Source: an optimization exercise on an open RTL-to-GDS flow (aim: small area). Production flows keep margins and buffers that such runs may drop. RTL that was checked went through simulation tests only; none was proved equivalent to the original. Some runs may be left out. An edit can pass the tests and still lose a function that they never use. Only the layout flow was run in runs 2 and 5; the RTL was not checked for function there. The clock cells of runs 8 and 9 come from the design's own scripts or RTL, not from TritonCTS. The clock port is modelled as an ideal driver, which makes a skipped or thinned clock tree look cheaper than it is; a real chip needs a root buffer or a tree.

## flow/design.v

```verilog
module reaction_game(
    input  wire clk,
    input  wire start_btn,
    input  wire resp_btn,
    input  wire reset_btn,
    output reg  [7:0] leds,
    output reg  [6:0] seg,
    output reg        dp,
    output reg  [7:0] an,
    output wire       piezo,
    output reg lcd_rs,
    output reg lcd_rw,
    output reg lcd_e,
    output reg [7:0] lcd_data,
    output wire fc_r,
    output wire fc_g,
    output wire fc_b
);
parameter CLOCK_FREQ=8000;
parameter MS_TICKS=CLOCK_FREQ/1000;
reg [31:0] clk_cnt;
reg ms_tick;
always@(posedge clk)begin
    if(reset_btn)begin clk_cnt<=0;ms_tick<=0;end
    else if(clk_cnt>=MS_TICKS-1)begin clk_cnt<=0;ms_tick<=1;end
    else begin clk_cnt<=clk_cnt+1;ms_tick<=0;end
end
parameter S_IDLE=0,S_WAIT=1,S_SIGNAL=2,S_CAPTURE=3,S_RESULT=4,S_FALSE=5;
reg [2:0] state,next_state,prev_state;
reg [15:0] lfsr;
always@(posedge clk)begin
    if(reset_btn) lfsr<=16'hACE1;
    else if(state==S_IDLE) lfsr<=16'hACE1;
    else lfsr<={lfsr[14:0],lfsr[15]^lfsr[13]^lfsr[12]^lfsr[10]};
end
parameter MIN_WAIT=500,MAX_WAIT=2000;
wire [31:0] wait_rng=MAX_WAIT-MIN_WAIT+1;
reg [31:0] wait_ms,wait_tgt,ms_counter,false_ms;
reg [3:0] wait_step;
reg was_signal;
reg intro_play;reg [31:0] intro_ms;
reg play_good,play_bad;
reg [15:0] melody_ms;reg [3:0] melody_step;
always@(*)begin
    next_state=state;
    case(state)
        S_IDLE:   if(start_btn) next_state=S_WAIT;
        S_WAIT:   if(resp_btn) next_state=S_FALSE; else if(wait_ms>=wait_tgt) next_state=S_SIGNAL;
        S_SIGNAL: if(resp_btn) next_state=S_CAPTURE;
        S_CAPTURE:next_state=S_RESULT;
        S_RESULT: if(start_btn) next_state=S_IDLE;
        S_FALSE:  if(false_ms>=2000) next_state=S_IDLE;
    endcase
end
always@(posedge clk)begin
    if(reset_btn)begin state<=S_IDLE;prev_state<=S_IDLE;end
    else begin prev_state<=state;state<=next_state;end
    was_signal<=(state==S_SIGNAL);
    if(reset_btn)begin
        ms_counter<=0;wait_ms<=0;false_ms<=0;wait_step<=0;wait_tgt<=0;was_signal<=0;
        intro_play<=0;intro_ms<=0;play_good<=0;play_bad<=0;
    end else
    case(state)
    S_IDLE:begin
        ms_counter<=0;wait_ms<=0;false_ms<=0;wait_step<=0;
        wait_tgt<=MIN_WAIT+(lfsr%wait_rng);
        intro_play<=0;intro_ms<=0;play_good<=0;play_bad<=0;
    end
    S_WAIT:begin
        if(!intro_play)begin intro_play<=1;intro_ms<=0;end
        if(ms_tick)begin intro_ms<=intro_ms+1;wait_ms<=wait_ms+1;if(wait_ms%10==0)wait_step<=wait_step+1;end
        play_good<=0;play_bad<=0;
    end
    S_SIGNAL:begin
        intro_play<=0;
        if(!was_signal)ms_counter<=0;
        else if(ms_tick)ms_counter<=ms_counter+1;
    end
    S_CAPTURE:intro_play<=0;
    S_RESULT:begin
        intro_play<=0;
        if(prev_state!=S_RESULT)begin
            if(ms_counter<1000)begin play_good<=1;play_bad<=0;end
            else begin play_good<=0;play_bad<=1;end
        end else begin
            if(melody_step>=7)begin play_good<=0;play_bad<=0;end
        end
    end
    S_FALSE:begin
        intro_play<=0;if(ms_tick)false_ms<=false_ms+1;ms_counter<=0;play_good<=0;play_bad<=0;
    end
    endcase
end
always@(*)begin
    case(state)
        S_IDLE:leds=8'b00000001;
        S_WAIT:leds=(8'b1<<wait_step[1:0]);
        S_SIGNAL, S_CAPTURE:leds=8'hFF;
        S_RESULT:leds=(ms_counter<=1000)?8'h0F:8'hF0;
        S_FALSE:leds=(false_ms%200<100)?8'hFF:8'h00;
        default:leds=8'b1;
    endcase
end
localparam T1=25000,T2=16666,T3=12500,FT=25000;
localparam Y0=9500,Y1=7100,Y2=6400,Y3=4800,Y4=6400,Y5=7100,Y6=9500;
localparam W0=13000,W1=15000,W2=19000,W3=22500,W4=26000,W5=30000,W6=34000;
reg [15:0] p_cnt;reg p_out;reg [31:0] tone;
always@(posedge clk)begin
    if(reset_btn)begin melody_ms<=0;melody_step<=0;end
    else if(play_good||play_bad)begin
        if(ms_tick)begin
            if(melody_step<12)begin
                if(melody_ms>=180)begin melody_ms<=0;melody_step<=melody_step+1;end
                else melody_ms<=melody_ms+1;
            end
        end
    end else begin melody_ms<=0;melody_step<=0;end
end
always@(posedge clk)begin
    tone=32'hFFFFFFFF;
    if(reset_btn)begin p_cnt<=0;p_out<=0;end
    else if(state==S_FALSE)begin
        if(p_cnt>=FT)begin p_cnt<=0;p_out<=~p_out;end else p_cnt<=p_cnt+1;
    end
    else if(intro_play)begin
        if(intro_ms<120)tone=T1;else if(intro_ms<240)tone=T2;else if(intro_ms<360)tone=T3;
        else tone=32'hFFFFFFFF;
        if(tone==32'hFFFFFFFF)begin p_cnt<=0;p_out<=0;end
        else if(p_cnt>=tone)begin p_cnt<=0;p_out<=~p_out;end else p_cnt<=p_cnt+1;
    end
    else if(play_good)begin
        case(melody_step)
            0:tone=Y0;1:tone=Y1;2:tone=Y2;3:tone=Y3;4:tone=Y4;5:tone=Y5;6:tone=Y6;
            default:tone=32'hFFFFFFFF;
        endcase
        if(tone==32'hFFFFFFFF)begin p_cnt<=0;p_out<=0;end
        else if(p_cnt>=tone)begin p_cnt<=0;p_out<=~p_out;end else p_cnt<=p_cnt+1;
    end
    else if(play_bad)begin
        case(melody_step)
            0:tone=W0;1:tone=W1;2:tone=W2;3:tone=W3;4:tone=W4;5:tone=W5;6:tone=W6;
            default:tone=32'hFFFFFFFF;
        endcase
        if(tone==32'hFFFFFFFF)begin p_cnt<=0;p_out<=0;end
        else if(p_cnt>=tone)begin p_cnt<=0;p_out<=~p_out;end else p_cnt<=p_cnt+1;
    end
    else begin p_cnt<=0;p_out<=0;end
end
assign piezo=p_out;
assign fc_r=1'b0;
assign fc_g=1'b0;
assign fc_b=1'b0;
reg [15:0] scan_div;reg[2:0] digit_sel;reg[3:0] digit;
always@(posedge clk)begin
    if(reset_btn)begin scan_div<=0;digit_sel<=0;end
    else begin scan_div<=scan_div+1;digit_sel<=scan_div[15:13];end
end
wire [13:0] sec=ms_counter/1000;
wire [13:0] ms10=(ms_counter%1000)/10;
wire [3:0] s_t=(sec/10)%10,s_o=sec%10,mt=(ms10/10)%10,mo=ms10%10;
always@(*)begin
    an=8'hFF;
    case(digit_sel)
        0:begin an[0]=0;digit=s_t;end
        1:begin an[1]=0;digit=s_o;end
        2:begin an[2]=0;digit=mt;end
        3:begin an[3]=0;digit=mo;end
        default:digit=4'hF;
    endcase
end
function [6:0] map(input[3:0]v);case(v)
0:map=7'b0111111;
1:map=7'b0000110;
2:map=7'b1011011;
3:map=7'b1001111;
4:map=7'b1100110;
5:map=7'b1101101;
6:map=7'b1111101;
7:map=7'b0000111;
8:map=7'b1111111;
9:map=7'b1101111;
default:map=7'b0000000;
endcase endfunction
always@(*)begin seg=map(digit);
dp=(digit_sel==1);end
function [47:0] msg1(input [2:0] s, input fast);
    case (s)
        S_IDLE:     msg1 = {"START "};
        S_WAIT:     msg1 = {"WAIT  "};
        S_SIGNAL:   msg1 = {"GO!!  "};
        S_RESULT:   msg1 = (fast ? {"GOOD!!"} : {"AGAIN "});
        S_FALSE:    msg1 = {"FALSE "};
        default:    msg1 = {"------"};
    endcase
endfunction
function [7:0] pick6(input [47:0] m, input integer i);
    case (i)
        1: pick6 = m[47:40];
        2: pick6 = m[39:32];
        3: pick6 = m[31:24];
        4: pick6 = m[23:16];
        5: pick6 = m[15:8];
        6: pick6 = m[7:0];
        default: pick6 = 8'h20;
    endcase
endfunction
reg [47:0] line1;
always @(*) begin
    line1 = msg1(state, (ms_counter < 1000));
end
reg [7:0] lcd_idx;
reg [1:0] lcd_phase;
reg [7:0] lcd_wait;
reg [2:0] lcd_prev_state;
always @(posedge clk) begin
    lcd_rw <= 0;
    if (reset_btn) begin
        lcd_prev_state <= 7;
        lcd_idx <= 0;
        lcd_phase <= 0;
        lcd_wait <= 0;
        lcd_rs <= 0;
        lcd_data <= 0;
        lcd_e <= 0;
    end else
    if (state != lcd_prev_state) begin
        lcd_prev_state <= state;
        lcd_idx <= 0;
        lcd_phase <= 0;
        lcd_wait <= 0;
    end else begin
        case (lcd_phase)
        0: begin
            if (lcd_idx == 0) begin
                lcd_rs   <= 0;
                lcd_data <= 8'h80;  
            end
            else begin
                lcd_rs   <= 1;      
                lcd_data <= pick6(line1, lcd_idx);
            end
            lcd_e <= 0;
            lcd_phase <= 1;
        end
        1: begin
            lcd_e <= 1;
            lcd_phase <= 2;
        end
        2: begin
            lcd_e <= 0;
            lcd_wait <= 0;
            lcd_phase <= 3;
        end
        3: begin
            if (ms_tick) begin
                lcd_wait <= lcd_wait + 1;
                if (lcd_wait >= 2) begin
                    lcd_wait <= 0;
                    lcd_idx <= lcd_idx + 1;
                    if (lcd_idx >= 6)
                        lcd_idx <= 6;  
                    else
                        lcd_phase <= 0;
                end
            end
        end
        endcase
    end
end
endmodule
```

## flow/run.sh

```bash
#!/bin/bash
# synth_recipe.tcl (not shown) runs the flow's synth.tcl, then flattens the netlist and writes it again
# the make line also repeats each setting of config.mk as NAME=value (left out here)
make -C /OpenROAD-flow-scripts/flow DESIGN_CONFIG=/design/flow/config.mk WORK_HOME=/design/flow/orfs CLKGATE_MAP_FILE= SYNTH_SCRIPT=/design/flow/synth_recipe.tcl finish
```

## flow/config.mk

```make
export PLATFORM = sky130hd
export DESIGN_NAME = reaction_game
export DESIGN_NICKNAME = reaction_game
export VERILOG_FILES = /design/flow/design.v
export SDC_FILE = /design/flow/constraint.sdc
export NUM_CORES = 4
export LEC_CHECK = 0
export CAP_MARGIN = 20
export CORE_MARGIN = 2
export CORE_UTILIZATION = 40
export SLEW_MARGIN = 20
```

## flow/constraint.sdc

```tcl
create_clock -name core_clock -period 45.0 [get_ports {clk}]
set_input_delay 9.0000 -clock core_clock [delete_from_list [all_inputs] [get_ports {clk}]]
set_output_delay 9.0000 -clock core_clock [all_outputs]
set_load 0.01 [all_outputs]
```

Figure 1. Clock tree after CTS (run 1).
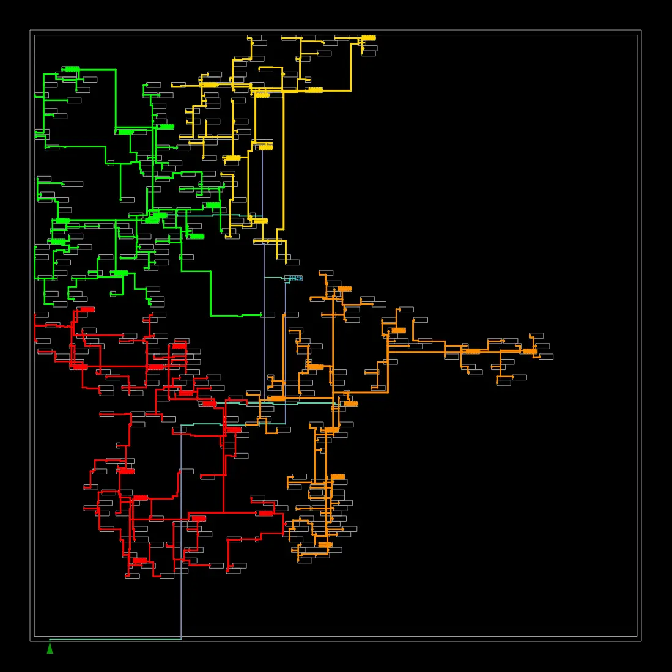
H-tree lvl count: 2
Root Buffer: clkbuf_16
CTS sink cnt: 308

Figure 2. Clock network drawn from the DEF (run 1).
Drawn at 1 px/um.
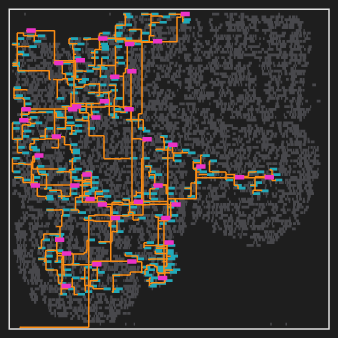
Key: orange = clock wires [length 5,100 um]; magenta = clock drivers [count 40]; cyan = flip-flops [count 308]
There are 41 routed clock nets.
Worst-Skew Late Latency: 0.58 ns
Max Clock Skew: 0.0232 ns

==> run notes, run 1 <==
* Status: complete, no violations
* Buffers on Ports at 34
* Utilization after layout at 42.7%
* # rows at 115
* Top post-synthesis cells by area: dfxtp_1 (16%), nor2_1 (6.5%), a21oi_1 (5.3%)
* Cells after DPL at 6,722
* Fin. Hold Viols at 0
* Ys async rst share at 0%
* CP dominant cell by count: o21ai_1
* Fin Setup TNS at 0 ns
* Reg2Reg Depth at 75
* Antenna violations before repair at 0
* Levels on crit path at 84
* Setup ws final at 4.76 ns
* PostCTS Resize Cnt at 0
* Layout cells sized above 1 at 6.73%
* Area occupied by multi-input gates at 0.0314 sq mm
* Mean Syn Cell Area at 7.01 sq um
* Post-route antenna net violation count at 0
* Die Width at 318 um
* Die Y at 318 um
* Number of global-route vias before repair at 36,555
* First-pass GRT wire length at 183 mm
* Total GRT Usage at 20.4%
* RSZ-0062 raised after global routing: no
* Mapped Area at 0.0395 sq mm
* Tightest Pin Transition at 1.05 ns
* CP endpoint kind: primary output
* Hold path cells at 1
* Post-route cell area at 0.0419 sq mm
* Register Area at 0.00617 sq mm
* Yosys cell types at 157
* Worst slew margin at 29.3%
* CP Data Arrival Time at 31.24 ns
* Synth area leader: dfxtp_1
* CP top delay family: compound AO/OA/AOI/OAI gates
* Hold Slack at 0.451 ns
* Max-slew violations at 0
* Register area share after synthesis at 15.6%
* Max-cap check violation count at 0
* Hold_buf cts at 0
* Synthesized flop and latch total at 308
* Core Box Area at 0.0981 sq mm
* Post-synth EDFFs at 0
* Hpwl dp at 80.6 mm
* DRC at 0
* Setup WS pre-CTS at 5.95 ns
* Vias at 40,712
* Post-route insts no fill at 6,797
* CP max stage delay at 0.88 ns
* FILL cells at 10,174
* Critical-path top delay cell: xnor2_1
* Worst min path class: reg -> reg
* Vias per inst at 5.99
* Area post-placement at 0.0404 sq mm
* Routability cong. at 0.951
* Largest net degree at the start of global routing at 78
* Minimum clock period at 40.24 ns
Figure 3. The metal 3 layer (run 1).
Drawn at 1 px/um.
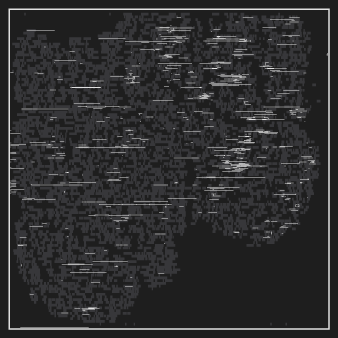
387 nets have wire on it. The wires run mostly horizontal. The layer carries 4,360 um of wire.
WL final: 108 mm
M3 GR Usage: 1.80%

## run 1: final cells by class
type / count / share of cell area [%]
multi-input combinational: 4881 / 75.0
sequential: 308 / 14.7
tap: 1287 / 3.84
clock buffer: 44 / 2.50
inverter: 179 / 1.60
timing repair buffer: 68 / 1.41
clock inverter: 30 / 0.973
## run 1: state kept, by name (all words and copies together) (netlist names), 3 cells and up
register	cells
wait_ms	32
melody_step	4
state	3
p_cnt	16
lcd_prev_state	3
scan_div	16
wait_tgt	32
lcd_data	8
digit_sel	3
false_ms	32
intro_ms	32
lfsr	16
clk_cnt	32
lcd_idx	8
melody_ms	16
lcd_wait	8
ms_counter	32
prev_state	3
## run 1: layout by cell type, fill, tap and decap left out, types with 81 or more instances in the layout
master	count
nor2_1	678
nand2_1	526
a21oi_1	416
o21ai_0	332
dfxtp_1	308
xnor2_1	222
nand3_1	218
nor3_1	185
inv_1	162
xor2_1	148
ha_1	130
nand2b_1	92
mux2i_1	91
nor2b_1	82
and3_1	81
## run 1: worst paths after layout
| kind | startpoint | end | slack (ns) |
|---|---|---|---|
| min | wait_tgt[18] | wait_tgt[18] | 0.45 |
| max | ms_counter[27] | seg[0] | 4.76 |
| max reg2reg | wait_ms[31] | wait_step[0] | 26.37 |
| min reg2reg | wait_tgt[18] | wait_tgt[18] | 0.45 |
## run 1: cells by family (layout without fill, tap and decap cells)
kind of cell,count (synthesis),count (layout),synth area share (%)
flip-flops,308,308,15.6
adder cells (fa/ha/maj),157,157,4.80
buffers and inverters,479,321,5.29
XOR/XNOR,380,380,8.63
other,2,36,0.0190
multiplexers,139,139,3.79
AND/OR/NAND/NOR,2381,2381,29.9
AO/OA/AOI/OAI,1788,1788,32.0
## run 1: per-layer routing
layer / vias to the layer above / global-route usage (%) / part of all wire, % / wire length, um
met2: 921 / 33.1 / 45 / 48400
met1: 19036 / 28.9 / 49 / 53300
met4: 0 / 4.91 / 1.8 / 1940
met3: 119 / 1.80 / 4.0 / 4360
li1: 20636 / - / - / -
met5: - / 0 / 0 / 0
Figure 4. Cell sizes after repair (run 1).
Drawn at 1.5 px/um.
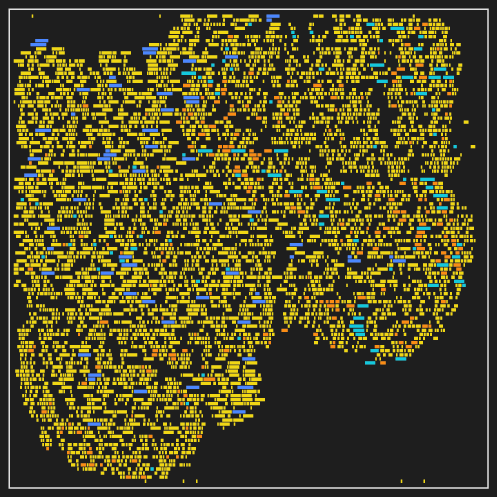

--- run 2 (changed files replaced; the others as in run 1) ---
==> flow/design.v <==
module reaction_game(
    input  wire clk,
    input  wire start_btn,
    input  wire resp_btn,
    input  wire reset_btn,
    output reg  [7:0] leds,
    output reg  [6:0] seg,
    output reg        dp,
    output reg  [7:0] an,
    output wire       piezo,
    output wire lcd_rs,
    output wire lcd_rw,
    output reg  lcd_e,
    output reg [7:0] lcd_data,
    output wire fc_r,
    output wire fc_g,
    output wire fc_b
);
reg [15:0] scan;
reg        first;       
always @(posedge clk) begin
    if (reset_btn) scan <= 16'hFFFF;
    else           scan <= scan + 1'b1;
    first <= reset_btn;
end
wire ms_tick = &scan[2:0];
localparam S_IDLE=3'd0, S_WAIT=3'd1, S_SIGNAL=3'd2, S_CAPTURE=3'd3, S_RESULT=3'd4, S_FALSE=3'd5;
reg [2:0] state, next_state;
reg       chg;          
wire st_idle   = (state == S_IDLE);
wire st_wait   = (state == S_WAIT);
wire st_signal = (state == S_SIGNAL);
wire st_result = (state == S_RESULT);
wire st_false  = (state == S_FALSE);
reg [3:0] d0, d1, d2, d3, d4;
reg       hi;
wire m500  = (d3 != 0) | (d2 >= 5);                        
wire fast  = ~hi & (d4 == 0) & (d3 == 0);                  
wire le1k  = fast | (~hi & (d4 == 0) & (d3 == 1) & (d2 == 0) & (d1 == 0) & (d0 == 0));
reg [15:0] lfsr;
always @(posedge clk) begin
    if (reset_btn | st_idle) lfsr <= 16'hACE1;
    else lfsr <= {lfsr[14:0], lfsr[15]^lfsr[13]^lfsr[12]^lfsr[10]};
end
reg  [15:0] x;
wire [16:0] x_sub = {1'b0, x} - 17'd1501;
wire        x_ge  = ~x_sub[16];
wire        wait_done = m500 & (x[10:0] == 0);
always @(posedge clk) begin
    if (st_idle)              x <= lfsr;
    else if (x_ge)            x <= x_sub[15:0];
    else if (ms_tick & m500)  x <= x - 1'b1;
end
always @(*) begin
    next_state = state;
    case (state)
        S_IDLE:    if (start_btn) next_state = S_WAIT;
        S_WAIT:    if (resp_btn) next_state = S_FALSE; else if (wait_done) next_state = S_SIGNAL;
        S_SIGNAL:  if (resp_btn) next_state = S_CAPTURE;
        S_CAPTURE: next_state = S_RESULT;
        S_RESULT:  if (start_btn) next_state = S_IDLE;
        S_FALSE:   if (d3[1]) next_state = S_IDLE;
        default:   next_state = state;
    endcase
end
always @(posedge clk) begin
    if (reset_btn) begin state <= S_IDLE; chg <= 1'b1; end
    else begin state <= next_state; chg <= (next_state != state); end
end
wire cnt_clr = st_idle | (st_wait & (resp_btn | wait_done)) | (st_false & d3[1]);
wire cnt_inc = ms_tick & (st_wait | st_false | (st_signal & ~chg));
wire c0 = cnt_inc & (d0 == 9);
wire c1 = c0 & (d1 == 9);
wire c2 = c1 & (d2 == 9);
wire c3 = c2 & (d3 == 9);
wire c4 = c3 & (d4 == 9);
always @(posedge clk) begin
    if (reset_btn | cnt_clr) begin
        d0 <= 0; d1 <= 0; d2 <= 0; d3 <= 0; d4 <= 0; hi <= 0;
    end else begin
        if (cnt_inc) d0 <= c0 ? 4'd0 : d0 + 1'b1;
        if (c0) d1 <= c1 ? 4'd0 : d1 + 1'b1;
        if (c1) d2 <= c2 ? 4'd0 : d2 + 1'b1;
        if (c2) d3 <= c3 ? 4'd0 : d3 + 1'b1;
        if (c3) d4 <= c4 ? 4'd0 : d4 + 1'b1;
        if (c4) hi <= 1'b1;
    end
end
reg       play;
reg [7:0] mel_ms;
reg [2:0] mel_step;
always @(posedge clk) begin
    if (reset_btn) play <= 1'b0;
    else play <= st_result & (chg | (play & ~&mel_step));
end
always @(posedge clk) begin
    if (reset_btn | ~play) begin mel_ms <= 0; mel_step <= 0; end
    else if (ms_tick) begin
        if (mel_ms >= 180) begin mel_ms <= 0; mel_step <= mel_step + 1'b1; end
        else mel_ms <= mel_ms + 1'b1;
    end
end
localparam T1=25000,T2=16666,T3=12500,FT=25000;
localparam Y0=9500,Y1=7100,Y2=6400,Y3=4800,Y4=6400,Y5=7100,Y6=9500;
localparam W0=13000,W1=15000,W2=19000,W3=22500,W4=26000,W5=30000,W6=34000;
wire lt120 = (d3 == 0) & ((d2 == 0) | ((d2 == 1) & (d1 < 2)));
wire lt240 = (d3 == 0) & ((d2 < 2) | ((d2 == 2) & (d1 < 4)));
wire lt360 = (d3 == 0) & ((d2 < 3) | ((d2 == 3) & (d1 < 6)));
reg [15:0] tone;
reg        sound;
always @(*) begin
    tone = 16'd0; sound = 1'b0;
    if (st_false) begin tone = FT; sound = 1'b1; end
    else if (st_wait & ~chg) begin
        sound = lt360;
        tone = lt120 ? T1 : lt240 ? T2 : T3;
    end else if (play) begin
        sound = ~&mel_step;
        if (fast)
            case (mel_step)
                0: tone=Y0; 1: tone=Y1; 2: tone=Y2; 3: tone=Y3; 4: tone=Y4; 5: tone=Y5; default: tone=Y6;
            endcase
        else
            case (mel_step)
                0: tone=W0; 1: tone=W1; 2: tone=W2; 3: tone=W3; 4: tone=W4; 5: tone=W5; default: tone=W6;
            endcase
    end
end
reg [15:0] p_cnt; reg p_out;
always @(posedge clk) begin
    if (reset_btn | ~sound) begin p_cnt <= 0; p_out <= 0; end
    else if (p_cnt >= tone) begin p_cnt <= 0; p_out <= ~p_out; end
    else p_cnt <= p_cnt + 1'b1;
end
assign piezo = p_out;
assign fc_r = 1'b0;
assign fc_g = 1'b0;
assign fc_b = 1'b0;
wire [1:0] wstep = d1[1:0] + {d2[0], 1'b0} + (d0 != 0);
always @(*) begin
    case (state)
        S_IDLE:              leds = 8'b00000001;
        S_WAIT:              leds = 8'b1 << wstep;
        S_SIGNAL, S_CAPTURE: leds = 8'hFF;
        S_RESULT:            leds = le1k ? 8'h0F : 8'hF0;
        S_FALSE:             leds = d2[0] ? 8'h00 : 8'hFF;
        default:             leds = 8'b1;
    endcase
end
wire [2:0] digit_sel = first ? 3'd0 : scan[15:13];
wire       blank = st_wait | st_false;
reg  [3:0] digit;
always @(*) begin
    an = 8'hFF;
    case (digit_sel)
        0: begin an[0] = 0; digit = d4; end
        1: begin an[1] = 0; digit = d3; end
        2: begin an[2] = 0; digit = d2; end
        3: begin an[3] = 0; digit = d1; end
        default: digit = 4'hF;
    endcase
    if (blank & ~digit_sel[2]) digit = 4'd0;
end
function [6:0] map(input [3:0] v);
    case (v)
        0: map = 7'b0111111;
        1: map = 7'b0000110;
        2: map = 7'b1011011;
        3: map = 7'b1001111;
        4: map = 7'b1100110;
        5: map = 7'b1101101;
        6: map = 7'b1111101;
        7: map = 7'b0000111;
        8: map = 7'b1111111;
        9: map = 7'b1101111;
        default: map = 7'b0000000;
    endcase
endfunction
always @(*) begin
    seg = map(digit);
    dp = (digit_sel == 1);
end
function [7:0] lcd_char(input [2:0] s, input f, input [2:0] i);
    reg [47:0] m;
    begin
        case (s)
            S_IDLE:   m = "START ";
            S_WAIT:   m = "WAIT  ";
            S_SIGNAL: m = "GO!!  ";
            S_RESULT: m = f ? "GOOD!!" : "AGAIN ";
            S_FALSE:  m = "FALSE ";
            default:  m = "------";
        endcase
        case (i)
            1: lcd_char = m[47:40];
            2: lcd_char = m[39:32];
            3: lcd_char = m[31:24];
            4: lcd_char = m[23:16];
            5: lcd_char = m[15:8];
            6: lcd_char = m[7:0];
            default: lcd_char = 8'h80;
        endcase
    end
endfunction
reg [2:0] lcd_idx;
reg [2:0] lcd_st;       
always @(posedge clk) begin
    if (reset_btn | chg) begin
        lcd_idx <= 0;
        lcd_st <= 0;
    end else begin
        case (lcd_st)
            3'd0, 3'd1, 3'd2: lcd_st <= lcd_st + 1'b1;
            3'd3, 3'd4: if (ms_tick) lcd_st <= lcd_st + 1'b1;
            default: if (ms_tick) begin
                if (lcd_idx == 6) lcd_st <= 3'd3;
                else begin lcd_st <= 0; lcd_idx <= lcd_idx + 1'b1; end
            end
        endcase
    end
end
always @(posedge clk) begin
    if (reset_btn) begin lcd_e <= 0; lcd_data <= 0; end
    else if (~chg) begin
        lcd_e <= (lcd_st == 1);
        if (lcd_st == 0) lcd_data <= lcd_char(state, fast, lcd_idx);
    end
end
assign lcd_rs = lcd_data[6] | lcd_data[5];
assign lcd_rw = 1'b0;
endmodule
Figure 5. Cell sizes after repair (run 2).
Drawn at 3 px/um.
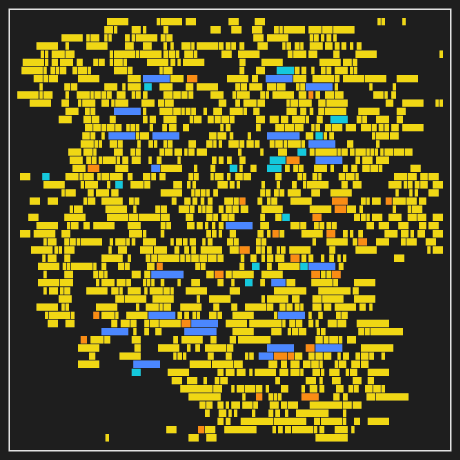
Key: cyan = _3 and _4 cells [cells 15, share 1.5%, most used buf_4]; orange = _2 cells [cells 27, share 2.6%, most used or2_2]; yellow = _0 and _1 cells [cells 958, share 94%, most used nor2_1]; blue = _6 and larger [cells 23, share 2.2%, most used clkbuf_16]
setup ws final: 32.33 ns
bufs w/o clock: 40
post-route cell area: 0.00920 sq mm

Figure 6. Clock network drawn from the DEF (run 2).
Drawn at 2 px/um.
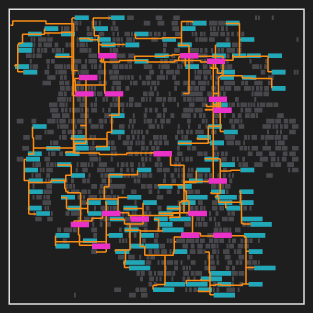
Key: magenta = clock drivers [count 17]; cyan = flip-flops [count 118]; orange = clock wires [length 1,890 um]
Position of the flops: widely spread. There are 18 routed clock nets.
Max Clock Skew: 0.00690 ns
Worst-Skew Late Latency: 0.43 ns

Figure 7. Clock tree after CTS (run 2).
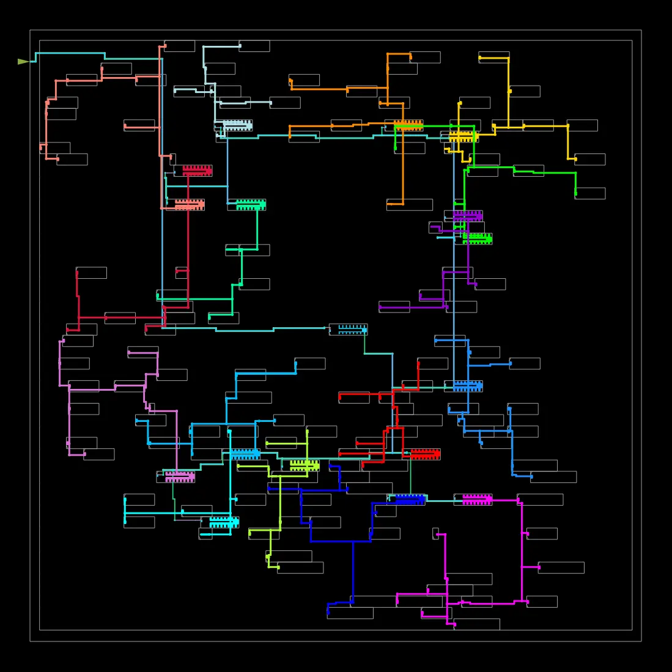
CTS sink cnt: 118
cts bufs inserted: 17
Seq cells: 118

==> run 2 against run 1 <==
Net effect: setup slack better by 28 ns; utilization is 3.0 points higher; critical path depth shrank 74; non-clock buffer count is 28 lower; count of clock-buffer cells in the layout is 24 lower; fmax increased to 3.2 times the previous value; flip-flop and latch count shrank 190; global-route usage decreased by 1.6 points; design area shrank 78%; first-iteration DRC count down 88%.
==> run notes, run 2 <==
* Post-synth top cells: nor2_1 (103), dfxtp_1 (102), nand2_1 (78), a21oi_1 (65), ha_1 (65)
* Starting Density at 40.5%
* Minimum clock period at 12.67 ns (-27.56 ns)
* First drt pass iteration count at 5
* Share of the synthesized area in the top cell type at 25.1%
* Root Buffer: clkbuf_16
* Most numerous cell in the Yosys netlist: nor2_1
* PostCTS Resize Cnt at 0 (unchanged)
* Clock transition at the registers of the reported paths at 0.05 ns
* Synth Warn # at 1
* Top Ports at 43
* Total GRT Usage at 18.8% (-1.6 points)
* Core Box Area at 0.0201 sq mm (-80%)
* R2r endpoint: p_cnt[15]
* Initial DRC count at 420
* WL final at 19.8 mm (-82%)
* Global route overflow at 0
* Vias per inst at 5.53 (-7.7%)
* Nets at 1,079
* Crit share post-route at 28.2%
* Antenna diodes at 0
* Die Width at 147 um (-54%)
* Most used flip-flop cell after synthesis: dfxtp_1
* Max-cap check violation count at 0 (unchanged)
* Layout area overhead at 13.0%
* Tightest Pin Transition at 1.01 ns (-0.0351 ns)
* Worst-path maximum fanout at 38
* Hold_buf cts at 0 (unchanged)
* Worst slew margin at 31.6% (+2.3 points)
* Utilization after layout at 45.7% (+3.0 points)
* Post-route antenna net violation count at 0 (unchanged)
* Area occupied by multi-input gates at 0.00518 sq mm (-84%)
* Postcts setup bufs at 0
* Reg2Reg Depth at 13 (-83%)
* CTS tree: done
* Startpoint Class: flip-flop
* Antenna violations before repair at 0 (unchanged)
* Register Area at 0.00252 sq mm (-59%)
* Mapped Area at 0.00814 sq mm (-79%)
* Synth area leader: dfxtp_1
* Max-slew violations at 0 (unchanged)
* First-pass GRT wire length at 33.4 mm (-82%)
* Fin Setup TNS at 0 ns (unchanged)
* WS Path Type: reg -> out
* Post-synth EDFFs at 16 (+16)
* Max clock buf depth at 2
* FILL cells at 1,974 (-81%)
* # rows at 52 (-55%)
* Number of global-route vias before repair at 6,626 (-82%)
* Fin. Hold Viols at 0 (unchanged)
* RSZ-0062 raised after global routing: no
* Most frequent cells in the layout: nor2_1 (103), dfxtp_1 (102), nand2_1 (78)
* Hold path cells at 1 (unchanged)
* Reg2Reg Setup Slack at 40.93 ns (+14.56 ns)
* Layout cells sized above 1 at 6.35% (-0.38 points)
* Ys async rst share at 0% (unchanged)
* Register area share after synthesis at 31.0% (+15 points)
* Synthesized flop and latch total at 118 (-62%)
* Cells after Synth at 1,012
* Largest net degree at the start of global routing at 42 (-46%)
* R2r startpoint: d4[0]
* Worst Path Required at 36.00 ns
* Buffers on Ports at 34 (unchanged)
* Die Y at 147 um (-54%)
* Setup-failing EPs final at 0
* CP endpoint kind: primary output
* Status: complete, no violations
* Mean Syn Cell Area at 8.04 sq um (+15%)
* DRC at 0 (unchanged)
* Vias at 7,152 (-82%)
* Top post-synthesis cells by area: dfxtp_1 (25%), ha_1 (10%), edfxtp_1 (5.9%)
* H-tree lvl count at 4 (+2)
* CP Data Arrival Time at 3.67 ns (-27.57 ns)
* Routability cong. at 0.856 (-10%)
* WL/cell at 15.3 um
* Yosys cell types at 79 (-50%)
* Worst hold start: scan[0]
* Fmax at 0.0789 GHz
* Die ar. at 0.0215 sq mm
* Commonest non-fill, non-tap cell in the layout: nor2_1
* Hpwl dp at 14.0 mm (-83%)
* Worst min path class: reg -> reg
* Hold Crit Endpoint: scan[0]
## run 2: stage by stage
| step | setup WS, ns | cells | area, sq um | hold slack [ns] |
|---|---|---|---|---|
| global placement | 32.87 | 1261 | 8590 | 0.397 |
| detailed placement | 32.80 | 1261 | 8590 | 0.404 |
| CTS | 32.33 | 1293 | 9200 | 0.418 |
| finish | 32.33 | 1293 | 9200 | 0.412 |
| floorplan | 33.44 | 1018 | 8160 | 0.383 |
| global route | 32.00 | 1293 | 9200 | 0.440 |
## run 2: worst max-delay path, stage by stage (launching register included)
cell and delay [ns]:
dfxtp_1 0.30, buf_4 0.31, nor2b_1 0.40, nor3_1 0.14, a221oi_1 0.73, inv_1 0.15, ha_1 0.34, nor2_1 0.11
a22o_1 0.13, a21o_1 0.10, clkdlybuf4s50_1 0.52
## run 2: logic make-up after synthesis
| family | share of synthesized area [%] |
|---|---|
| flip-flops | 31.0 |
| AND/OR/NAND/NOR | 25.8 |
| AO/OA/AOI/OAI | 21.4 |
| multiplexers | 2.12 |
| other | 0.0923 |
| adder cells (fa/ha/maj) | 9.99 |
| XOR/XNOR | 3.87 |
| buffers and inverters | 5.76 |
## run 2: area by class of cell
type	instances	share of cell area, %
multi-input cells	789	56.3
clock inverters	12	1.65
flip-flops and latches	118	27.4
inverters	44	1.80
well taps	270	3.67
clock buffers	20	4.97
repair buffers	40	4.19
## run 2: how the worst max path moves through the flow
stage                  start  endpoint  slack, ns  cells after the start
global route        state[0]    seg[3]      32.00                     10
CTS                 state[0]    seg[3]      32.33                     10
floorplan           scan[13]    seg[3]      33.44                     10
global placement    state[0]    seg[3]      32.87                     10
detailed placement  state[0]    seg[3]      32.80                     10
finish              state[0]    seg[3]      32.33                     10
## run 2: routing by layer
layer / wire length [um] / track usage [%] / vias to the layer above
li1: - / - / 3642
met1: 9940 / 26.0 / 3361
met2: 8910 / 29.6 / 128
met3: 674 / 3.62 / 21
met4: 286 / 5.58 / 0
met5: 0 / 0 / -
Figure 8. Port wiring (run 2).
Drawn at 3 px/um.
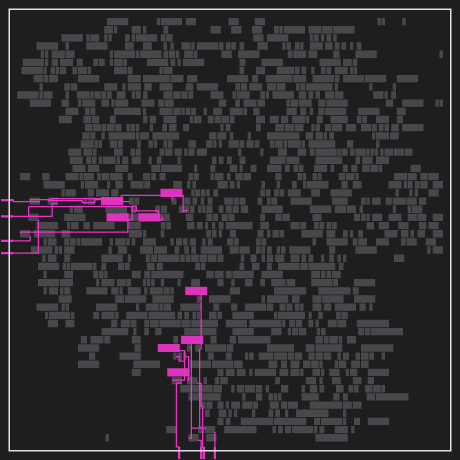

==> run 3, diff against run 2 <==
--- a/flow/design.v
+++ b/flow/design.v
@@ -19,3 +19,2 @@
 reg [15:0] scan;
-reg        first;       
 always @(posedge clk) begin
@@ -23,3 +22,2 @@
     else           scan <= scan + 1'b1;
-    first <= reset_btn;
 end
@@ -39,15 +37,12 @@
 wire le1k  = fast | (~hi & (d4 == 0) & (d3 == 1) & (d2 == 0) & (d1 == 0) & (d0 == 0));
+localparam [15:0] INJ = 16'h544F;    
 reg [15:0] lfsr;
-always @(posedge clk) begin
-    if (reset_btn | st_idle) lfsr <= 16'hACE1;
-    else lfsr <= {lfsr[14:0], lfsr[15]^lfsr[13]^lfsr[12]^lfsr[10]};
-end
-reg  [15:0] x;
-wire [16:0] x_sub = {1'b0, x} - 17'd1501;
-wire        x_ge  = ~x_sub[16];
-wire        wait_done = m500 & (x[10:0] == 0);
-always @(posedge clk) begin
-    if (st_idle)              x <= lfsr;
-    else if (x_ge)            x <= x_sub[15:0];
-    else if (ms_tick & m500)  x <= x - 1'b1;
+reg [4:0]  inj;                      
+wire       inj_on = ~inj[4];
+wire       lfsr_init = reset_btn | (st_idle & ~start_btn);
+always @(posedge clk) begin
+    if (lfsr_init) lfsr <= 16'hACE1;
+    else lfsr <= {lfsr[14:0], st_idle ? 1'b1 : inj_on ? INJ[inj[3:0]] : (lfsr[15]^lfsr[13]^lfsr[12]^lfsr[10])};
+    if (st_idle) inj <= 5'd1;
+    else if (inj_on) inj <= inj + 1'b1;
 end
@@ -88,49 +83,26 @@
 end
-reg       play;
-reg [7:0] mel_ms;
-reg [2:0] mel_step;
+reg        play;
+reg        p_out;
+assign piezo = p_out;
+localparam [13:0] MEL_K0  = 14'd10135;
+localparam [13:0] MEL_END = 14'h3FFF;
+reg  [13:0] m_cnt;
+wire [11:0] r2    = {m_cnt[10:0] & {11{~st_idle}}, lfsr[15]};
+wire [12:0] r2sub = {1'b0, r2} - 13'd1501;
+wire        wait_done = m500 & (m_cnt[10:0] == 0);
+wire        mel_end = (m_cnt == MEL_END);
+always @(posedge clk) begin
+    if (st_idle | inj_on)                       m_cnt <= {3'b0, r2sub[12] ? r2[10:0] : r2sub[10:0]};
+    else if (st_result & chg)                   m_cnt <= MEL_K0;
+    else if (play & ms_tick & (m_cnt[13:3] == 0)) m_cnt <= MEL_END;
+    else if (play | (ms_tick & m500))           m_cnt <= m_cnt - 1'b1;
+end
 always @(posedge clk) begin
     if (reset_btn) play <= 1'b0;
-    else play <= st_result & (chg | (play & ~&mel_step));
-end
-always @(posedge clk) begin
-    if (reset_btn | ~play) begin mel_ms <= 0; mel_step <= 0; end
-    else if (ms_tick) begin
-        if (mel_ms >= 180) begin mel_ms <= 0; mel_step <= mel_step + 1'b1; end
-        else mel_ms <= mel_ms + 1'b1;
-    end
-end
-localparam T1=25000,T2=16666,T3=12500,FT=25000;
-localparam Y0=9500,Y1=7100,Y2=6400,Y3=4800,Y4=6400,Y5=7100,Y6=9500;
-localparam W0=13000,W1=15000,W2=19000,W3=22500,W4=26000,W5=30000,W6=34000;
-wire lt120 = (d3 == 0) & ((d2 == 0) | ((d2 == 1) & (d1 < 2)));
-wire lt240 = (d3 == 0) & ((d2 < 2) | ((d2 == 2) & (d1 < 4)));
-wire lt360 = (d3 == 0) & ((d2 < 3) | ((d2 == 3) & (d1 < 6)));
-reg [15:0] tone;
-reg        sound;
-always @(*) begin
-    tone = 16'd0; sound = 1'b0;
-    if (st_false) begin tone = FT; sound = 1'b1; end
-    else if (st_wait & ~chg) begin
-        sound = lt360;
-        tone = lt120 ? T1 : lt240 ? T2 : T3;
-    end else if (play) begin
-        sound = ~&mel_step;
-        if (fast)
-            case (mel_step)
-                0: tone=Y0; 1: tone=Y1; 2: tone=Y2; 3: tone=Y3; 4: tone=Y4; 5: tone=Y5; default: tone=Y6;
-            endcase
-        else
-            case (mel_step)
-                0: tone=W0; 1: tone=W1; 2: tone=W2; 3: tone=W3; 4: tone=W4; 5: tone=W5; default: tone=W6;
-            endcase
-    end
-end
-reg [15:0] p_cnt; reg p_out;
-always @(posedge clk) begin
-    if (reset_btn | ~sound) begin p_cnt <= 0; p_out <= 0; end
-    else if (p_cnt >= tone) begin p_cnt <= 0; p_out <= ~p_out; end
-    else p_cnt <= p_cnt + 1'b1;
-end
-assign piezo = p_out;
+    else play <= st_result & (chg | (play & ~mel_end));
+end
+always @(posedge clk) begin
+    if (reset_btn) p_out <= 0;
+    else p_out <= play & ~mel_end & fast & (p_out | (m_cnt == MEL_K0 - 14'd4800));
+end
 assign fc_r = 1'b0;
@@ -149,3 +121,3 @@
 end
-wire [2:0] digit_sel = first ? 3'd0 : scan[15:13];
+wire [2:0] digit_sel = (lcd_data[7:5] == 0) ? 3'd0 : scan[15:13];
 wire       blank = st_wait | st_false;
--- a/flow/config.mk
+++ b/flow/config.mk
@@ -7,2 +7,3 @@
 export LEC_CHECK = 0
+export ABC_AREA = 1
 export CAP_MARGIN = 20
Figure 9. Port wiring (run 3).
Drawn at 4 px/um.
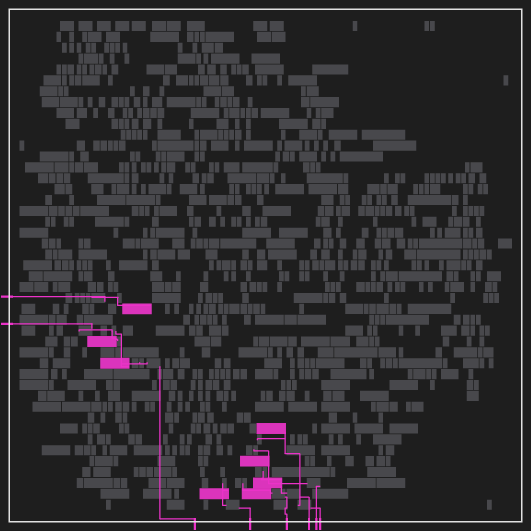
Key: magenta = `lcd_data` [bits 8, direction output, edge 6 bottom, 2 left, end cells 8, buffers 8, wire 256 um]
Top Ports: 43
Buffers on Ports: 34

Figure 10. Clock tree after CTS (run 3).
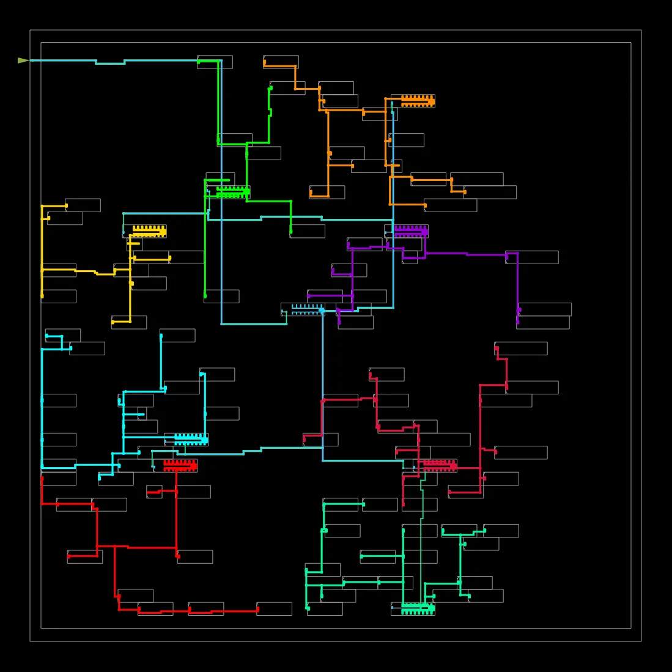
CTS sink cnt: 93
cts bufs inserted: 9

Figure 11. Cell sizes after repair (run 3).
Drawn at 4 px/um.
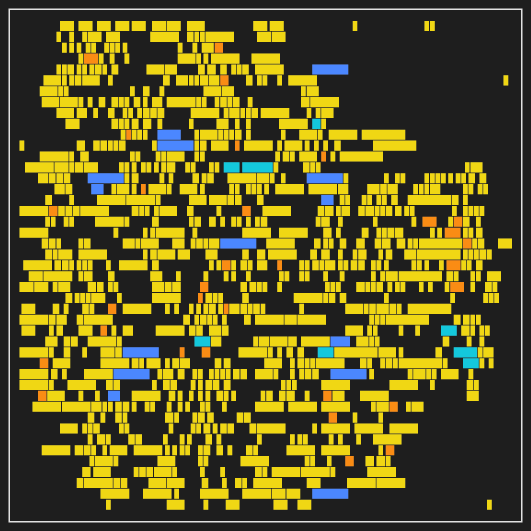
Key: yellow = _0 and _1 cells [cells 884, share 94%, most used nand2_1]; cyan = _3 and _4 cells [cells 8, share 0.85%, most used nor2_4]; blue = _6 and larger [cells 14, share 1.5%, most used clkbuf_16]; orange = _2 cells [cells 31, share 3.3%]
post-route cell area: 0.00686 sq mm
Layout area overhead: 11.9%
setup ws final: 33.07 ns
bufs w/o clock: 34

==> run 3 against run 2 <==
Net effect: still clean on timing, DRC and antenna; utilization shrank 0.30 points; wire length shrank 29%; count of clock-buffer cells in the layout shrank 10; sequential share of layout area grew 1.3 points; register-to-register slack gained 1.2 ns; final cell count shrank 13%; synthesized cell count shrank 11%; design area shrank 25%; flip-flop and latch count shrank 25; die area shrank 24%.
==> run notes, run 3 <==
* Antenna diodes at 0 (unchanged)
* Synthesized flop and latch total at 93 (-21%)
* Root Buffer: clkbuf_16
* Worst-Skew Late Latency at 0.36 ns (-0.07 ns)
* Nets at 977 (-9.5%)
* Ys async rst share at 0% (unchanged)
* Worst slew margin at 46.1% (+14 points)
* Worst Path Required at 36.00 ns (about the same)
* Starting Density at 40.6% (+0.11 points)
* Synth area leader: dfxtp_1
* Mean Syn Cell Area at 6.78 sq um (-16%)
* CP Capture Point: seg[3]
* Tightest Pin Transition at 0.804 ns (-0.208 ns)
* Worst-path maximum fanout at 7 (-82%)
* Fin. Hold Viols at 0 (unchanged)
* Layout cells sized above 1 at 5.66% (-0.70 points)
* CP cell instances: nor2_1 > nand2_2 > o21ai_0 > nand3_1 > nand2_1 > nor2_1 > nand2_1 > nand2_1 > ha_1 > inv_1 > nand3_1 > nand2_1 > nand2_1 > nand2_1 > clkdlybuf4s50_1
* Fmax at 0.0838 GHz (+6.3%)
* Most used flip-flop cell after synthesis: dfxtp_1
* Die ar. at 0.0163 sq mm (-24%)
* Global route overflow at 0 (unchanged)
* Commonest non-fill, non-tap cell in the layout: nand2_1
* Core Box Area at 0.0151 sq mm (-25%)
* Fin Setup TNS at 0 ns (unchanged)
* WS Path Type: reg -> out
* Cells after DPL at 1,109 (-12%)
* CP Launch Point: lcd_data[5]
* Status: complete, no violations
* CP max stage delay at 0.53 ns (-0.20 ns)
* Hpwl dp at 10.9 mm (-23%)
* Largest net degree at the start of global routing at 21 (-50%)
* Post-synth top cells: nand2_1 (219), inv_1 (129), nor2_1 (97), dfxtp_1 (82), nand3_1 (76)
* Cells after Synth at 904 (-11%)
* Max clock buf depth at 2 (unchanged)
* First-pass GRT wire length at 24.0 mm (-28%)
* Minimum clock period at 11.93 ns (-0.746 ns)
* Mapped Area at 0.00613 sq mm (-25%)
* Most numerous cell in the Yosys netlist: nand2_1
* Post-route insts no fill at 1,125 (-13%)
* Crit share post-route at 26.5% (-1.7 points)
* DRC at 0 (unchanged)
* Number of global-route vias before repair at 5,176 (-22%)
* # rows at 45 (-13%)
* Hold_buf cts at 0 (unchanged)
* R2r startpoint: state[1]
* Synth Warn # at 1 (unchanged)
* Setup WS pre-CTS at 33.43 ns (+0.639 ns)
* Max Clock Skew at 0.00847 ns (+0.00156 ns)
* Startpoint Class: flip-flop
* Reg2Reg Setup Slack at 42.11 ns (+1.18 ns)
* Biggest regs: lfsr x16, scan x16, m_cnt x14
* Area post-placement at 0.00656 sq mm (-24%)
* Total GRT Usage at 18.1% (-0.72 points)
* Die Width at 128 um (-13%)
* WL final at 14.1 mm (-29%)
* Clock transition at the registers of the reported paths at 0.07 ns (+0.02 ns)
* Die Y at 128 um (-13%)
* Vias per inst at 4.92 (-11%)
* Antenna violations before repair at 0 (unchanged)
* Postcts setup bufs at 0 (unchanged)
* R2r endpoint: m_cnt[7]
* Routability cong. at 0.886 (+3.5%)
* CP dominant cell by count: nand2_1
* Max-cap check violation count at 0 (unchanged)
* CTS tree: done
* Register area share after synthesis at 32.2% (+1.2 points)
* Yosys cell types at 45 (-43%)
* H-tree lvl count at 3 (-1)
* Top post-synthesis cells by area: dfxtp_1 (27%), nand2_1 (13%), ha_1 (8.4%)
* Share of the synthesized area in the top cell type at 26.8% (+1.7 points)
* Most frequent cells in the layout: nand2_1 (219), inv_1 (129), nor2_1 (97)
* RSZ-0062 raised after global routing: no
* CP Data Arrival Time at 2.93 ns (-0.74 ns)
* PostCTS Resize Cnt at 0 (unchanged)
* Setup-failing EPs final at 0 (unchanged)
* Post-route antenna net violation count at 0 (unchanged)
* Critical-path top delay cell: clkdlybuf4s50_1
* Initial DRC count at 402 (-4.3%)
* CP endpoint kind: primary output
* WL/cell at 12.5 um (-18%)
* Worst min path class: reg -> reg
* First drt pass iteration count at 5 (unchanged)
* Max-slew violations at 0 (unchanged)
* Vias at 5,534 (-23%)
* Post-synth EDFFs at 11 (-5)
* Reg2Reg Depth at 7 (-6)
==> run 3: changes by cell type after synthesis, moves of 21 or more <==
cell / before / now
inv_1: 44 / 129
clkbuf_1: 48 / 4
nand2_1: 78 / 219
nor3_1: 36 / 10
a21oi_1: 65 / 42
ha_1: 65 / 41
nand2b_1: 21 / 0
nand3_1: 42 / 76
==> run 3: cell families after synthesis <==
| family | share of synthesized area, % |
|---|---|
| compound gates | 10.6 |
| fa+ha+maj | 8.37 |
| buf+inv | 11.1 |
| simple gates | 33.9 |
| other cells | 0.123 |
| flops | 32.2 |
| xor+xnor | 3.72 |
==> run 3: how the worst min path moves through the flow <==
stage                  from      end  slack, ns  cells past startpoint
floorplan           scan[0]  scan[0]       0.38                      1
detailed placement  lfsr[2]  lfsr[3]       0.40                      2
finish              lfsr[3]  lfsr[4]       0.41                      2
global placement    lfsr[6]  lfsr[7]       0.39                      1
global route        lfsr[3]  lfsr[4]       0.43                      2
CTS                 lfsr[3]  lfsr[4]       0.41                      2
==> run 3: layout make-up <==
class                   count  area [sq um]
fillers                  1569          8230
multi-input cells         656          3500
flip-flops and latches     93          1970
inverters                 138           518
repair buffers             34           340
clock buffers              10           239
well taps                 188           235
clock inverters             6          53.8
==> run 3: per-layer routing <==
metal	share of wire (%)	vias up	global-route usage, %	routed length (um)
met5	0	-	0	0
met4	1.6	0	6.21	231
met3	3.8	18	3.80	539
met2	46	86	29.4	6430
met1	49	2481	23.8	6900
li1	-	2949	-	-
==> run 3: per-stage QoR <==
step	util [%]	hold slack [ns]
6_report	45.4	0.408
5_1_grt	45.4	0.432
4_1_cts	45.4	0.411
3_5_place_dp	43.5	0.400
3_3_place_gp	43.5	0.390
2_1_floorplan	-	0.384
==> run 3: critical path: cells and delay by family (launching register included) <==
| kind | cells | cell delay [ns] |
|---|---|---|
| AOI/OAI and AO/OA | 1 | 0.27 |
| DFF | 1 | 0.33 |
| buffers and inverters | 2 | 0.59 |
| and+or+nand+nor | 11 | 1.09 |
| adders and majority gates | 1 | 0.31 |
Figure 12. Clock network drawn from the DEF (run 3).
Drawn at 3 px/um.
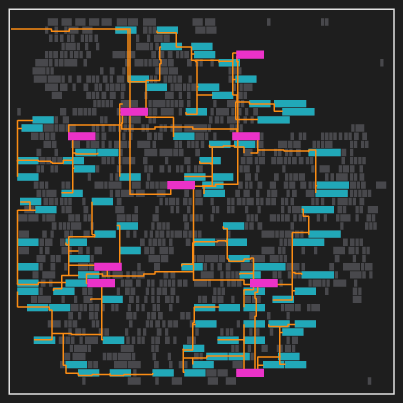

==> run 4, diff against run 3 <==
==> flow/flow/run.sh (new file) <==
#!/bin/bash
# The standard layout (standard.sh), with three changes:
#  - synthesis maps with an area-oriented ABC script (flow/area.abc) and
#    leaves adders to ABC instead of fixed half/full-adder cells;
#  - port buffers are the smallest buffer, buf_1.
# Registers are inferred exactly as in the standard synthesis.
set -euo pipefail
HERE=$(pwd)
export MY_ABC_SCRIPT=$HERE/flow/area.abc
export ADDER_MAP_FILE=
export ABC_AREA=1
export BUFFER_PORTS_ARGS="-buffer_cell sky130_fd_sc_hd__buf_1"
sed -e "s#SYNTH_SCRIPT=[^ ]*synth_recipe.tcl#SYNTH_SCRIPT=$HERE/flow/my_synth.tcl#" standard.sh > my_standard.sh
grep -q "flow/my_synth.tcl" my_standard.sh
bash my_standard.sh > flow.log 2>&1
cp orfs/logs/sky130hd/reaction_game/base/*.log . 2>/dev/null || true
==> flow/flow/area.abc (new file) <==
strash
&get -n
&deepsyn -T 20
&put
dch -f
map -a
topo
==> flow/flow/my_synth.tcl (new file) <==
# synth_recipe.tcl, with ORFS's ABC script replaced by flow/area.abc
proc synth {args} { yosys synth -nofsm -noshare {*}$args }
proc abc {args} {
  set i [lsearch -exact $args -script]
  if {$i >= 0} { lset args [expr {$i+1}] $::env(MY_ABC_SCRIPT) }
  yosys abc {*}$args
}
source $::env(SCRIPTS_DIR)/synth.tcl
# left out here: clear keep_hierarchy, flatten, clean up, hide names made inside functions, write 1_2_yosys.v
==> flow/standard.sh (new file) <==
#!/bin/bash
# synth_recipe.tcl (not shown) runs the flow's synth.tcl, then flattens the netlist and writes it again
# the make line also repeats each setting of config.mk as NAME=value (left out here)
make -C /OpenROAD-flow-scripts/flow DESIGN_CONFIG=/design/flow/config.mk WORK_HOME=/design/flow/orfs CLKGATE_MAP_FILE= SYNTH_SCRIPT=/design/flow/synth_recipe.tcl "${@:-finish}"
--- a/flow/config.mk
+++ b/flow/config.mk
@@ -7,3 +7,2 @@
 export LEC_CHECK = 0
-export ABC_AREA = 1
 export CAP_MARGIN = 20
removed: flow/run.sh
Figure 13. Clock network drawn from the DEF (run 4).
Drawn at 3 px/um.
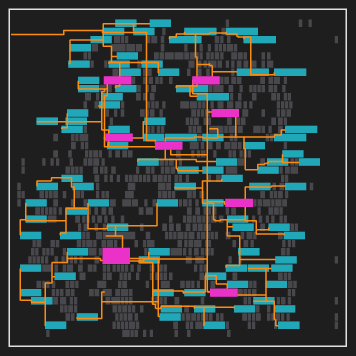
Key: cyan = flip-flops [count 93]; orange = clock wires [length 1,220 um]; magenta = clock drivers [count 9]
There are 10 routed clock nets.
Max Clock Skew: 0.0113 ns
Worst-Skew Late Latency: 0.34 ns

Figure 14. Port wiring (run 4).
Drawn at 4 px/um.
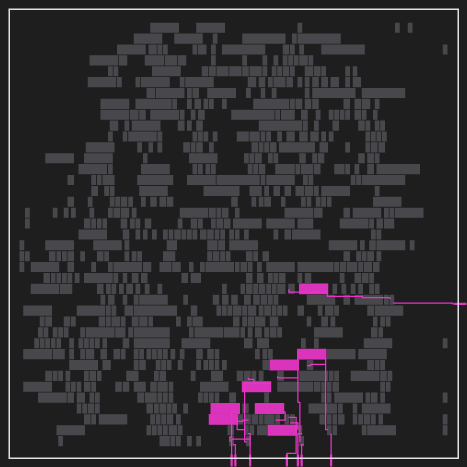
Key: magenta = `lcd_data` [bits 8, direction output, edge 7 bottom, 1 right, end cells 8, buffers 8, wire 190 um]

Figure 15. Clock tree after CTS (run 4).
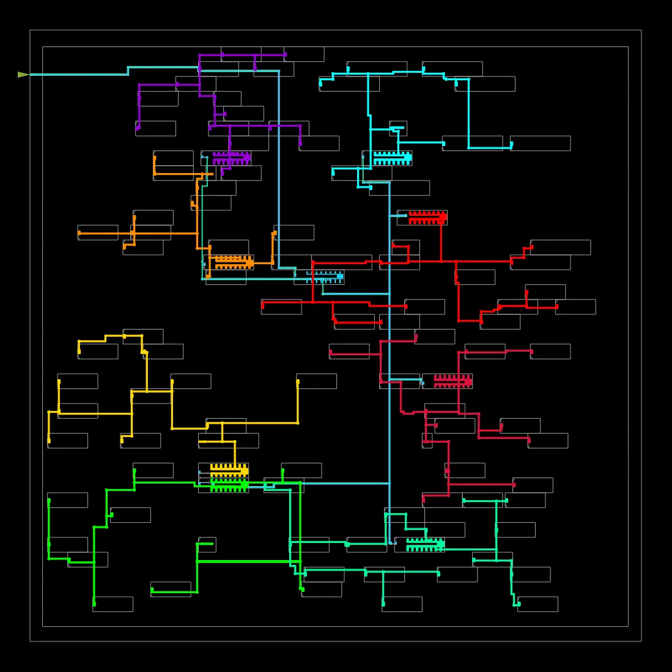
H-tree lvl count: 3
Seq cells: 93

==> run 4 against run 3 <==
Net effect: non-clock buffer count increased by 2; synthesized area fell by 24%; fmax is 4.8% lower; utilization up 0.53 points; setup slack worse by 0.60 ns; count of clock-buffer cells in the layout is 1 higher; still clean; critical path depth up 8; flip-flop and latch count is the same; first-iteration DRC count down 36%.
==> run notes, run 4 <==
* Post-route antenna net violation count at 0 (unchanged)
* Vias at 4,467 (-19%)
* Fin. Hold Viols at 0 (unchanged)
* DRC at 0 (unchanged)
* CP top delay family: compound AO/OA/AOI/OAI gates
* Max-cap check violation count at 0 (unchanged)
* Cells after Synth at 682 (-25%)
* FILL cells at 1,150 (-27%)
* Tightest Pin Transition at 0.689 ns (-0.115 ns)
* CP Data Arrival Time at 3.52 ns (+0.59 ns)
* First-pass GRT wire length at 18.3 mm (-24%)
* Minimum clock period at 12.52 ns (+0.597 ns)
* Fin Setup TNS at 0 ns (unchanged)
* Max-slew violations at 0 (unchanged)
* Total GRT Usage at 17.8% (-0.30 points)
* Root Buffer: clkbuf_16
* WL/cell at 12.6 um (+0.51%)
* Antenna violations before repair at 0 (unchanged)
* Most used flip-flop cell after synthesis: dfxtp_1
* WL final at 11.0 mm (-22%)
* Global route overflow at 0 (unchanged)
* PostCTS Resize Cnt at 0 (unchanged)
* Hold_buf cts at 0 (unchanged)
* Synth area leader: dfxtp_1
* Post-route insts no fill at 872 (-22%)
* Fmax at 0.0798 GHz (-4.8%)
* Max clock buf depth at 2 (unchanged)
* CP endpoint kind: primary output
* Layout cells sized above 1 at 4.25% (-1.4 points)
* Setup-failing EPs final at 0 (unchanged)
* CP cell instances: clkinv_1 > nand2_1 > nor2_1 > nor2_1 > clkinv_1 > nor2_1 > clkinv_1 > nor2_1 > clkinv_1 > o22ai_1 > a21oi_1 > o21ai_0 > nand2_1 > nor2_1 > clkinv_1 > a21oi_1 > nor2_1 > a21oi_1 > a21oi_1 > o21bai_1 > o31ai_1 > a31oi_1 > buf_1
* Layout area overhead at 12.3%
* Startpoint Class: flip-flop
* CTS tree: done
* Share of the synthesized area in the top cell type at 35.3% (+8.5 points)
* Vias per inst at 5.12 (+4.1%)
* Yosys cell types at 35 (-22%)
* Worst slew margin at 52.9% (+6.8 points)
* Starting Density at 40.9% (+0.34 points)
* Hpwl dp at 8.43 mm (-22%)
* Cts bufs inserted at 9 (unchanged)
* Setup WS pre-CTS at 32.93 ns (-0.507 ns)
* Antenna diodes at 0 (unchanged)
* Worst-path maximum fanout at 5 (-2)
* Mean Syn Cell Area at 6.82 sq um (+0.71%)
* Status: complete, no violations
* Postcts setup bufs at 0 (unchanged)
* Clock transition at the registers of the reported paths at 0.07 ns (about the same)
* Cells after DPL at 856 (-23%)
* Ys async rst share at 0% (unchanged)
* Synthesized flop and latch total at 93 (unchanged)
* Worst min path class: reg -> reg
* Commonest non-fill, non-tap cell in the layout: nor2_1
* RSZ-0062 raised after global routing: no
* First drt pass iteration count at 5 (unchanged)
* Number of global-route vias before repair at 3,998 (-23%)
* Core Box Area at 0.0114 sq mm (-25%)
* CP bufs+invs at 6 (+4)
* CP max stage delay at 0.33 ns (-0.20 ns)
* Most numerous cell in the Yosys netlist: nor2_1
* Routability cong. at 0.980 (+11%)
* Worst Path Required at 36.00 ns (about the same)
* Largest net degree at the start of global routing at 28 (+33%)
* Setup ws final at 32.48 ns (-0.597 ns)
* CP dominant cell by count: nor2_1
* Die ar. at 0.0125 sq mm (-23%)
* Post-synth top cells: nor2_1 (142), clkinv_1 (130), nand2_1 (83), dfxtp_1 (82), o21ai_0 (61)
* Critical-path top delay cell: dfxtp_1
* Initial DRC count at 258 (-36%)
* # rows at 39 (-13%)
* WS Path Type: reg -> out
* Die Width at 112 um (-12%)
* Register area share after synthesis at 42.4% (+10 points)
* Nets at 728 (-25%)
* Top Ports at 43 (unchanged)
* Post-synth EDFFs at 11 (unchanged)
* Mapped Area at 0.00465 sq mm (-24%)
* Buffers on Ports at 34 (unchanged)
* Crit share post-route at 27.8% (+1.3 points)
* Synth Warn # at 1 (unchanged)
* CTS sink cnt at 93 (unchanged)
* Most frequent cells in the layout: nor2_1 (142), clkinv_1 (130), nand2_1 (83)
* Biggest regs: lfsr x16, scan x16, m_cnt x14
* Die Y at 112 um (-12%)
* Top post-synthesis cells by area: dfxtp_1 (35%), nor2_1 (11%), clkinv_1 (10%)
run 4: changes by cell type in the layout (fill, tap and decap cells not counted), moves of 41 or more:
cell and change:
ha_1 -41, inv_1 -129, nor2_1 +45, clkinv_1 +129, nand3_1 -58, nand2_1 -136
run 4: kinds of logic (layout without fill, tap and decap cells):
| family | Yosys count | count (layout) | share of synthesized area, % |
|---|---|---|---|
| AND/OR/NAND/NOR | 299 | 299 | 26.7 |
| AO/OA/AOI/OAI | 141 | 141 | 17.3 |
| buffers and inverters | 141 | 182 | 12.3 |
| flip-flops | 93 | 93 | 42.4 |
| XOR/XNOR | 6 | 6 | 1.13 |
| other | 2 | 8 | 0.161 |
run 4: worst paths after layout:
kind | cells after the start | startpoint | endpoint | slack, ns
setup reg to reg | 22 | state[0] | d4[3] | 40.84
setup / recovery | 23 | lcd_data[6] | seg[1] | 32.48
hold reg to reg | 2 | lfsr[8] | lfsr[9] | 0.40
hold / removal | 2 | lfsr[8] | lfsr[9] | 0.40
run 4: tightest hold or removal path, delay by kind of cell, from the launching register on:
kind	cells	cell delay, ns
and+or+nand+nor	1	0.03
DFF	1	0.30
buffers and inverters	1	0.03
run 4: layer usage:
metal | vias up | GRT usage (%) | share of wire (%)
met5 | - | 0 | 0
met4 | 0 | 6.67 | 1.9
met3 | 18 | 3.97 | 5.1
met2 | 100 | 28.3 | 45
met1 | 2034 | 23.6 | 48
li1 | 2315 | - | -
run 4: cell type report:
class	count	area (sq um)	area share [%]
Multi-Input combinational cell	454	2130	40.8
Sequential cell	93	1970	37.7
Inverter	130	488	9.34
Clock buffer	11	253	4.84
Tap cell	143	179	3.42
Timing Repair Buffer	36	143	2.73
Clock inverter	5	57.6	1.10
run 4: through the flow:
step	utilization [%]	hold slack [ns]	instance area, sq um
floorplan	-	0.375	4680
global placement	43.2	0.382	4920
detailed placement	43.2	0.392	4920
CTS	46.0	0.406	5230
global route	46.0	0.420	5230
finish	46.0	0.402	5230
Figure 16. Cell sizes after repair (run 4).
Drawn at 4 px/um.
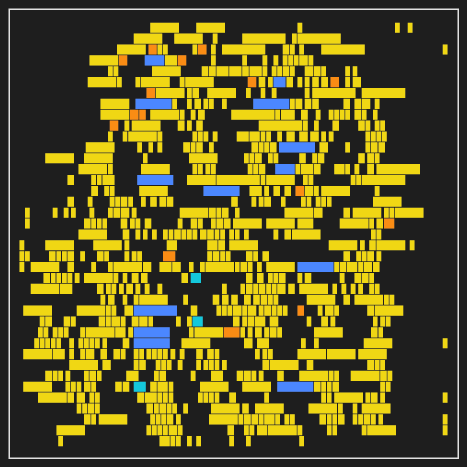

==> run 5, diff against run 4 <==
--- a/flow/design.v
+++ b/flow/design.v
@@ -163,3 +163,3 @@
             S_FALSE:  m = "FALSE ";
-            default:  m = "------";
+            default:  m = "GO!!  ";    
         endcase
@@ -177,10 +177,14 @@
 reg [2:0] lcd_idx;
-reg [2:0] lcd_st;       
-always @(posedge clk) begin
-    if (reset_btn | chg) begin
+reg [2:0] lcd_st;
+always @(posedge clk) begin
+    if (reset_btn) begin
         lcd_idx <= 0;
         lcd_st <= 0;
+    end else if (chg) begin
+        lcd_idx <= 0;
+        lcd_st <= (lcd_st == 2 || lcd_st == 6) ? 3'd6 : 3'd0;
     end else begin
         case (lcd_st)
-            3'd0, 3'd1, 3'd2: lcd_st <= lcd_st + 1'b1;
+            3'd0, 3'd6: lcd_st <= 3'd1;
+            3'd1, 3'd2: lcd_st <= lcd_st + 1'b1;
             3'd3, 3'd4: if (ms_tick) lcd_st <= lcd_st + 1'b1;
@@ -193,8 +197,6 @@
 end
-always @(posedge clk) begin
-    if (reset_btn) begin lcd_e <= 0; lcd_data <= 0; end
-    else if (~chg) begin
-        lcd_e <= (lcd_st == 1);
-        if (lcd_st == 0) lcd_data <= lcd_char(state, fast, lcd_idx);
-    end
+always @(*) lcd_e = (lcd_st == 2) | (lcd_st == 6);
+always @(posedge clk) begin
+    if (reset_btn) lcd_data <= 0;
+    else if (~chg & (lcd_st == 0 || lcd_st == 6)) lcd_data <= lcd_char(state, fast, lcd_idx);
 end
--- a/flow/config.mk
+++ b/flow/config.mk
@@ -9,3 +9,6 @@
 export CORE_MARGIN = 2
-export CORE_UTILIZATION = 40
+export CORE_UTILIZATION = 70
+export CTS_BUF_LIST = sky130_fd_sc_hd__clkbuf_8
+export CTS_CLUSTER_DIAMETER = 500
+export CTS_CLUSTER_SIZE = 100
 export SLEW_MARGIN = 20
Figure 17. Cell sizes after repair (run 5).
Drawn at 6 px/um.
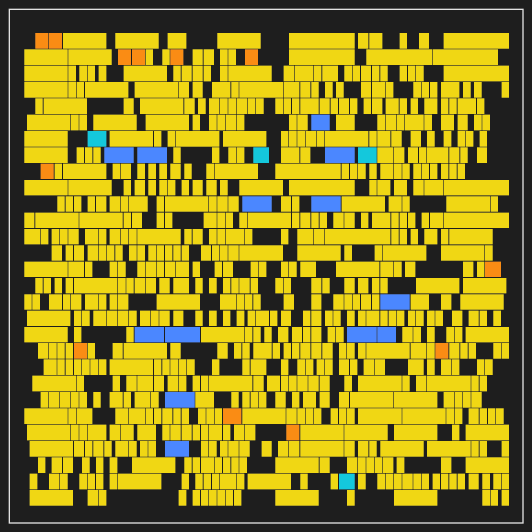
Key: orange = _2 cells [cells 12, share 1.7%, most used or2_2]; yellow = _0 and _1 cells [cells 694, share 96%, most used nor2_1]; blue = _6 and larger [cells 13, share 1.8%, most used clkbuf_8]; cyan = _3 and _4 cells [cells 4, share 0.55%, most used clkinv_4]
setup ws final: 32.65 ns
Layout area overhead: 7.88%

Figure 18. Clock tree after CTS (run 5).
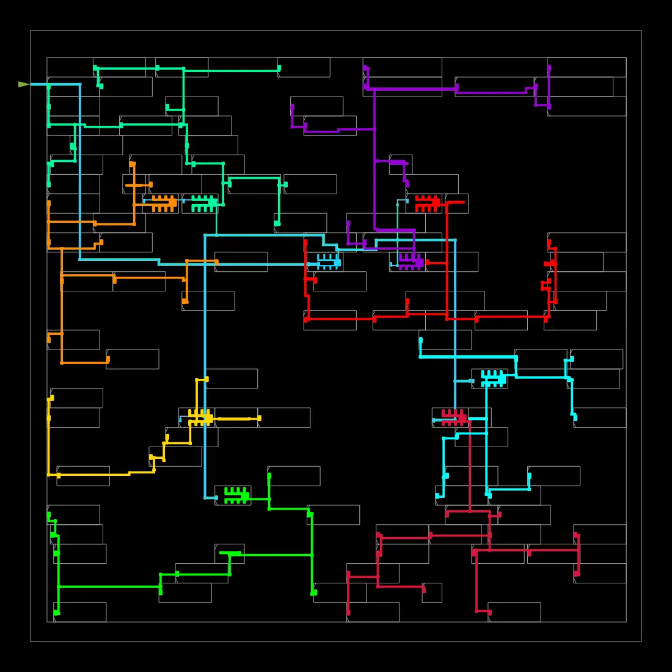
Root Buffer: clkbuf_8
Seq cells: 92
CTS sink cnt: 92

==> run 5 against run 4 <==
Net effect: still clean on timing, DRC and antenna; non-clock buffer count down 1; sequential share of layout area up 1.3 points; die area down 42%; via count up 2.8%; first-iteration DRC count up 52%; synthesized area down 0.40%; critical path type unchanged; critical endpoint is now seg[3].
==> run notes, run 5 <==
* # rows at 29 (-26%)
* Max clock buf depth at 2 (unchanged)
* Die ar. at 0.00729 sq mm (-42%)
* Routability cong. at 1.01 (+3.1%)
* CP top delay family: simple AND/OR/NAND/NOR gates
* Cells after Synth at 677 (-0.73%)
* Hpwl dp at 8.22 mm (-2.6%)
* CP bufs+invs at 6 (unchanged)
* Max-cap check violation count at 0 (unchanged)
* Critical-path top delay cell: nor3_1
* Synth Area in XOR/XNOR at 0.945% (-0.18 points)
* Worst-path maximum fanout at 4 (-1)
* Antenna diodes at 0 (unchanged)
* Cts bufs inserted at 9 (unchanged)
* Starting Density at 72.6% (+32 points)
* H-tree lvl count at 3 (unchanged)
* Largest net degree at the start of global routing at 26 (-7.1%)
* CP max stage delay at 0.41 ns (+0.08 ns)
* Layout cells sized above 1 at 4.01% (-0.24 points)
* Buffers on Ports at 34 (unchanged)
* WL final at 10.7 mm (-2.8%)
* CTS tree: done
* Fmax at 0.0810 GHz (+1.4%)
* Vias per inst at 5.74 (+12%)
* Fin Setup TNS at 0 ns (unchanged)
* DRC at 0 (unchanged)
* Crit share post-route at 27.4% (-0.40 points)
* Die Y at 85.4 um (-24%)
* Most used flip-flop cell after synthesis: dfxtp_1
* Antenna violations before repair at 0 (unchanged)
* RSZ-0062 raised after global routing: no
* Worst-Skew Late Latency at 0.36 ns (+0.02 ns)
* CP Data Arrival Time at 3.35 ns (-0.17 ns)
* Post-synth EDFFs at 11 (unchanged)
* Mapped Area at 0.00464 sq mm (-0.40%)
* Max Clock Skew at 0.0127 ns (+0.00133 ns)
* Most numerous cell in the Yosys netlist: nor2_1
* Worst Path Required at 36.00 ns (about the same)
* Number of global-route vias before repair at 4,097 (+2.5%)
* Largest family of logic cells by synthesized area: simple AND/OR/NAND/NOR gates
* Total GRT Usage at 30.2% (+12 points)
* Ys async rst share at 0% (unchanged)
* Mean Syn Cell Area at 6.85 sq um (+0.33%)
* Hold_buf cts at 0 (unchanged)
* Commonest non-fill, non-tap cell in the layout: nor2_1
* Vias at 4,591 (+2.8%)
* Nets at 722 (-0.82%)
* Tightest Pin Transition at 0.713 ns (+0.0240 ns)
* Status: complete, no violations
* Biggest regs: lfsr x16, scan x16, m_cnt x14
* Worst min path class: reg -> reg
* First-pass GRT wire length at 17.9 mm (-2.1%)
* Compound-Gate Fraction of Synth Area at 17.3% (-0.038 points)
* Worst slew margin at 52.2% (-0.71 points)
* Die Width at 85.4 um (-24%)
* PostCTS Resize Cnt at 0 (unchanged)
* Synth area leader: dfxtp_1
* Top post-synthesis cells by area: dfxtp_1 (35%), nor2_1 (12%), clkinv_1 (10%)
* FILL cells at 467 (-59%)
* First drt pass iteration count at 5 (unchanged)
* Post-synth top cells: nor2_1 (152), clkinv_1 (128), dfxtp_1 (81), nand2_1 (72), o21ai_0 (51)
* Synth Warn # at 1 (unchanged)
* Minimum clock period at 12.35 ns (-0.178 ns)
* WS Path Type: reg -> out
* Setup-failing EPs final at 0 (unchanged)
* Register area share after synthesis at 42.1% (-0.26 points)
* Post-Synth Simple-Gate Area at 27.3% (+0.59 points)
* Synthesized flop and latch total at 92 (-1.1%)
* Clock transition at the registers of the reported paths at 0.10 ns (+0.03 ns)
Figure 19. Sequential cells coloured by netlist name (run 5).
Drawn at 6 px/um. Other sequential cells in the stronger grey, the rest of the logic in the fainter grey.
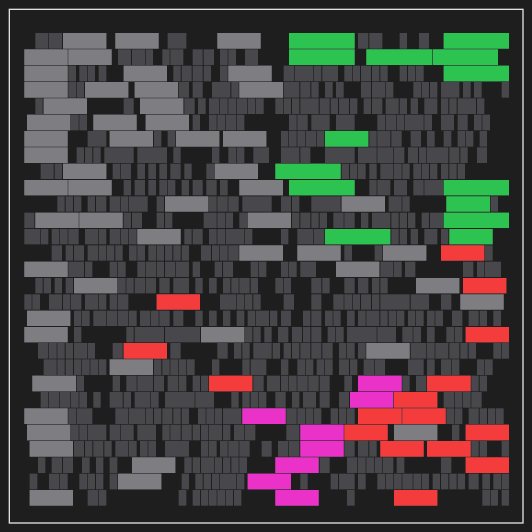
Key: red = `scan` [flops 16]; magenta = `lcd_data` [flops 8, where bottom middle]; green = `m_cnt` [flops 14]
Register Area: 0.00195 sq mm
utilization after layout: 78.3%
fraction of area in registers: 39.0%

run 5: changes by cell type in the layout (fill, tap and decap cells not counted), moves of 4 or more:
cell	change
nor3_1	+4
a31oi_1	-4
nor2_1	+10
nand2_1	-11
o22ai_1	+4
clkbuf_16	-9
o21ai_0	-10
nor4_1	+4
nand3_1	-4
clkbuf_8	+7
run 5: final cells by class:
cell class	count	area, sq um	share of cell area (%)
repair buffers	35	135	2.70
inverters	128	480	9.61
flip-flops and latches	92	1950	39.0
clock inverters	7	70.1	1.40
well taps	77	96.3	1.93
multi-input cells	452	2140	42.9
clock buffers	9	124	2.48
run 5: stage by stage:
stage          hold WS [ns]  setup WS [ns]  cell area (sq um)  instances
2_1_floorplan         0.375          33.22               4660        683
3_3_place_gp          0.386          33.56               4810        784
3_5_place_dp          0.389          33.31               4810        784
4_1_cts               0.410          32.83               5000        800
5_1_grt               0.417          32.49               5000        800
6_report              0.409          32.65               5000        800
run 5: routing by layer:
metal,wire [um],track usage (%),vias up,part of all wire [%]
met2,4990,51.6,198,47
met5,0,0,-,0
met3,752,6.13,34,7.0
met1,4640,37.5,2052,43
li1,-,-,2307,-
met4,308,12.0,0,2.9
run 5: tightest hold or removal path, delay by kind of cell, from the launching register on:
family,cells,cell delay [ns]
simple gates,1,0.03
flops,1,0.31
buf+inv,1,0.03
run 5: worst paths after layout:
check	depth (start not counted)	startpoint	slack, ns	to
hold reg to reg	2	lfsr[11]	0.41	lfsr[12]
setup reg to reg	20	state[0]	41.41	d4[3]
hold / removal	2	lfsr[11]	0.41	lfsr[12]
setup / recovery	18	lcd_data[5]	32.65	seg[3]
run 5: cells by family after synthesis:
kind of cell / count (synthesis)
DFF: 92
buffers and inverters: 139
AOI/OAI and AO/OA: 137
and+or+nand+nor: 302
other: 2
xor gates and xnor gates: 5
==> run 6, diff against run 5 <==
--- a/flow/design.v
+++ b/flow/design.v
@@ -13,3 +13,3 @@
     output reg  lcd_e,
-    output reg [7:0] lcd_data,
+    output wire [7:0] lcd_data,
     output wire fc_r,
@@ -97,3 +97,3 @@
     else if (play & ms_tick & (m_cnt[13:3] == 0)) m_cnt <= MEL_END;
-    else if (play | (ms_tick & m500))           m_cnt <= m_cnt - 1'b1;
+    else                                        m_cnt <= m_cnt - {13'b0, play | (ms_tick & m500)};
 end
@@ -177,2 +177,4 @@
 reg [2:0] lcd_idx;
+reg [6:0] lcd_q;        
+wire [7:0] lcd_w = lcd_char(state, fast, lcd_idx);
 reg [2:0] lcd_st;
@@ -199,5 +201,6 @@
 always @(posedge clk) begin
-    if (reset_btn) lcd_data <= 0;
-    else if (~chg & (lcd_st == 0 || lcd_st == 6)) lcd_data <= lcd_char(state, fast, lcd_idx);
-end
+    if (reset_btn) lcd_q <= 0;
+    else if (~chg & (lcd_st == 0 || lcd_st == 6)) lcd_q <= {lcd_w[7], lcd_w[5:0]};
+end
+assign lcd_data = {lcd_q[6], ~lcd_q[6] & ~lcd_q[5] & (lcd_q[4:0] != 0), lcd_q[5:0]};
 assign lcd_rs = lcd_data[6] | lcd_data[5];
==> flow/flow/area.abc (replaced) <==
strash
dc2
balance; rewrite; refactor; balance; rewrite; rewrite -z; balance; refactor -z; rewrite -z; balance
&get -n
&deepsyn -T 60
&put
dch -f
amap
topo
--- a/flow/config.mk
+++ b/flow/config.mk
@@ -9,6 +9,4 @@
 export CORE_MARGIN = 2
-export CORE_UTILIZATION = 70
+export CORE_UTILIZATION = 85
 export CTS_BUF_LIST = sky130_fd_sc_hd__clkbuf_8
-export CTS_CLUSTER_DIAMETER = 500
-export CTS_CLUSTER_SIZE = 100
 export SLEW_MARGIN = 20
==> run 6 against run 5 <==
Net effect: the flow now stops in 3_1_place_gp_skip_io; synthesized area shrank 6.6%; synthesized cell count shrank 14%.
==> run notes, run 6 <==
* Status: did not finish
* Failed at: 3_1_place_gp_skip_io
* Error: [ERROR GPL-0301] Utilization 105.317 % exceeds 100%.
* Synth area leader: dfxtp_1
* Starting Density at 89.8% (+17 points)
* Register area share after synthesis at 42.1% (about the same)
* Mapped Area at 0.00433 sq mm (-6.6%)
* Top post-synthesis cells by area: dfxtp_1 (42%), nor2_1 (8.9%), clkinv_1 (7.3%)
* Post-synth EDFFs at 0 (-11)
* Most used flip-flop cell after synthesis: dfxtp_1
* Ys async rst share at 0% (unchanged)
* Synthesized flop and latch total at 91 (-1.1%)
* Cells after Synth at 584 (-14%)
* Synth Warn # at 1 (unchanged)
* Die Width at 75.4 um (-12%)
* Yosys cell types at 42
* Die Y at 75.4 um (-12%)
* Mean Syn Cell Area at 7.41 sq um (+8.2%)
* Post-synth top cells: nor2_1 (103), dfxtp_1 (91), clkinv_1 (84), o21ai_0 (49), nand2_1 (37)
* Share of the synthesized area in the top cell type at 42.1%
* Most numerous cell in the Yosys netlist: nor2_1
* # rows at 25 (-14%)
run 6: logic make-up after synthesis:
group / after synthesis / share of synthesized area (%)
other cells: 2 / 0.174
simple gates: 246 / 26.5
compound gates: 150 / 22.0
flops: 91 / 42.1
buf+inv: 95 / 9.19
==> run 7, diff against run 6 <==
--- a/flow/config.mk
+++ b/flow/config.mk
@@ -9,3 +9,3 @@
 export CORE_MARGIN = 2
-export CORE_UTILIZATION = 85
+export CORE_UTILIZATION = 70
 export CTS_BUF_LIST = sky130_fd_sc_hd__clkbuf_8
Figure 20. Port wiring (run 7).
Drawn at 6 px/um.
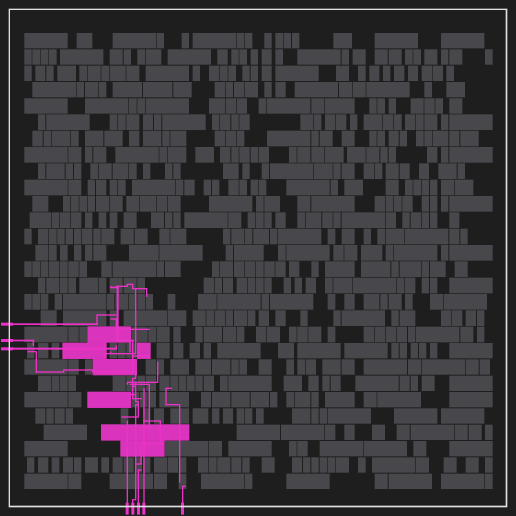
Key: magenta = `lcd_data` [bits 8, direction output, edge 5 bottom, 3 left, end cells 8, buffers 8, wire 249 um]

Figure 21. Cell sizes after repair (run 7).
Drawn at 6 px/um.
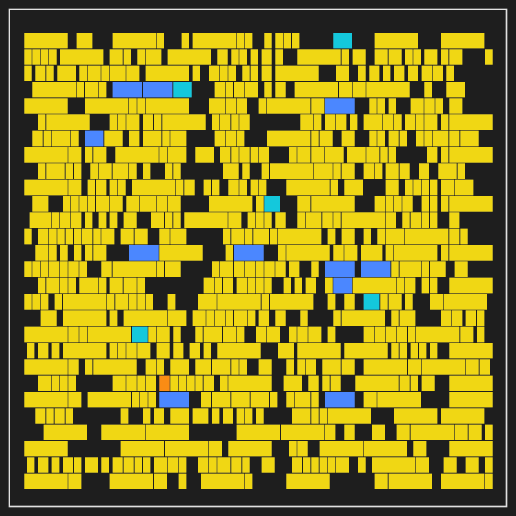
Key: blue = _6 and larger [cells 11, share 1.7%, most used clkbuf_8]; orange = _2 cells [cells 1, share 0.16%, most used clkinv_2]; yellow = _0 and _1 cells [cells 614, share 97%, most used nor2_1]; cyan = _3 and _4 cells [cells 5, share 0.79%]
post-route cell area: 0.00468 sq mm
Layout area overhead: 8.12%
bufs w/o clock: 36

==> run 7 against run 6 <==
Net effect: now clean on timing, DRC and antenna; synthesized cell count did not move; synthesized area unchanged.
==> run notes, run 7 <==
* Worst-Skew Late Latency at 0.36 ns
* WL final at 10.0 mm
* FILL cells at 433
* H-tree lvl count at 3
* Startpoint Class: flip-flop
* Largest net degree at the start of global routing at 20
* Root Buffer: clkbuf_8
* Vias per inst at 5.94
* R2r endpoint: d4[1]
* Routability cong. at 0.906
* First-pass GRT wire length at 16.5 mm
* Ys async rst share at 0% (unchanged)
* Reg2Reg Setup Slack at 39.69 ns
* Setup WS pre-CTS at 33.01 ns
* Cts bufs inserted at 9
* Buffers on Ports at 34
* Most frequent cells in the layout: nor2_1 (103), dfxtp_1 (91), clkinv_1 (84)
* Yosys cell types at 42 (unchanged)
* Worst min path class: reg -> reg
* Tightest Pin Transition at 0.881 ns
* Top post-synthesis cells by area: dfxtp_1 (42%), nor2_1 (8.9%), clkinv_1 (7.3%)
* DRC at 0
* Max Clock Skew at 0.0108 ns
* Total GRT Usage at 31.0%
* Post-route insts no fill at 706
* PostCTS Resize Cnt at 0
* Top Ports at 43
* Clock transition at the registers of the reported paths at 0.09 ns
* Mean Syn Cell Area at 7.41 sq um (unchanged)
* Max clock buf depth at 2
* R2r startpoint: state[0]
* Worst-path maximum fanout at 5
* Register area share after synthesis at 42.1% (unchanged)
* Starting Density at 72.7% (-17 points)
* Synthesized flop and latch total at 91 (unchanged)
* Initial DRC count at 359
* Share of the synthesized area in the top cell type at 42.1% (unchanged)
* Mapped Area at 0.00433 sq mm (unchanged)
* WL/cell at 14.2 um
* Die Y at 82.6 um (+9.7%)
* Post-synth top cells: nor2_1 (103), dfxtp_1 (91), clkinv_1 (84), o21ai_0 (49), nand2_1 (37)
* Status: complete, no violations
* Number of global-route vias before repair at 3,872
* Biggest regs: lfsr x16, scan x16, m_cnt x14
* Fmax at 0.0805 GHz
* Post-synth EDFFs at 0 (unchanged)
* Antenna violations before repair at 0
* Hold path cells at 1
* Max-cap check violation count at 0
* Fin Setup TNS at 0 ns
* Postcts setup bufs at 0
* RSZ-0062 raised after global routing: no
* Worst Path Required at 36.00 ns
* Minimum clock period at 12.43 ns
* Synth area leader: dfxtp_1
* # rows at 28 (+12%)
* First drt pass iteration count at 5
* Max-slew violations at 0
* Reg2Reg Depth at 29
* Worst hold start: scan[0]
* CP endpoint kind: primary output
* CTS tree: done
* Worst slew margin at 40.7%
* Vias at 4,193
* Die ar. at 0.00683 sq mm
* Hold Crit Endpoint: scan[0]
* Antenna diodes at 0
* Hpwl dp at 7.47 mm
* CP Data Arrival Time at 3.43 ns
* Setup-failing EPs final at 0
* Die Width at 82.6 um (+9.7%)
* Core Box Area at 0.00596 sq mm
* Most numerous cell in the Yosys netlist: nor2_1
* Post-route antenna net violation count at 0
* CTS sink cnt at 91
* Nets at 630
* Hold_buf cts at 0
* Area post-placement at 0.00450 sq mm
* Crit share post-route at 27.6%
* Layout cells sized above 1 at 2.69%
* Cells after DPL at 690
* WS Path Type: reg -> out
* Setup ws final at 32.57 ns
* Global route overflow at 0
* Synth Warn # at 1 (unchanged)
* Cells after Synth at 584 (unchanged)
* Commonest non-fill, non-tap cell in the layout: nor2_1
* Fin. Hold Viols at 0
* Most used flip-flop cell after synthesis: dfxtp_1
Figure 22. Sequential cells coloured by netlist name (run 7).
Drawn at 6 px/um. Other sequential cells in the stronger grey, the rest of the logic in the fainter grey.
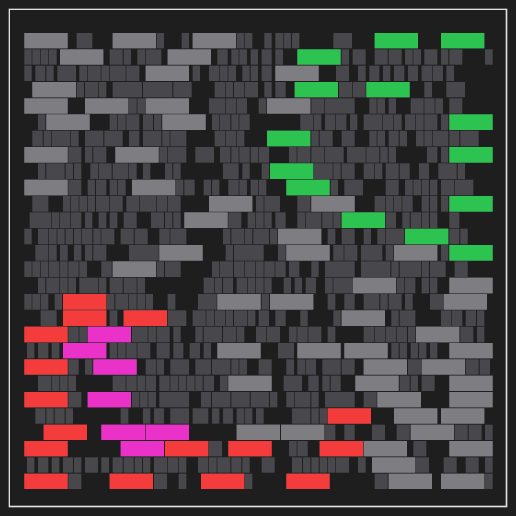
Key: magenta = `lcd_q` [flops 7, where bottom left]; red = `scan` [flops 16]; green = `m_cnt` [flops 14]
Another 54 sequential cells are not coloured.
utilization after layout: 78.6%
Register Area: 0.00182 sq mm
fraction of area in registers: 38.9%

==> run 7: critical path, cell delays in order (launching register included) <==
cell,delay (ns)
dfxtp_1,0.33
nor3_1,0.18
nand3_1,0.12
nor3_1,0.27
or3_1,0.19
or2_0,0.25
o22ai_1,0.10
nor2_1,0.19
clkinv_1,0.12
nor3_1,0.23
nor3_1,0.08
nor3_1,0.25
nor2_1,0.09
clkinv_1,0.07
o32a_1,0.15
or2_0,0.15
o21a_1,0.13
buf_1,0.14
==> run 7: cells by family after synthesis <==
kind of cell           synth area share (%)
other                                 0.174
AOI/OAI and AO/OA                      22.0
and+or+nand+nor                        26.5
DFF                                    42.1
buffers and inverters                  9.19
==> run 7: worst max path at each step <==
stage                         from  endpoint  slack [ns]  depth (start not counted)
after floorplan           lcd_q[1]    seg[4]       33.11                         17
after global placement    lcd_q[2]    seg[4]       33.26                         17
after detailed placement  lcd_q[2]    seg[4]       33.01                         17
after CTS                 lcd_q[2]    seg[4]       32.62                         17
after global routing      lcd_q[2]    seg[4]       32.23                         17
final                     lcd_q[2]    seg[4]       32.57                         17
==> run 7: per-stage QoR <==
step,utilization (%),hold WS [ns]
after floorplan,-,0.368
final,78.6,0.399
after detailed placement,75.6,0.379
after CTS,78.6,0.401
after global placement,75.6,0.374
after global routing,78.6,0.437
==> run 7: cell type report <==
type	count	area (sq um)	share of cell area, %
tap	75	93.8	2.01
multi-input combinational	404	2130	45.5
clock buffer	9	124	2.65
clock inverter	7	51.3	1.10
sequential	91	1820	38.9
timing repair buffer	36	143	3.05
inverter	84	315	6.74
==> run 7: layer usage <==
layer | track usage, % | share of wire [%]
met2 | 52.7 | 47
met5 | 0 | 0
met3 | 6.41 | 5.8
met1 | 37.2 | 45
met4 | 15.4 | 2.7
Figure 23. Clock network drawn from the DEF (run 7).
Drawn at 4 px/um.
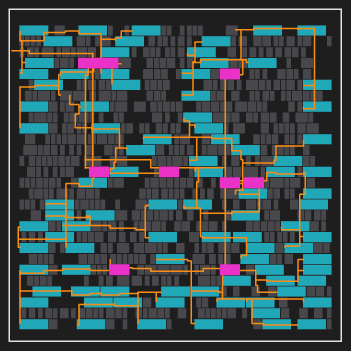

==> run 8, diff against run 7 <==
==> flow/flow/run.sh (replaced) <==
#!/bin/bash
# The standard layout (standard.sh), with these changes:
#  - synthesis maps with an area-oriented ABC script (flow/area.abc) and
#    leaves adders to ABC instead of fixed half/full-adder cells;
#    registers are inferred exactly as in the standard synthesis;
#  - port buffers are the smallest buffer, buf_1;
#  - the clock is buffered by flow/my_cts.tcl: MY_CLK_K buffers, each
#    driving one group of nearby registers, driven from the clock port.
set -euo pipefail
HERE=$(pwd)
export MY_ABC_SCRIPT=$HERE/flow/area.abc
export ADDER_MAP_FILE=
export ABC_AREA=1
export BUFFER_PORTS_ARGS="-buffer_cell sky130_fd_sc_hd__buf_1"
export PRE_CTS_TCL=$HERE/flow/my_cts.tcl
export MY_CLK_K=4
export MY_CLK_BUF=sky130_fd_sc_hd__buf_12
export MY_CLK_ROOT=
sed -e "s#SYNTH_SCRIPT=[^ ]*synth_recipe.tcl#SYNTH_SCRIPT=$HERE/flow/my_synth.tcl#" standard.sh > my_standard.sh
grep -q "flow/my_synth.tcl" my_standard.sh
bash my_standard.sh > flow.log 2>&1
==> flow/flow/my_cts.tcl (new file) <==
# Clock buffering without TritonCTS (sourced as PRE_CTS_TCL): the clock sinks are split into
# MY_CLK_K groups by k-means on their positions; each group gets one buffer
# (MY_CLK_BUF) at its centre, driven straight from the clock port.
proc my_clock_buffer {} {
  set block [ord::get_db_block]
  set db [ord::get_db]
  set clk_net [$block findNet clk]
  set master [$db findMaster $::env(MY_CLK_BUF)]
  set K $::env(MY_CLK_K)
  set sinks {}
  foreach it [$clk_net getITerms] {
    set loc [[$it getInst] getLocation]
    lappend sinks [list $it [lindex $loc 0] [lindex $loc 1]]
  }
  set n [llength $sinks]
  # initial centres: sinks spread by sorted order of x+y and y-x
  set order [lsort -real -index 1 $sinks]
  set cx {}; set cy {}
  for {set k 0} {$k < $K} {incr k} {
    set s [lindex $order [expr {int(($k + 0.5) * $n / $K)}]]
    lappend cx [lindex $s 1]; lappend cy [lindex $s 2]
  }
  for {set iter 0} {$iter < 50} {incr iter} {
    set asg {}
    foreach s $sinks {
      set best 0; set bd 1e30
      for {set k 0} {$k < $K} {incr k} {
        set d [expr {abs([lindex $s 1] - [lindex $cx $k]) + abs([lindex $s 2] - [lindex $cy $k])}]
        if {$d < $bd} { set bd $d; set best $k }
      }
      lappend asg $best
    }
    for {set k 0} {$k < $K} {incr k} { set sx($k) 0.0; set sy($k) 0.0; set sn($k) 0 }
    foreach s $sinks a $asg {
      set sx($a) [expr {$sx($a) + [lindex $s 1]}]; set sy($a) [expr {$sy($a) + [lindex $s 2]}]; incr sn($a)
    }
    for {set k 0} {$k < $K} {incr k} {
      if {$sn($k) > 0} { lset cx $k [expr {$sx($k) / $sn($k)}]; lset cy $k [expr {$sy($k) / $sn($k)}] }
    }
  }
  set drv_net $clk_net
  if {[info exists ::env(MY_CLK_ROOT)] && $::env(MY_CLK_ROOT) ne ""} {
    set rinst [odb::dbInst_create $block [$db findMaster $::env(MY_CLK_ROOT)] clkbuf_root]
    set drv_net [odb::dbNet_create $block clknet_root]
    $drv_net setSigType CLOCK
    [$rinst findITerm A] connect $clk_net
    [$rinst findITerm X] connect $drv_net
    set rx 0.0; set ry 0.0
    for {set k 0} {$k < $K} {incr k} { set rx [expr {$rx + [lindex $cx $k]}]; set ry [expr {$ry + [lindex $cy $k]}] }
    $rinst setLocation [expr {int($rx / $K)}] [expr {int($ry / $K)}]
    $rinst setPlacementStatus PLACED
  }
  for {set k 0} {$k < $K} {incr k} {
    if {$sn($k) == 0} continue
    set inst [odb::dbInst_create $block $master clkbuf_leaf_$k]
    set net [odb::dbNet_create $block clknet_leaf_$k]
    $net setSigType CLOCK
    [$inst findITerm A] connect $drv_net
    [$inst findITerm X] connect $net
    $inst setLocation [expr {int([lindex $cx $k])}] [expr {int([lindex $cy $k])}]
    $inst setPlacementStatus PLACED
    set net_of($k) $net
    puts "my_clock_buffer: $::env(MY_CLK_BUF) clkbuf_leaf_$k drives $sn($k) sinks"
  }
  foreach s $sinks a $asg {
    set it [lindex $s 0]
    $it disconnect
    $it connect $net_of($a)
  }
}

# Replace TritonCTS (which always builds a tree of at least 9 buffers here)
# by the buffering above. cts.tcl then legalizes, repairs timing as usual.
rename clock_tree_synthesis orig_clock_tree_synthesis
proc clock_tree_synthesis {args} {
  my_clock_buffer
  set_propagated_clock [all_clocks]
}
--- a/flow/config.mk
+++ b/flow/config.mk
@@ -10,3 +10,2 @@
 export CORE_UTILIZATION = 70
-export CTS_BUF_LIST = sky130_fd_sc_hd__clkbuf_8
 export SLEW_MARGIN = 20
Figure 24. Clock network drawn from the DEF (run 8).
Drawn at 4 px/um.
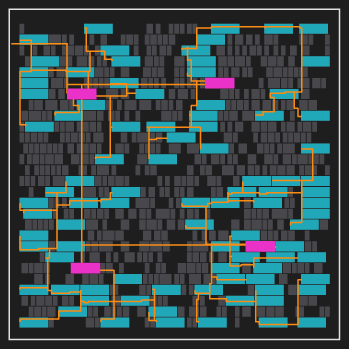
Key: magenta = clock drivers [count 4]; orange = clock wires [length 798 um]; cyan = flip-flops [count 91]
There are 5 routed clock nets. Position of the flops: widely spread.
Worst-Skew Late Latency: 0.14 ns

Figure 25. Cell sizes after repair (run 8).
Drawn at 6 px/um.
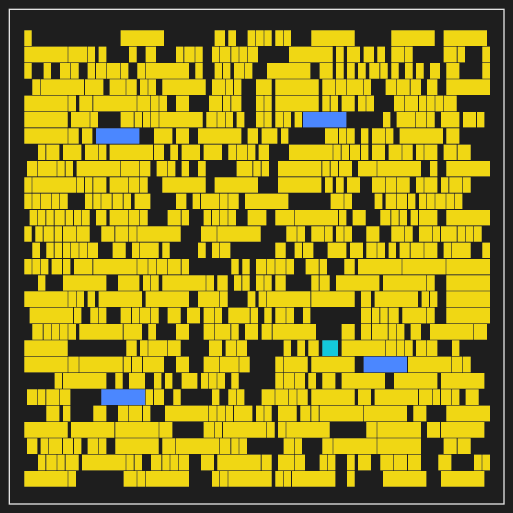
Key: yellow = _0 and _1 cells [cells 610, share 99%, most used nor2_1]; cyan = _3 and _4 cells [cells 1, share 0.16%, most used buf_4]; blue = _6 and larger [cells 4, share 0.65%, most used buf_12]
setup ws final: 32.79 ns
post-route cell area: 0.00453 sq mm
Layout area overhead: 5.82%

Figure 26. Sequential cells coloured by netlist name (run 8).
Drawn at 6 px/um. Other sequential cells in the stronger grey, the rest of the logic in the fainter grey.
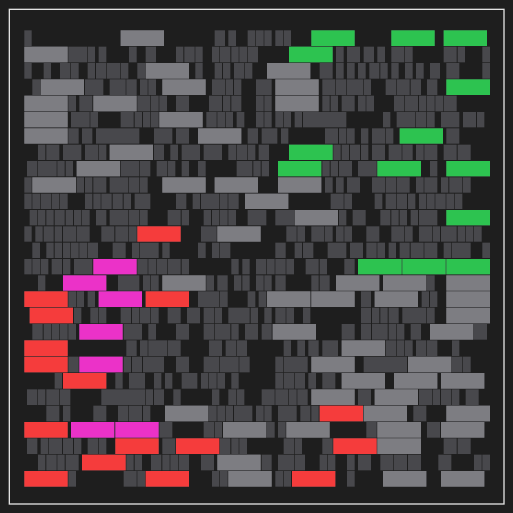
Key: magenta = `lcd_q` [flops 7]; green = `m_cnt` [flops 14]; red = `scan` [flops 16]
Another 54 sequential cells are not coloured.
fraction of area in registers: 40.2%
utilization after layout: 76.5%

==> run 8 against run 7 <==
Net effect: synthesized area decreased by 1.1%; utilization decreased by 2.0 points; hold slack improved by 0.011 ns; sequential share of layout area increased by 1.3 points; register-to-register slack improved by 0.65 ns; flip-flop and latch count unchanged; critical endpoint unchanged.
==> run notes, run 8 <==
* Die Width at 82.2 um (-0.51%)
* Global route overflow at 0 (unchanged)
* Tightest Pin Transition at 0.864 ns (-0.0172 ns)
* Antenna diodes at 0 (unchanged)
* Nets at 621 (-1.4%)
* Fmax at 0.0819 GHz (+1.8%)
* Max-slew violations at 0 (unchanged)
* Synth area leader: dfxtp_1
* Total GRT Usage at 29.2% (-1.8 points)
* Register area share after synthesis at 42.5% (+0.46 points)
* Yosys cell types at 42 (unchanged)
* Layout cells sized above 1 at 0.813% (-1.9 points)
* PostCTS Resize Cnt at 0 (unchanged)
* Area post-placement at 0.00445 sq mm (-1.2%)
* First-pass GRT wire length at 16.1 mm (-2.2%)
* Most used flip-flop cell after synthesis: dfxtp_1
* Fin. Hold Viols at 0 (unchanged)
* Hold path cells at 1 (unchanged)
* Hold_buf cts at 0 (unchanged)
* Die ar. at 0.00676 sq mm (-1.0%)
* DRC at 0 (unchanged)
* WS Path Type: reg -> out
* WL final at 9.85 mm (-1.8%)
* Levels on crit path at 16 (-1)
* Crit share post-route at 27.1% (-0.49 points)
* RSZ-0062 raised after global routing: no
* Die Y at 82.2 um (-0.51%)
* Setup-failing EPs final at 0 (unchanged)
* CP Data Arrival Time at 3.21 ns (-0.22 ns)
* Routability cong. at 0.992 (+9.4%)
* Max Clock Skew at 0.0376 ns (+0.0268 ns)
* Antenna violations before repair at 0 (unchanged)
* Postcts setup bufs at 0 (unchanged)
* Top post-synthesis cells by area: dfxtp_1 (43%), nor2_1 (9.6%), o21ai_0 (6.7%)
* Number of global-route vias before repair at 3,647 (-5.8%)
* Worst slew margin at 40.9% (+0.28 points)
* Most frequent cells in the layout: nor2_1 (109), dfxtp_1 (91), clkinv_1 (70)
* Ys async rst share at 0% (unchanged)
* Synthesized flop and latch total at 91 (unchanged)
* Share of the synthesized area in the top cell type at 42.5% (+0.46 points)
* Vias per inst at 6.04 (+1.7%)
* Largest net degree at the start of global routing at 34 (+70%)
* Biggest regs: lfsr x16, scan x16, m_cnt x14
* CP top delay family: simple AND/OR/NAND/NOR gates
* Hpwl dp at 7.34 mm (-1.7%)
* CP bufs+invs at 3 (unchanged)
* Cells after Synth at 581 (-0.51%)
* Initial DRC count at 333 (-7.2%)
* Mean Syn Cell Area at 7.37 sq um (-0.56%)
* # rows at 28 (unchanged)
* Post-synth top cells: nor2_1 (109), dfxtp_1 (91), clkinv_1 (70), nand2_1 (57), o21ai_0 (57)
* First drt pass iteration count at 5 (unchanged)
* Mapped Area at 0.00428 sq mm (-1.1%)
* Fin Setup TNS at 0 ns (unchanged)
* Commonest non-fill, non-tap cell in the layout: nor2_1
* Reg2Reg Depth at 19 (-34%)
* Synth Warn # at 1 (unchanged)
* Vias at 4,166 (-0.64%)
* Startpoint Class: flip-flop
* Worst-path maximum fanout at 5 (unchanged)
* Minimum clock period at 12.21 ns (-0.220 ns)
* CP cell instances: nor3_1 > nand3_1 > nor3_1 > or3_1 > or2_0 > o22ai_1 > a21oi_1 > o21ai_0 > clkinv_1 > nor2_1 > clkinv_1 > and3_1 > a31oi_1 > o21ai_0 > a21oi_1 > buf_1
* Most numerous cell in the Yosys netlist: nor2_1
* Buffers on Ports at 34 (unchanged)
* Critical-path top delay cell: dfxtp_1
* Clock transition at the registers of the reported paths at 0.11 ns (+0.02 ns)
* Top Ports at 43 (unchanged)
* Core Box Area at 0.00592 sq mm (-0.59%)
* Status: complete, no violations
* Worst Path Required at 36.00 ns (about the same)
* Max-cap check violation count at 0 (unchanged)
* Post-route antenna net violation count at 0 (unchanged)
* CP max stage delay at 0.38 ns (+0.05 ns)
* WL/cell at 14.3 um (+0.46%)
* Hold Slack at 0.410 ns (+0.0108 ns)
* CP endpoint kind: primary output
* Post-synth EDFFs at 0 (unchanged)
* Starting Density at 72.3% (-0.35 points)
* Worst min path class: reg -> reg
[run 8: layout make-up]
class                           count  area, sq um
Buffer                              4         80.1
Fill cell                         469         1390
Inverter                           70          263
Multi-Input combinational cell    415         2140
Sequential cell                    91         1820
Tap cell                           75         93.8
Timing Repair Buffer               35          135
[run 8: logic make-up after synthesis]
group / count (synthesis) / share of synthesized area [%]
simple gates: 261 / 27.9
compound gates: 146 / 21.3
flops: 91 / 42.5
buf+inv: 81 / 8.07
other cells: 2 / 0.175
[run 8: layer usage]
| metal | GRT usage, % | vias to the layer above | wire, um |
|---|---|---|---|
| met5 | 0 | - | 0 |
| met4 | 4.00 | 0 | 121 |
| met3 | 3.26 | 16 | 660 |
| met2 | 52.2 | 171 | 4720 |
| met1 | 38.9 | 1904 | 4350 |
| li1 | - | 2075 | - |
[run 8: metrics by stage]
step	worst slack, ns	std cells	util (%)
6_report	32.79	690	76.5
5_1_grt	32.54	690	76.5
4_1_cts	32.88	690	76.5
3_5_place_dp	33.07	686	75.2
3_3_place_gp	33.29	686	75.2
2_1_floorplan	33.33	587	-
[run 8: final timing paths]
check                           slack, ns       to     start
worst max-delay path                32.79   seg[4]  lcd_q[0]
worst min-delay path                 0.41  scan[0]   scan[0]
worst max register to register      40.34    d4[3]  state[0]
worst min register to register       0.41  scan[0]   scan[0]
Figure 27. Port wiring (run 8).
Drawn at 6 px/um.
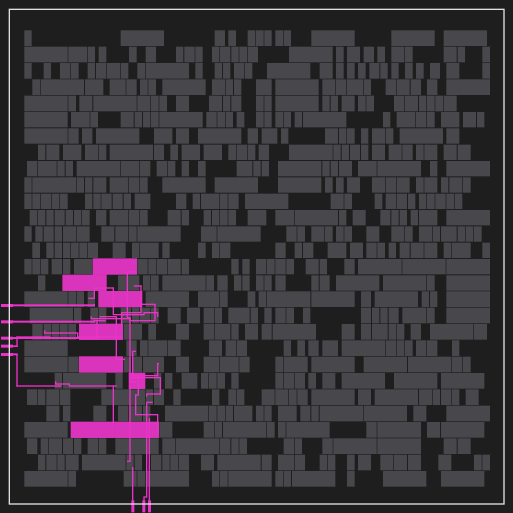

==> run 9, diff against run 8 <==
--- a/flow/design.v
+++ b/flow/design.v
@@ -18,2 +18,4 @@
 );
+parameter CLOCK_FREQ=8000;
+parameter MS_TICKS=CLOCK_FREQ/1000;
 reg [15:0] scan;
@@ -34,5 +36,5 @@
 reg       hi;
-wire m500  = (d3 != 0) | (d2 >= 5);                        
+wire m500  = d3[1] | d3[0] | d2[3] | (d2[2] & (d2[1] | d2[0]));   
 wire fast  = ~hi & (d4 == 0) & (d3 == 0);                  
-wire le1k  = fast | (~hi & (d4 == 0) & (d3 == 1) & (d2 == 0) & (d1 == 0) & (d0 == 0));
+wire le1k  = fast | (~hi & (d4 == 0) & (d3 == 4'd1) & (d2 == 0) & (d1 == 0) & (d0 == 0));
 localparam [15:0] INJ = 16'h544F;    
@@ -60,13 +62,20 @@
 end
+wire leave_wait  = st_wait & (resp_btn | wait_done);
+wire leave_false = st_false & d3[1];
+wire trans = (st_idle & start_btn) | leave_wait | (st_signal & resp_btn) | (state == S_CAPTURE)
+           | (st_result & start_btn) | leave_false;
 always @(posedge clk) begin
     if (reset_btn) begin state <= S_IDLE; chg <= 1'b1; end
-    else begin state <= next_state; chg <= (next_state != state); end
-end
-wire cnt_clr = st_idle | (st_wait & (resp_btn | wait_done)) | (st_false & d3[1]);
+    else begin state <= next_state; chg <= trans; end
+end
+wire cnt_clr = st_idle | leave_wait | leave_false;
 wire cnt_inc = ms_tick & (st_wait | st_false | (st_signal & ~chg));
-wire c0 = cnt_inc & (d0 == 9);
-wire c1 = c0 & (d1 == 9);
-wire c2 = c1 & (d2 == 9);
-wire c3 = c2 & (d3 == 9);
-wire c4 = c3 & (d4 == 9);
+function [3:0] inc10(input [3:0] d);
+    inc10 = (d + 1'b1) & {4{~(d[3] & d[0])}};
+endfunction
+wire c0 = cnt_inc & d0[3] & d0[0];
+wire c1 = c0 & d1[3] & d1[0];
+wire c2 = c1 & d2[3] & d2[0];
+wire c3 = c2 & d3[3] & d3[0];
+wire c4 = c3 & d4[3] & d4[0];
 always @(posedge clk) begin
@@ -75,7 +84,7 @@
     end else begin
-        if (cnt_inc) d0 <= c0 ? 4'd0 : d0 + 1'b1;
-        if (c0) d1 <= c1 ? 4'd0 : d1 + 1'b1;
-        if (c1) d2 <= c2 ? 4'd0 : d2 + 1'b1;
-        if (c2) d3 <= c3 ? 4'd0 : d3 + 1'b1;
-        if (c3) d4 <= c4 ? 4'd0 : d4 + 1'b1;
+        if (cnt_inc) d0 <= inc10(d0);
+        if (c0) d1 <= inc10(d1);
+        if (c1) d2 <= inc10(d2);
+        if (c2) d3 <= inc10(d3);
+        if (c3) d4 <= inc10(d4);
         if (c4) hi <= 1'b1;
@@ -86,4 +95,3 @@
 assign piezo = p_out;
-localparam [13:0] MEL_K0  = 14'd10135;
-localparam [13:0] MEL_END = 14'h3FFF;
+localparam [13:0] MEL_K0  = 14'd12991;
 reg  [13:0] m_cnt;
@@ -92,3 +100,3 @@
 wire        wait_done = m500 & (m_cnt[10:0] == 0);
-wire        mel_end = (m_cnt == MEL_END);
+wire        mel_end = m_cnt[13] & m_cnt[12] & m_cnt[11];
 always @(posedge clk) begin
@@ -96,3 +104,3 @@
     else if (st_result & chg)                   m_cnt <= MEL_K0;
-    else if (play & ms_tick & (m_cnt[13:3] == 0)) m_cnt <= MEL_END;
+    else if (play & ms_tick & (m_cnt[13:3] == 11'd357)) m_cnt <= 14'h3FFF;
     else                                        m_cnt <= m_cnt - {13'b0, play | (ms_tick & m500)};
@@ -105,3 +113,3 @@
     if (reset_btn) p_out <= 0;
-    else p_out <= play & ~mel_end & fast & (p_out | (m_cnt == MEL_K0 - 14'd4800));
+    else p_out <= play & ~mel_end & fast & ~m_cnt[13];
 end
@@ -126,28 +134,23 @@
     an = 8'hFF;
-    case (digit_sel)
-        0: begin an[0] = 0; digit = d4; end
-        1: begin an[1] = 0; digit = d3; end
-        2: begin an[2] = 0; digit = d2; end
-        3: begin an[3] = 0; digit = d1; end
-        default: digit = 4'hF;
+    an[digit_sel] = 1'b0;
+    an[7:4] = 4'hF;
+    case (digit_sel[1:0])
+        0: digit = d4;
+        1: digit = d3;
+        2: digit = d2;
+        default: digit = d1;
     endcase
-    if (blank & ~digit_sel[2]) digit = 4'd0;
+    if (blank) digit = 4'd0;
 end
 function [6:0] map(input [3:0] v);
-    case (v)
-        0: map = 7'b0111111;
-        1: map = 7'b0000110;
-        2: map = 7'b1011011;
-        3: map = 7'b1001111;
-        4: map = 7'b1100110;
-        5: map = 7'b1101101;
-        6: map = 7'b1111101;
-        7: map = 7'b0000111;
-        8: map = 7'b1111111;
-        9: map = 7'b1101111;
-        default: map = 7'b0000000;
-    endcase
+    map = {v[3] | (v[2] & ~v[1]) | (~v[2] & v[1]) | (v[1] & ~v[0]),                     
+           v[3] | (~v[1] & ~v[0]) | (v[2] & ~v[1]) | (v[2] & ~v[0]),                     
+           (~v[2] & ~v[0]) | (v[1] & ~v[0]),                                             
+           v[3] | (~v[2] & ~v[0]) | (v[1] & ~v[0]) | (~v[2] & v[1]) | (v[2] & ~v[1] & v[0]),  
+           v[2] | ~v[1] | v[0],                                                          
+           ~v[2] | (v[1] & v[0]) | (~v[1] & ~v[0]),                                      
+           v[3] | v[1] | (v[2] & v[0]) | (~v[2] & ~v[0])};                               
 endfunction
 always @(*) begin
-    seg = map(digit);
+    seg = digit_sel[2] ? 7'd0 : map(digit);
     dp = (digit_sel == 1);
@@ -193,3 +196,3 @@
             default: if (ms_tick) begin
-                if (lcd_idx == 6) lcd_st <= 3'd3;
+                if (lcd_idx[2] & lcd_idx[1]) lcd_st <= 3'd3;    
                 else begin lcd_st <= 0; lcd_idx <= lcd_idx + 1'b1; end
--- a/flow/flow/run.sh
+++ b/flow/flow/run.sh
@@ -2,4 +2,5 @@
 # The standard layout (standard.sh), with these changes:
-#  - synthesis maps with an area-oriented ABC script (flow/area.abc) and
-#    leaves adders to ABC instead of fixed half/full-adder cells;
+#  - synthesis maps with an area-oriented ABC script (flow/area.abc), run
+#    with several seeds keeping the smallest, and leaves adders to ABC
+#    instead of fixed half/full-adder cells;
 #    registers are inferred exactly as in the standard synthesis;
@@ -7,3 +8,4 @@
 #  - the clock is buffered by flow/my_cts.tcl: MY_CLK_K buffers, each
-#    driving one group of nearby registers, driven from the clock port.
+#    driving one group of nearby registers, driven from the clock port;
+#  - after floorplan, flow/my_ties.tcl lets one tie cell drive a 0 and a 1.
 set -euo pipefail
@@ -11,2 +13,3 @@
 export MY_ABC_SCRIPT=$HERE/flow/area.abc
+export MY_ABC_SEEDS="1 2 3 4 5 6 7 8"
 export ADDER_MAP_FILE=
@@ -15,2 +18,3 @@
 export PRE_CTS_TCL=$HERE/flow/my_cts.tcl
+export POST_FLOORPLAN_TCL=$HERE/flow/my_ties.tcl
 export MY_CLK_K=4
--- a/flow/flow/area.abc
+++ b/flow/flow/area.abc
@@ -4,3 +4,3 @@
 &get -n
-&deepsyn -T 60
+&deepsyn -T 30 -S SEED
 &put
==> flow/flow/my_synth.tcl (replaced) <==
# synth_recipe.tcl, with ORFS's ABC mapping replaced: the combinational logic
# is mapped with flow/area.abc (area-oriented, with &deepsyn) once per seed in
# MY_ABC_SEEDS, and the smallest result is kept. Registers are untouched.
proc synth {args} { yosys synth -nofsm -noshare {*}$args }
proc abc {args} {
  set i [lsearch -exact $args -script]
  set tmpl [open $::env(MY_ABC_SCRIPT) r]
  set text [read $tmpl]
  close $tmpl
  set lib $::env(LIB_FILES)
  yosys design -save my_pre_abc
  set best -1
  set best_area 1e30
  foreach seed $::env(MY_ABC_SEEDS) {
    yosys design -load my_pre_abc
    set f $::env(OBJECTS_DIR)/area_$seed.abc
    set fh [open $f w]
    puts -nonewline $fh [string map [list SEED $seed] $text]
    close $fh
    set a $args
    if {$i >= 0} { lset a [expr {$i+1}] $f }
    yosys abc {*}$a
    set rpt $::env(OBJECTS_DIR)/area_$seed.txt
    yosys tee -q -o $rpt stat -liberty [lindex $lib 0]
    set fh [open $rpt r]
    set area 1e30
    regexp {Chip area for module[^:]*: ([0-9.]+)} [read $fh] -> area
    close $fh
    puts "my_synth: ABC seed $seed area $area"
    yosys design -save my_abc_$seed
    if {$area < $best_area} { set best_area $area; set best $seed }
  }
  puts "my_synth: keeping ABC seed $best (area $best_area)"
  yosys design -load my_abc_$best
}
source $::env(SCRIPTS_DIR)/synth.tcl
# left out here: clear keep_hierarchy, flatten, clean up, hide names made inside functions, write 1_2_yosys.v
==> flow/flow/my_ties.tcl (new file) <==
# Sourced as POST_FLOORPLAN_TCL. repair_tie_fanout gives every constant
# output its own sky130 conb_1 tie cell, using only its HI or only its LO
# pin; a conb_1 has both, so pair them up: one cell drives a 1 and a 0.
proc my_merge_ties {} {
  set block [ord::get_db_block]
  set his {}
  set los {}
  foreach inst [$block getInsts] {
    if {[[$inst getMaster] getName] ne "sky130_fd_sc_hd__conb_1"} continue
    set hn [[$inst findITerm HI] getNet]
    set ln [[$inst findITerm LO] getNet]
    if {$hn ne "NULL" && $ln eq "NULL"} { lappend his $inst }
    if {$ln ne "NULL" && $hn eq "NULL"} { lappend los $inst }
  }
  set n 0
  foreach h $his l $los {
    if {$h eq "" || $l eq ""} break
    set it [$l findITerm LO]
    set net [$it getNet]
    $it disconnect
    [$h findITerm LO] connect $net
    odb::dbInst_destroy $l
    incr n
  }
  puts "my_merge_ties: merged $n pairs of tie cells"
}
my_merge_ties
--- a/flow/config.mk
+++ b/flow/config.mk
@@ -7,5 +7,6 @@
 export LEC_CHECK = 0
-export CAP_MARGIN = 20
+export CAP_MARGIN = 5
 export CORE_MARGIN = 2
 export CORE_UTILIZATION = 70
-export SLEW_MARGIN = 20
+export PLACE_DENSITY = 0.9
+export SLEW_MARGIN = 5
Figure 28. Port wiring (run 9).
Drawn at 6 px/um.
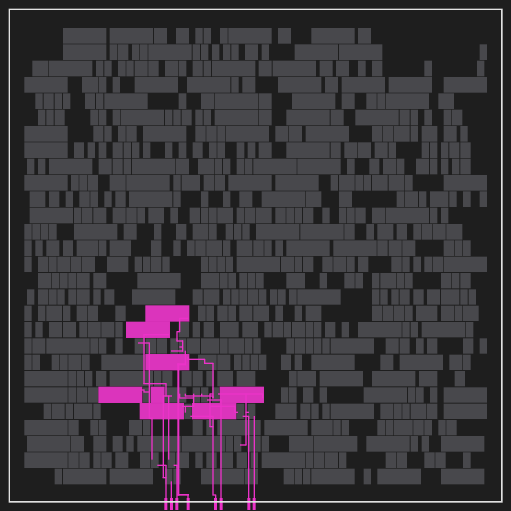
Key: magenta = `lcd_data` [bits 8, direction output, edge bottom, end cells 8, buffers 8, wire 241 um]

Figure 29. Clock network drawn from the DEF (run 9).
Drawn at 4 px/um.
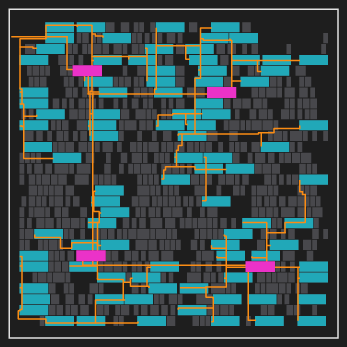
Key: cyan = flip-flops [count 91]; magenta = clock drivers [count 4]; orange = clock wires [length 773 um]
There are 5 routed clock nets.
Max Clock Skew: 0.0243 ns

==> run 9 against run 8 <==
Net effect: highest routed layer unchanged; still clean; hold slack barely moved; largest cell class unchanged; via count shrank 0.58%; synthesized area fell by 0.94%; first-iteration DRC count shrank 19%; utilization decreased by 0.35 points; final cell count decreased by 0.58%; clock skew is 0.013 ns lower; wire length down 3.0%; register-to-register slack better by 1.4 ns.
==> run notes, run 9 <==
* Status: complete, no violations
* Fin Setup TNS at 0 ns (unchanged)
* CP top delay family: compound AO/OA/AOI/OAI gates
* Hpwl dp at 7.37 mm (+0.33%)
* Minimum clock period at 11.53 ns (-0.675 ns)
* # rows at 28 (unchanged)
* Crit share post-route at 25.6% (-1.5 points)
* Worst-path maximum fanout at 7 (+2)
* Fmax at 0.0867 GHz (+5.8%)
* RSZ-0062 raised after global routing: no
* Mean Syn Cell Area at 7.31 sq um (-0.76%)
* Yosys cell types at 40 (-4.8%)
* Worst-Skew Late Latency at 0.14 ns (about the same)
* CP bufs+invs at 3 (unchanged)
* Post-synth top cells: nor2_1 (129), dfxtp_1 (91), clkinv_1 (75), o21ai_0 (50), nand2_1 (37)
* First drt pass iteration count at 6 (+1)
* WL final at 9.56 mm (-3.0%)
* Max-slew violations at 0 (unchanged)
* Area post-placement at 0.00440 sq mm (-1.1%)
* Initial DRC count at 271 (-19%)
* Total GRT Usage at 28.7% (-0.51 points)
* Tightest Pin Transition at 0.777 ns (-0.0870 ns)
* CP dominant cell by count: a21oi_1
* Number of global-route vias before repair at 3,808 (+4.4%)
* CP endpoint kind: primary output
* Clock transition at the registers of the reported paths at 0.11 ns (about the same)
* Compound-Gate Fraction of Synth Area at 21.1% (-0.24 points)
* Wl on met1 at 4.00 mm (-8.1%)
* Share of the synthesized area in the top cell type at 42.9% (+0.40 points)
* Synthesized flop and latch total at 91 (unchanged)
* Setup-failing EPs final at 0 (unchanged)
* Post-synth EDFFs at 0 (unchanged)
* Antenna violations before repair at 0 (unchanged)
* Mapped Area at 0.00424 sq mm (-0.94%)
* Worst Path Required at 36.00 ns (about the same)
* Layout cells sized above 1 at 0.982% (+0.17 points)
* Register area share after synthesis at 42.9% (+0.40 points)
* Post-route insts no fill at 686 (-0.58%)
* Routability cong. at 0.882 (-11%)
* Synth area leader: dfxtp_1
* Reg2Reg Depth at 14 (-5)
* Synth Area in XOR/XNOR at 0% (unchanged)
* Top post-synthesis cells by area: dfxtp_1 (43%), nor2_1 (11%), clkinv_1 (6.6%)
* Worst min path class: reg -> reg
* Post-Synth Simple-Gate Area at 27.2% (-0.68 points)
* Most used flip-flop cell after synthesis: dfxtp_1
* Synth Area in Adders at 0% (unchanged)
* Hold_buf cts at 0 (unchanged)
* Nets at 621 (unchanged)
* Largest net degree at the start of global routing at 29 (-15%)
* Post-route antenna net violation count at 0 (unchanged)
* Cells after DPL at 682 (-0.58%)
* Synth Warn # at 1 (unchanged)
* Most frequent cells in the layout: nor2_1 (129), dfxtp_1 (91), clkinv_1 (75)
* Hold Slack at 0.410 ns (-0.000199 ns)
* WS Path Type: reg -> out
* Highest Signal Layer: met4
* Startpoint Class: flip-flop
* Starting Density at 72.1% (-0.25 points)
* CP Data Arrival Time at 2.53 ns (-0.68 ns)
* Antenna diodes at 0 (unchanged)
* Top Ports at 43 (unchanged)
* PostCTS Resize Cnt at 0 (unchanged)
* Wire length on met3 at 582 um (-12%)
* Vias per inst at 6.04 (about the same)
* CP max stage delay at 0.39 ns (about the same)
* Max-cap check violation count at 0 (unchanged)
* Core Box Area at 0.00589 sq mm (-0.59%)
* Critical-path top delay cell: dfxtp_1
* Die Width at 81.8 um (-0.45%)
* Setup WS pre-CTS at 33.70 ns (+0.623 ns)
* Vias at 4,142 (-0.58%)
* Global route overflow at 0 (unchanged)
* Cells after Synth at 580 (-0.17%)
* Fin. Hold Viols at 0 (unchanged)
* Most numerous cell in the Yosys netlist: nor2_1
* Levels on crit path at 10 (-6)
* Commonest non-fill, non-tap cell in the layout: nor2_1
* Die Y at 81.8 um (-0.45%)
* Buffers on Ports at 34 (unchanged)
* First-pass GRT wire length at 15.8 mm (-1.9%)
* DRC at 0 (unchanged)
* Postcts setup bufs at 0 (unchanged)
* Biggest regs: lfsr x16, scan x16, m_cnt x14
* Met2 wire len at 4.70 mm (-0.44%)
* Ys async rst share at 0% (unchanged)
* FILL cells at 469 (unchanged)
* Die ar. at 0.00670 sq mm (-0.90%)
* WL/cell at 13.9 um (-2.4%)
* Utilization after layout at 76.2% (-0.35 points)
* Largest family of logic cells by synthesized area: simple AND/OR/NAND/NOR gates
* Hold path cells at 1 (unchanged)
* CP cell instances: clkinv_1 > a21oi_1 > clkinv_1 > o22ai_1 > nor2_1 > a21oi_1 > o22ai_1 > nor3_1 > a21oi_1 > buf_1
* Worst slew margin at 48.0% (+7.1 points)
* Mux cell area share after synthesis at 0% (unchanged)
Figure 30. Cell sizes after repair (run 9).
Drawn at 6 px/um.
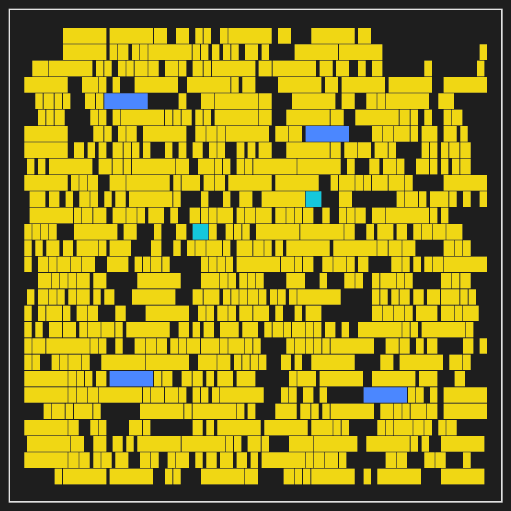
Key: blue = _6 and larger [cells 4, share 0.65%, most used buf_12]; cyan = _3 and _4 cells [cells 2, share 0.33%, most used buf_4]; yellow = _0 and _1 cells [cells 605, share 99%, most used nor2_1]
Layout area overhead: 5.69%
post-route cell area: 0.00448 sq mm
setup ws final: 33.47 ns

run 9: cell count changes in the layout (fill, tap and decap cells not counted), sizes merged, moves of 5 or more:
cell / delta
o21ai: -7
a2111oi: -6
nand2: -20
a31oi: -10
or2: -9
or3: -6
nor2: +20
clkinv: +5
run 9: kinds of logic (layout without fill, tap and decap cells):
family | count (synthesis) | count (layout)
compound gates | 143 | 143
buf+inv | 86 | 115
flops | 91 | 91
other cells | 2 | 4
simple gates | 258 | 258
run 9: worst paths after layout:
| check | slack [ns] | endpoint | startpoint |
|---|---|---|---|
| worst max-delay path | 33.47 | seg[0] | scan[14] |
| worst min-delay path | 0.41 | lfsr[7] | lfsr[6] |
| worst max register to register | 41.71 | d4[1] | scan[0] |
| worst min register to register | 0.41 | lfsr[7] | lfsr[6] |
run 9: area by class of cell:
type	count	area (sq um)	area share (%)
multi-input cells	405	2060	46.0
flip-flops and latches	91	1820	40.6
inverters	75	282	6.28
repair buffers	36	143	3.18
well taps	75	93.8	2.09
plain buffers	4	80.1	1.79
run 9: per-layer routing:
layer	global-route usage, %	up-vias
li1	-	2062
met1	34.3	1895
met2	52.0	156
met3	3.19	29
met4	12.2	0
met5	0	-

==> layout pictures side by side <==
Sequential cells coloured by netlist name.
image #1
Drawn at 6 px/um. Other sequential cells in the stronger grey, the rest of the logic in the fainter grey.
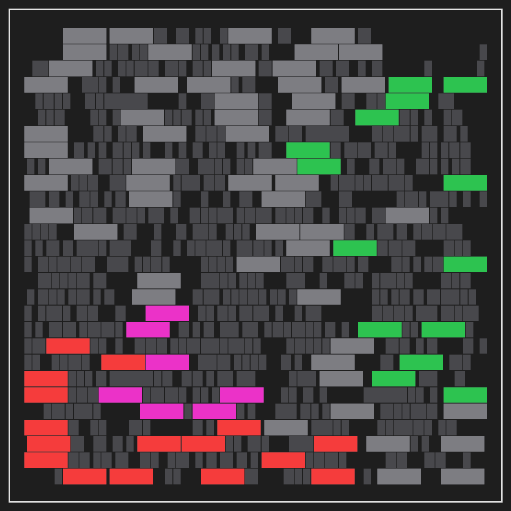
image #2
Drawn at 4 px/um. Other sequential cells in the stronger grey, the rest of the logic in the fainter grey.
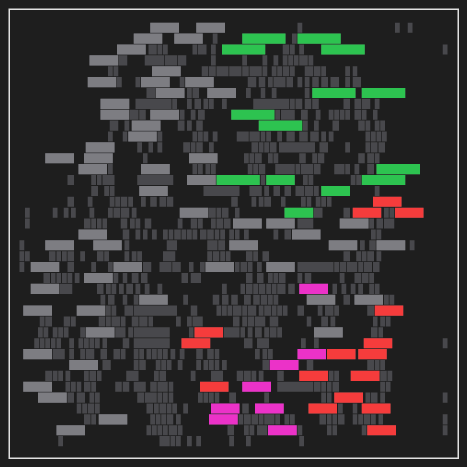
image #3
Drawn at 4 px/um. Other sequential cells in the stronger grey, the rest of the logic in the fainter grey.
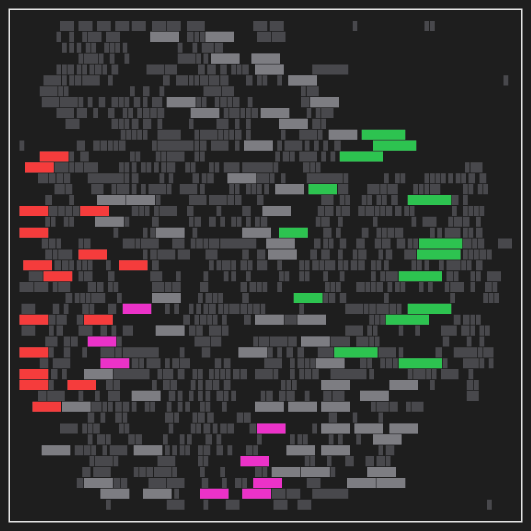
- image #2 = run 4
- image #1 = run 9
- image #3 = run 3
The one with the smallest die is image #1.
The one with the largest die is image #3.

Key to image #3:
Key: red = `scan` [flops 16, where left middle]; green = `m_cnt` [flops 14, where right middle]; magenta = `lcd_data` [flops 8, where bottom middle]

[port drivers added, routing unchanged]
No port has a modelled driver above. Below, the same layouts with a new extraction and two added sets of constraints. Step 1 sets driving cells, clkbuf_16 on the clock port and buf_2 on the other inputs (assumed; they add their load-dependent delay and slew). Step 2 also shifts input and output timing later by t, the mid clock arrival at the registers, as if the neighbouring blocks saw the same clock. Three values: ideal ports, drivers, drivers and shift; two values: the first two.
run | t, ns | setup slack, ns | worst setup path after step 2 | pins driven straight from the clock port
run 1 | 0.633 | 4.765 / 4.694 / 5.327 | register to output | 1
run 2 | 0.470 | 32.326 / 32.278 / 32.748 | register to output | 1
run 3 | 0.391 | 33.072 / 33.033 / 33.424 | register to output | 1
run 4 | 0.371 | 32.476 / 32.440 / 32.811 | register to output | 1
run 5 | 0.380 | 32.654 / 32.625 / 33.004 | register to output | 1
run 7 | 0.387 | 32.572 / 32.541 / 32.928 | register to output | 1
run 8 | 0.213 | 32.792 / 32.705 / 32.918 | register to output | 4
run 9 | 0.211 | 33.466 / 33.384 / 33.594 | register to output | 4
After both steps setup and hold are still met in every run listed.
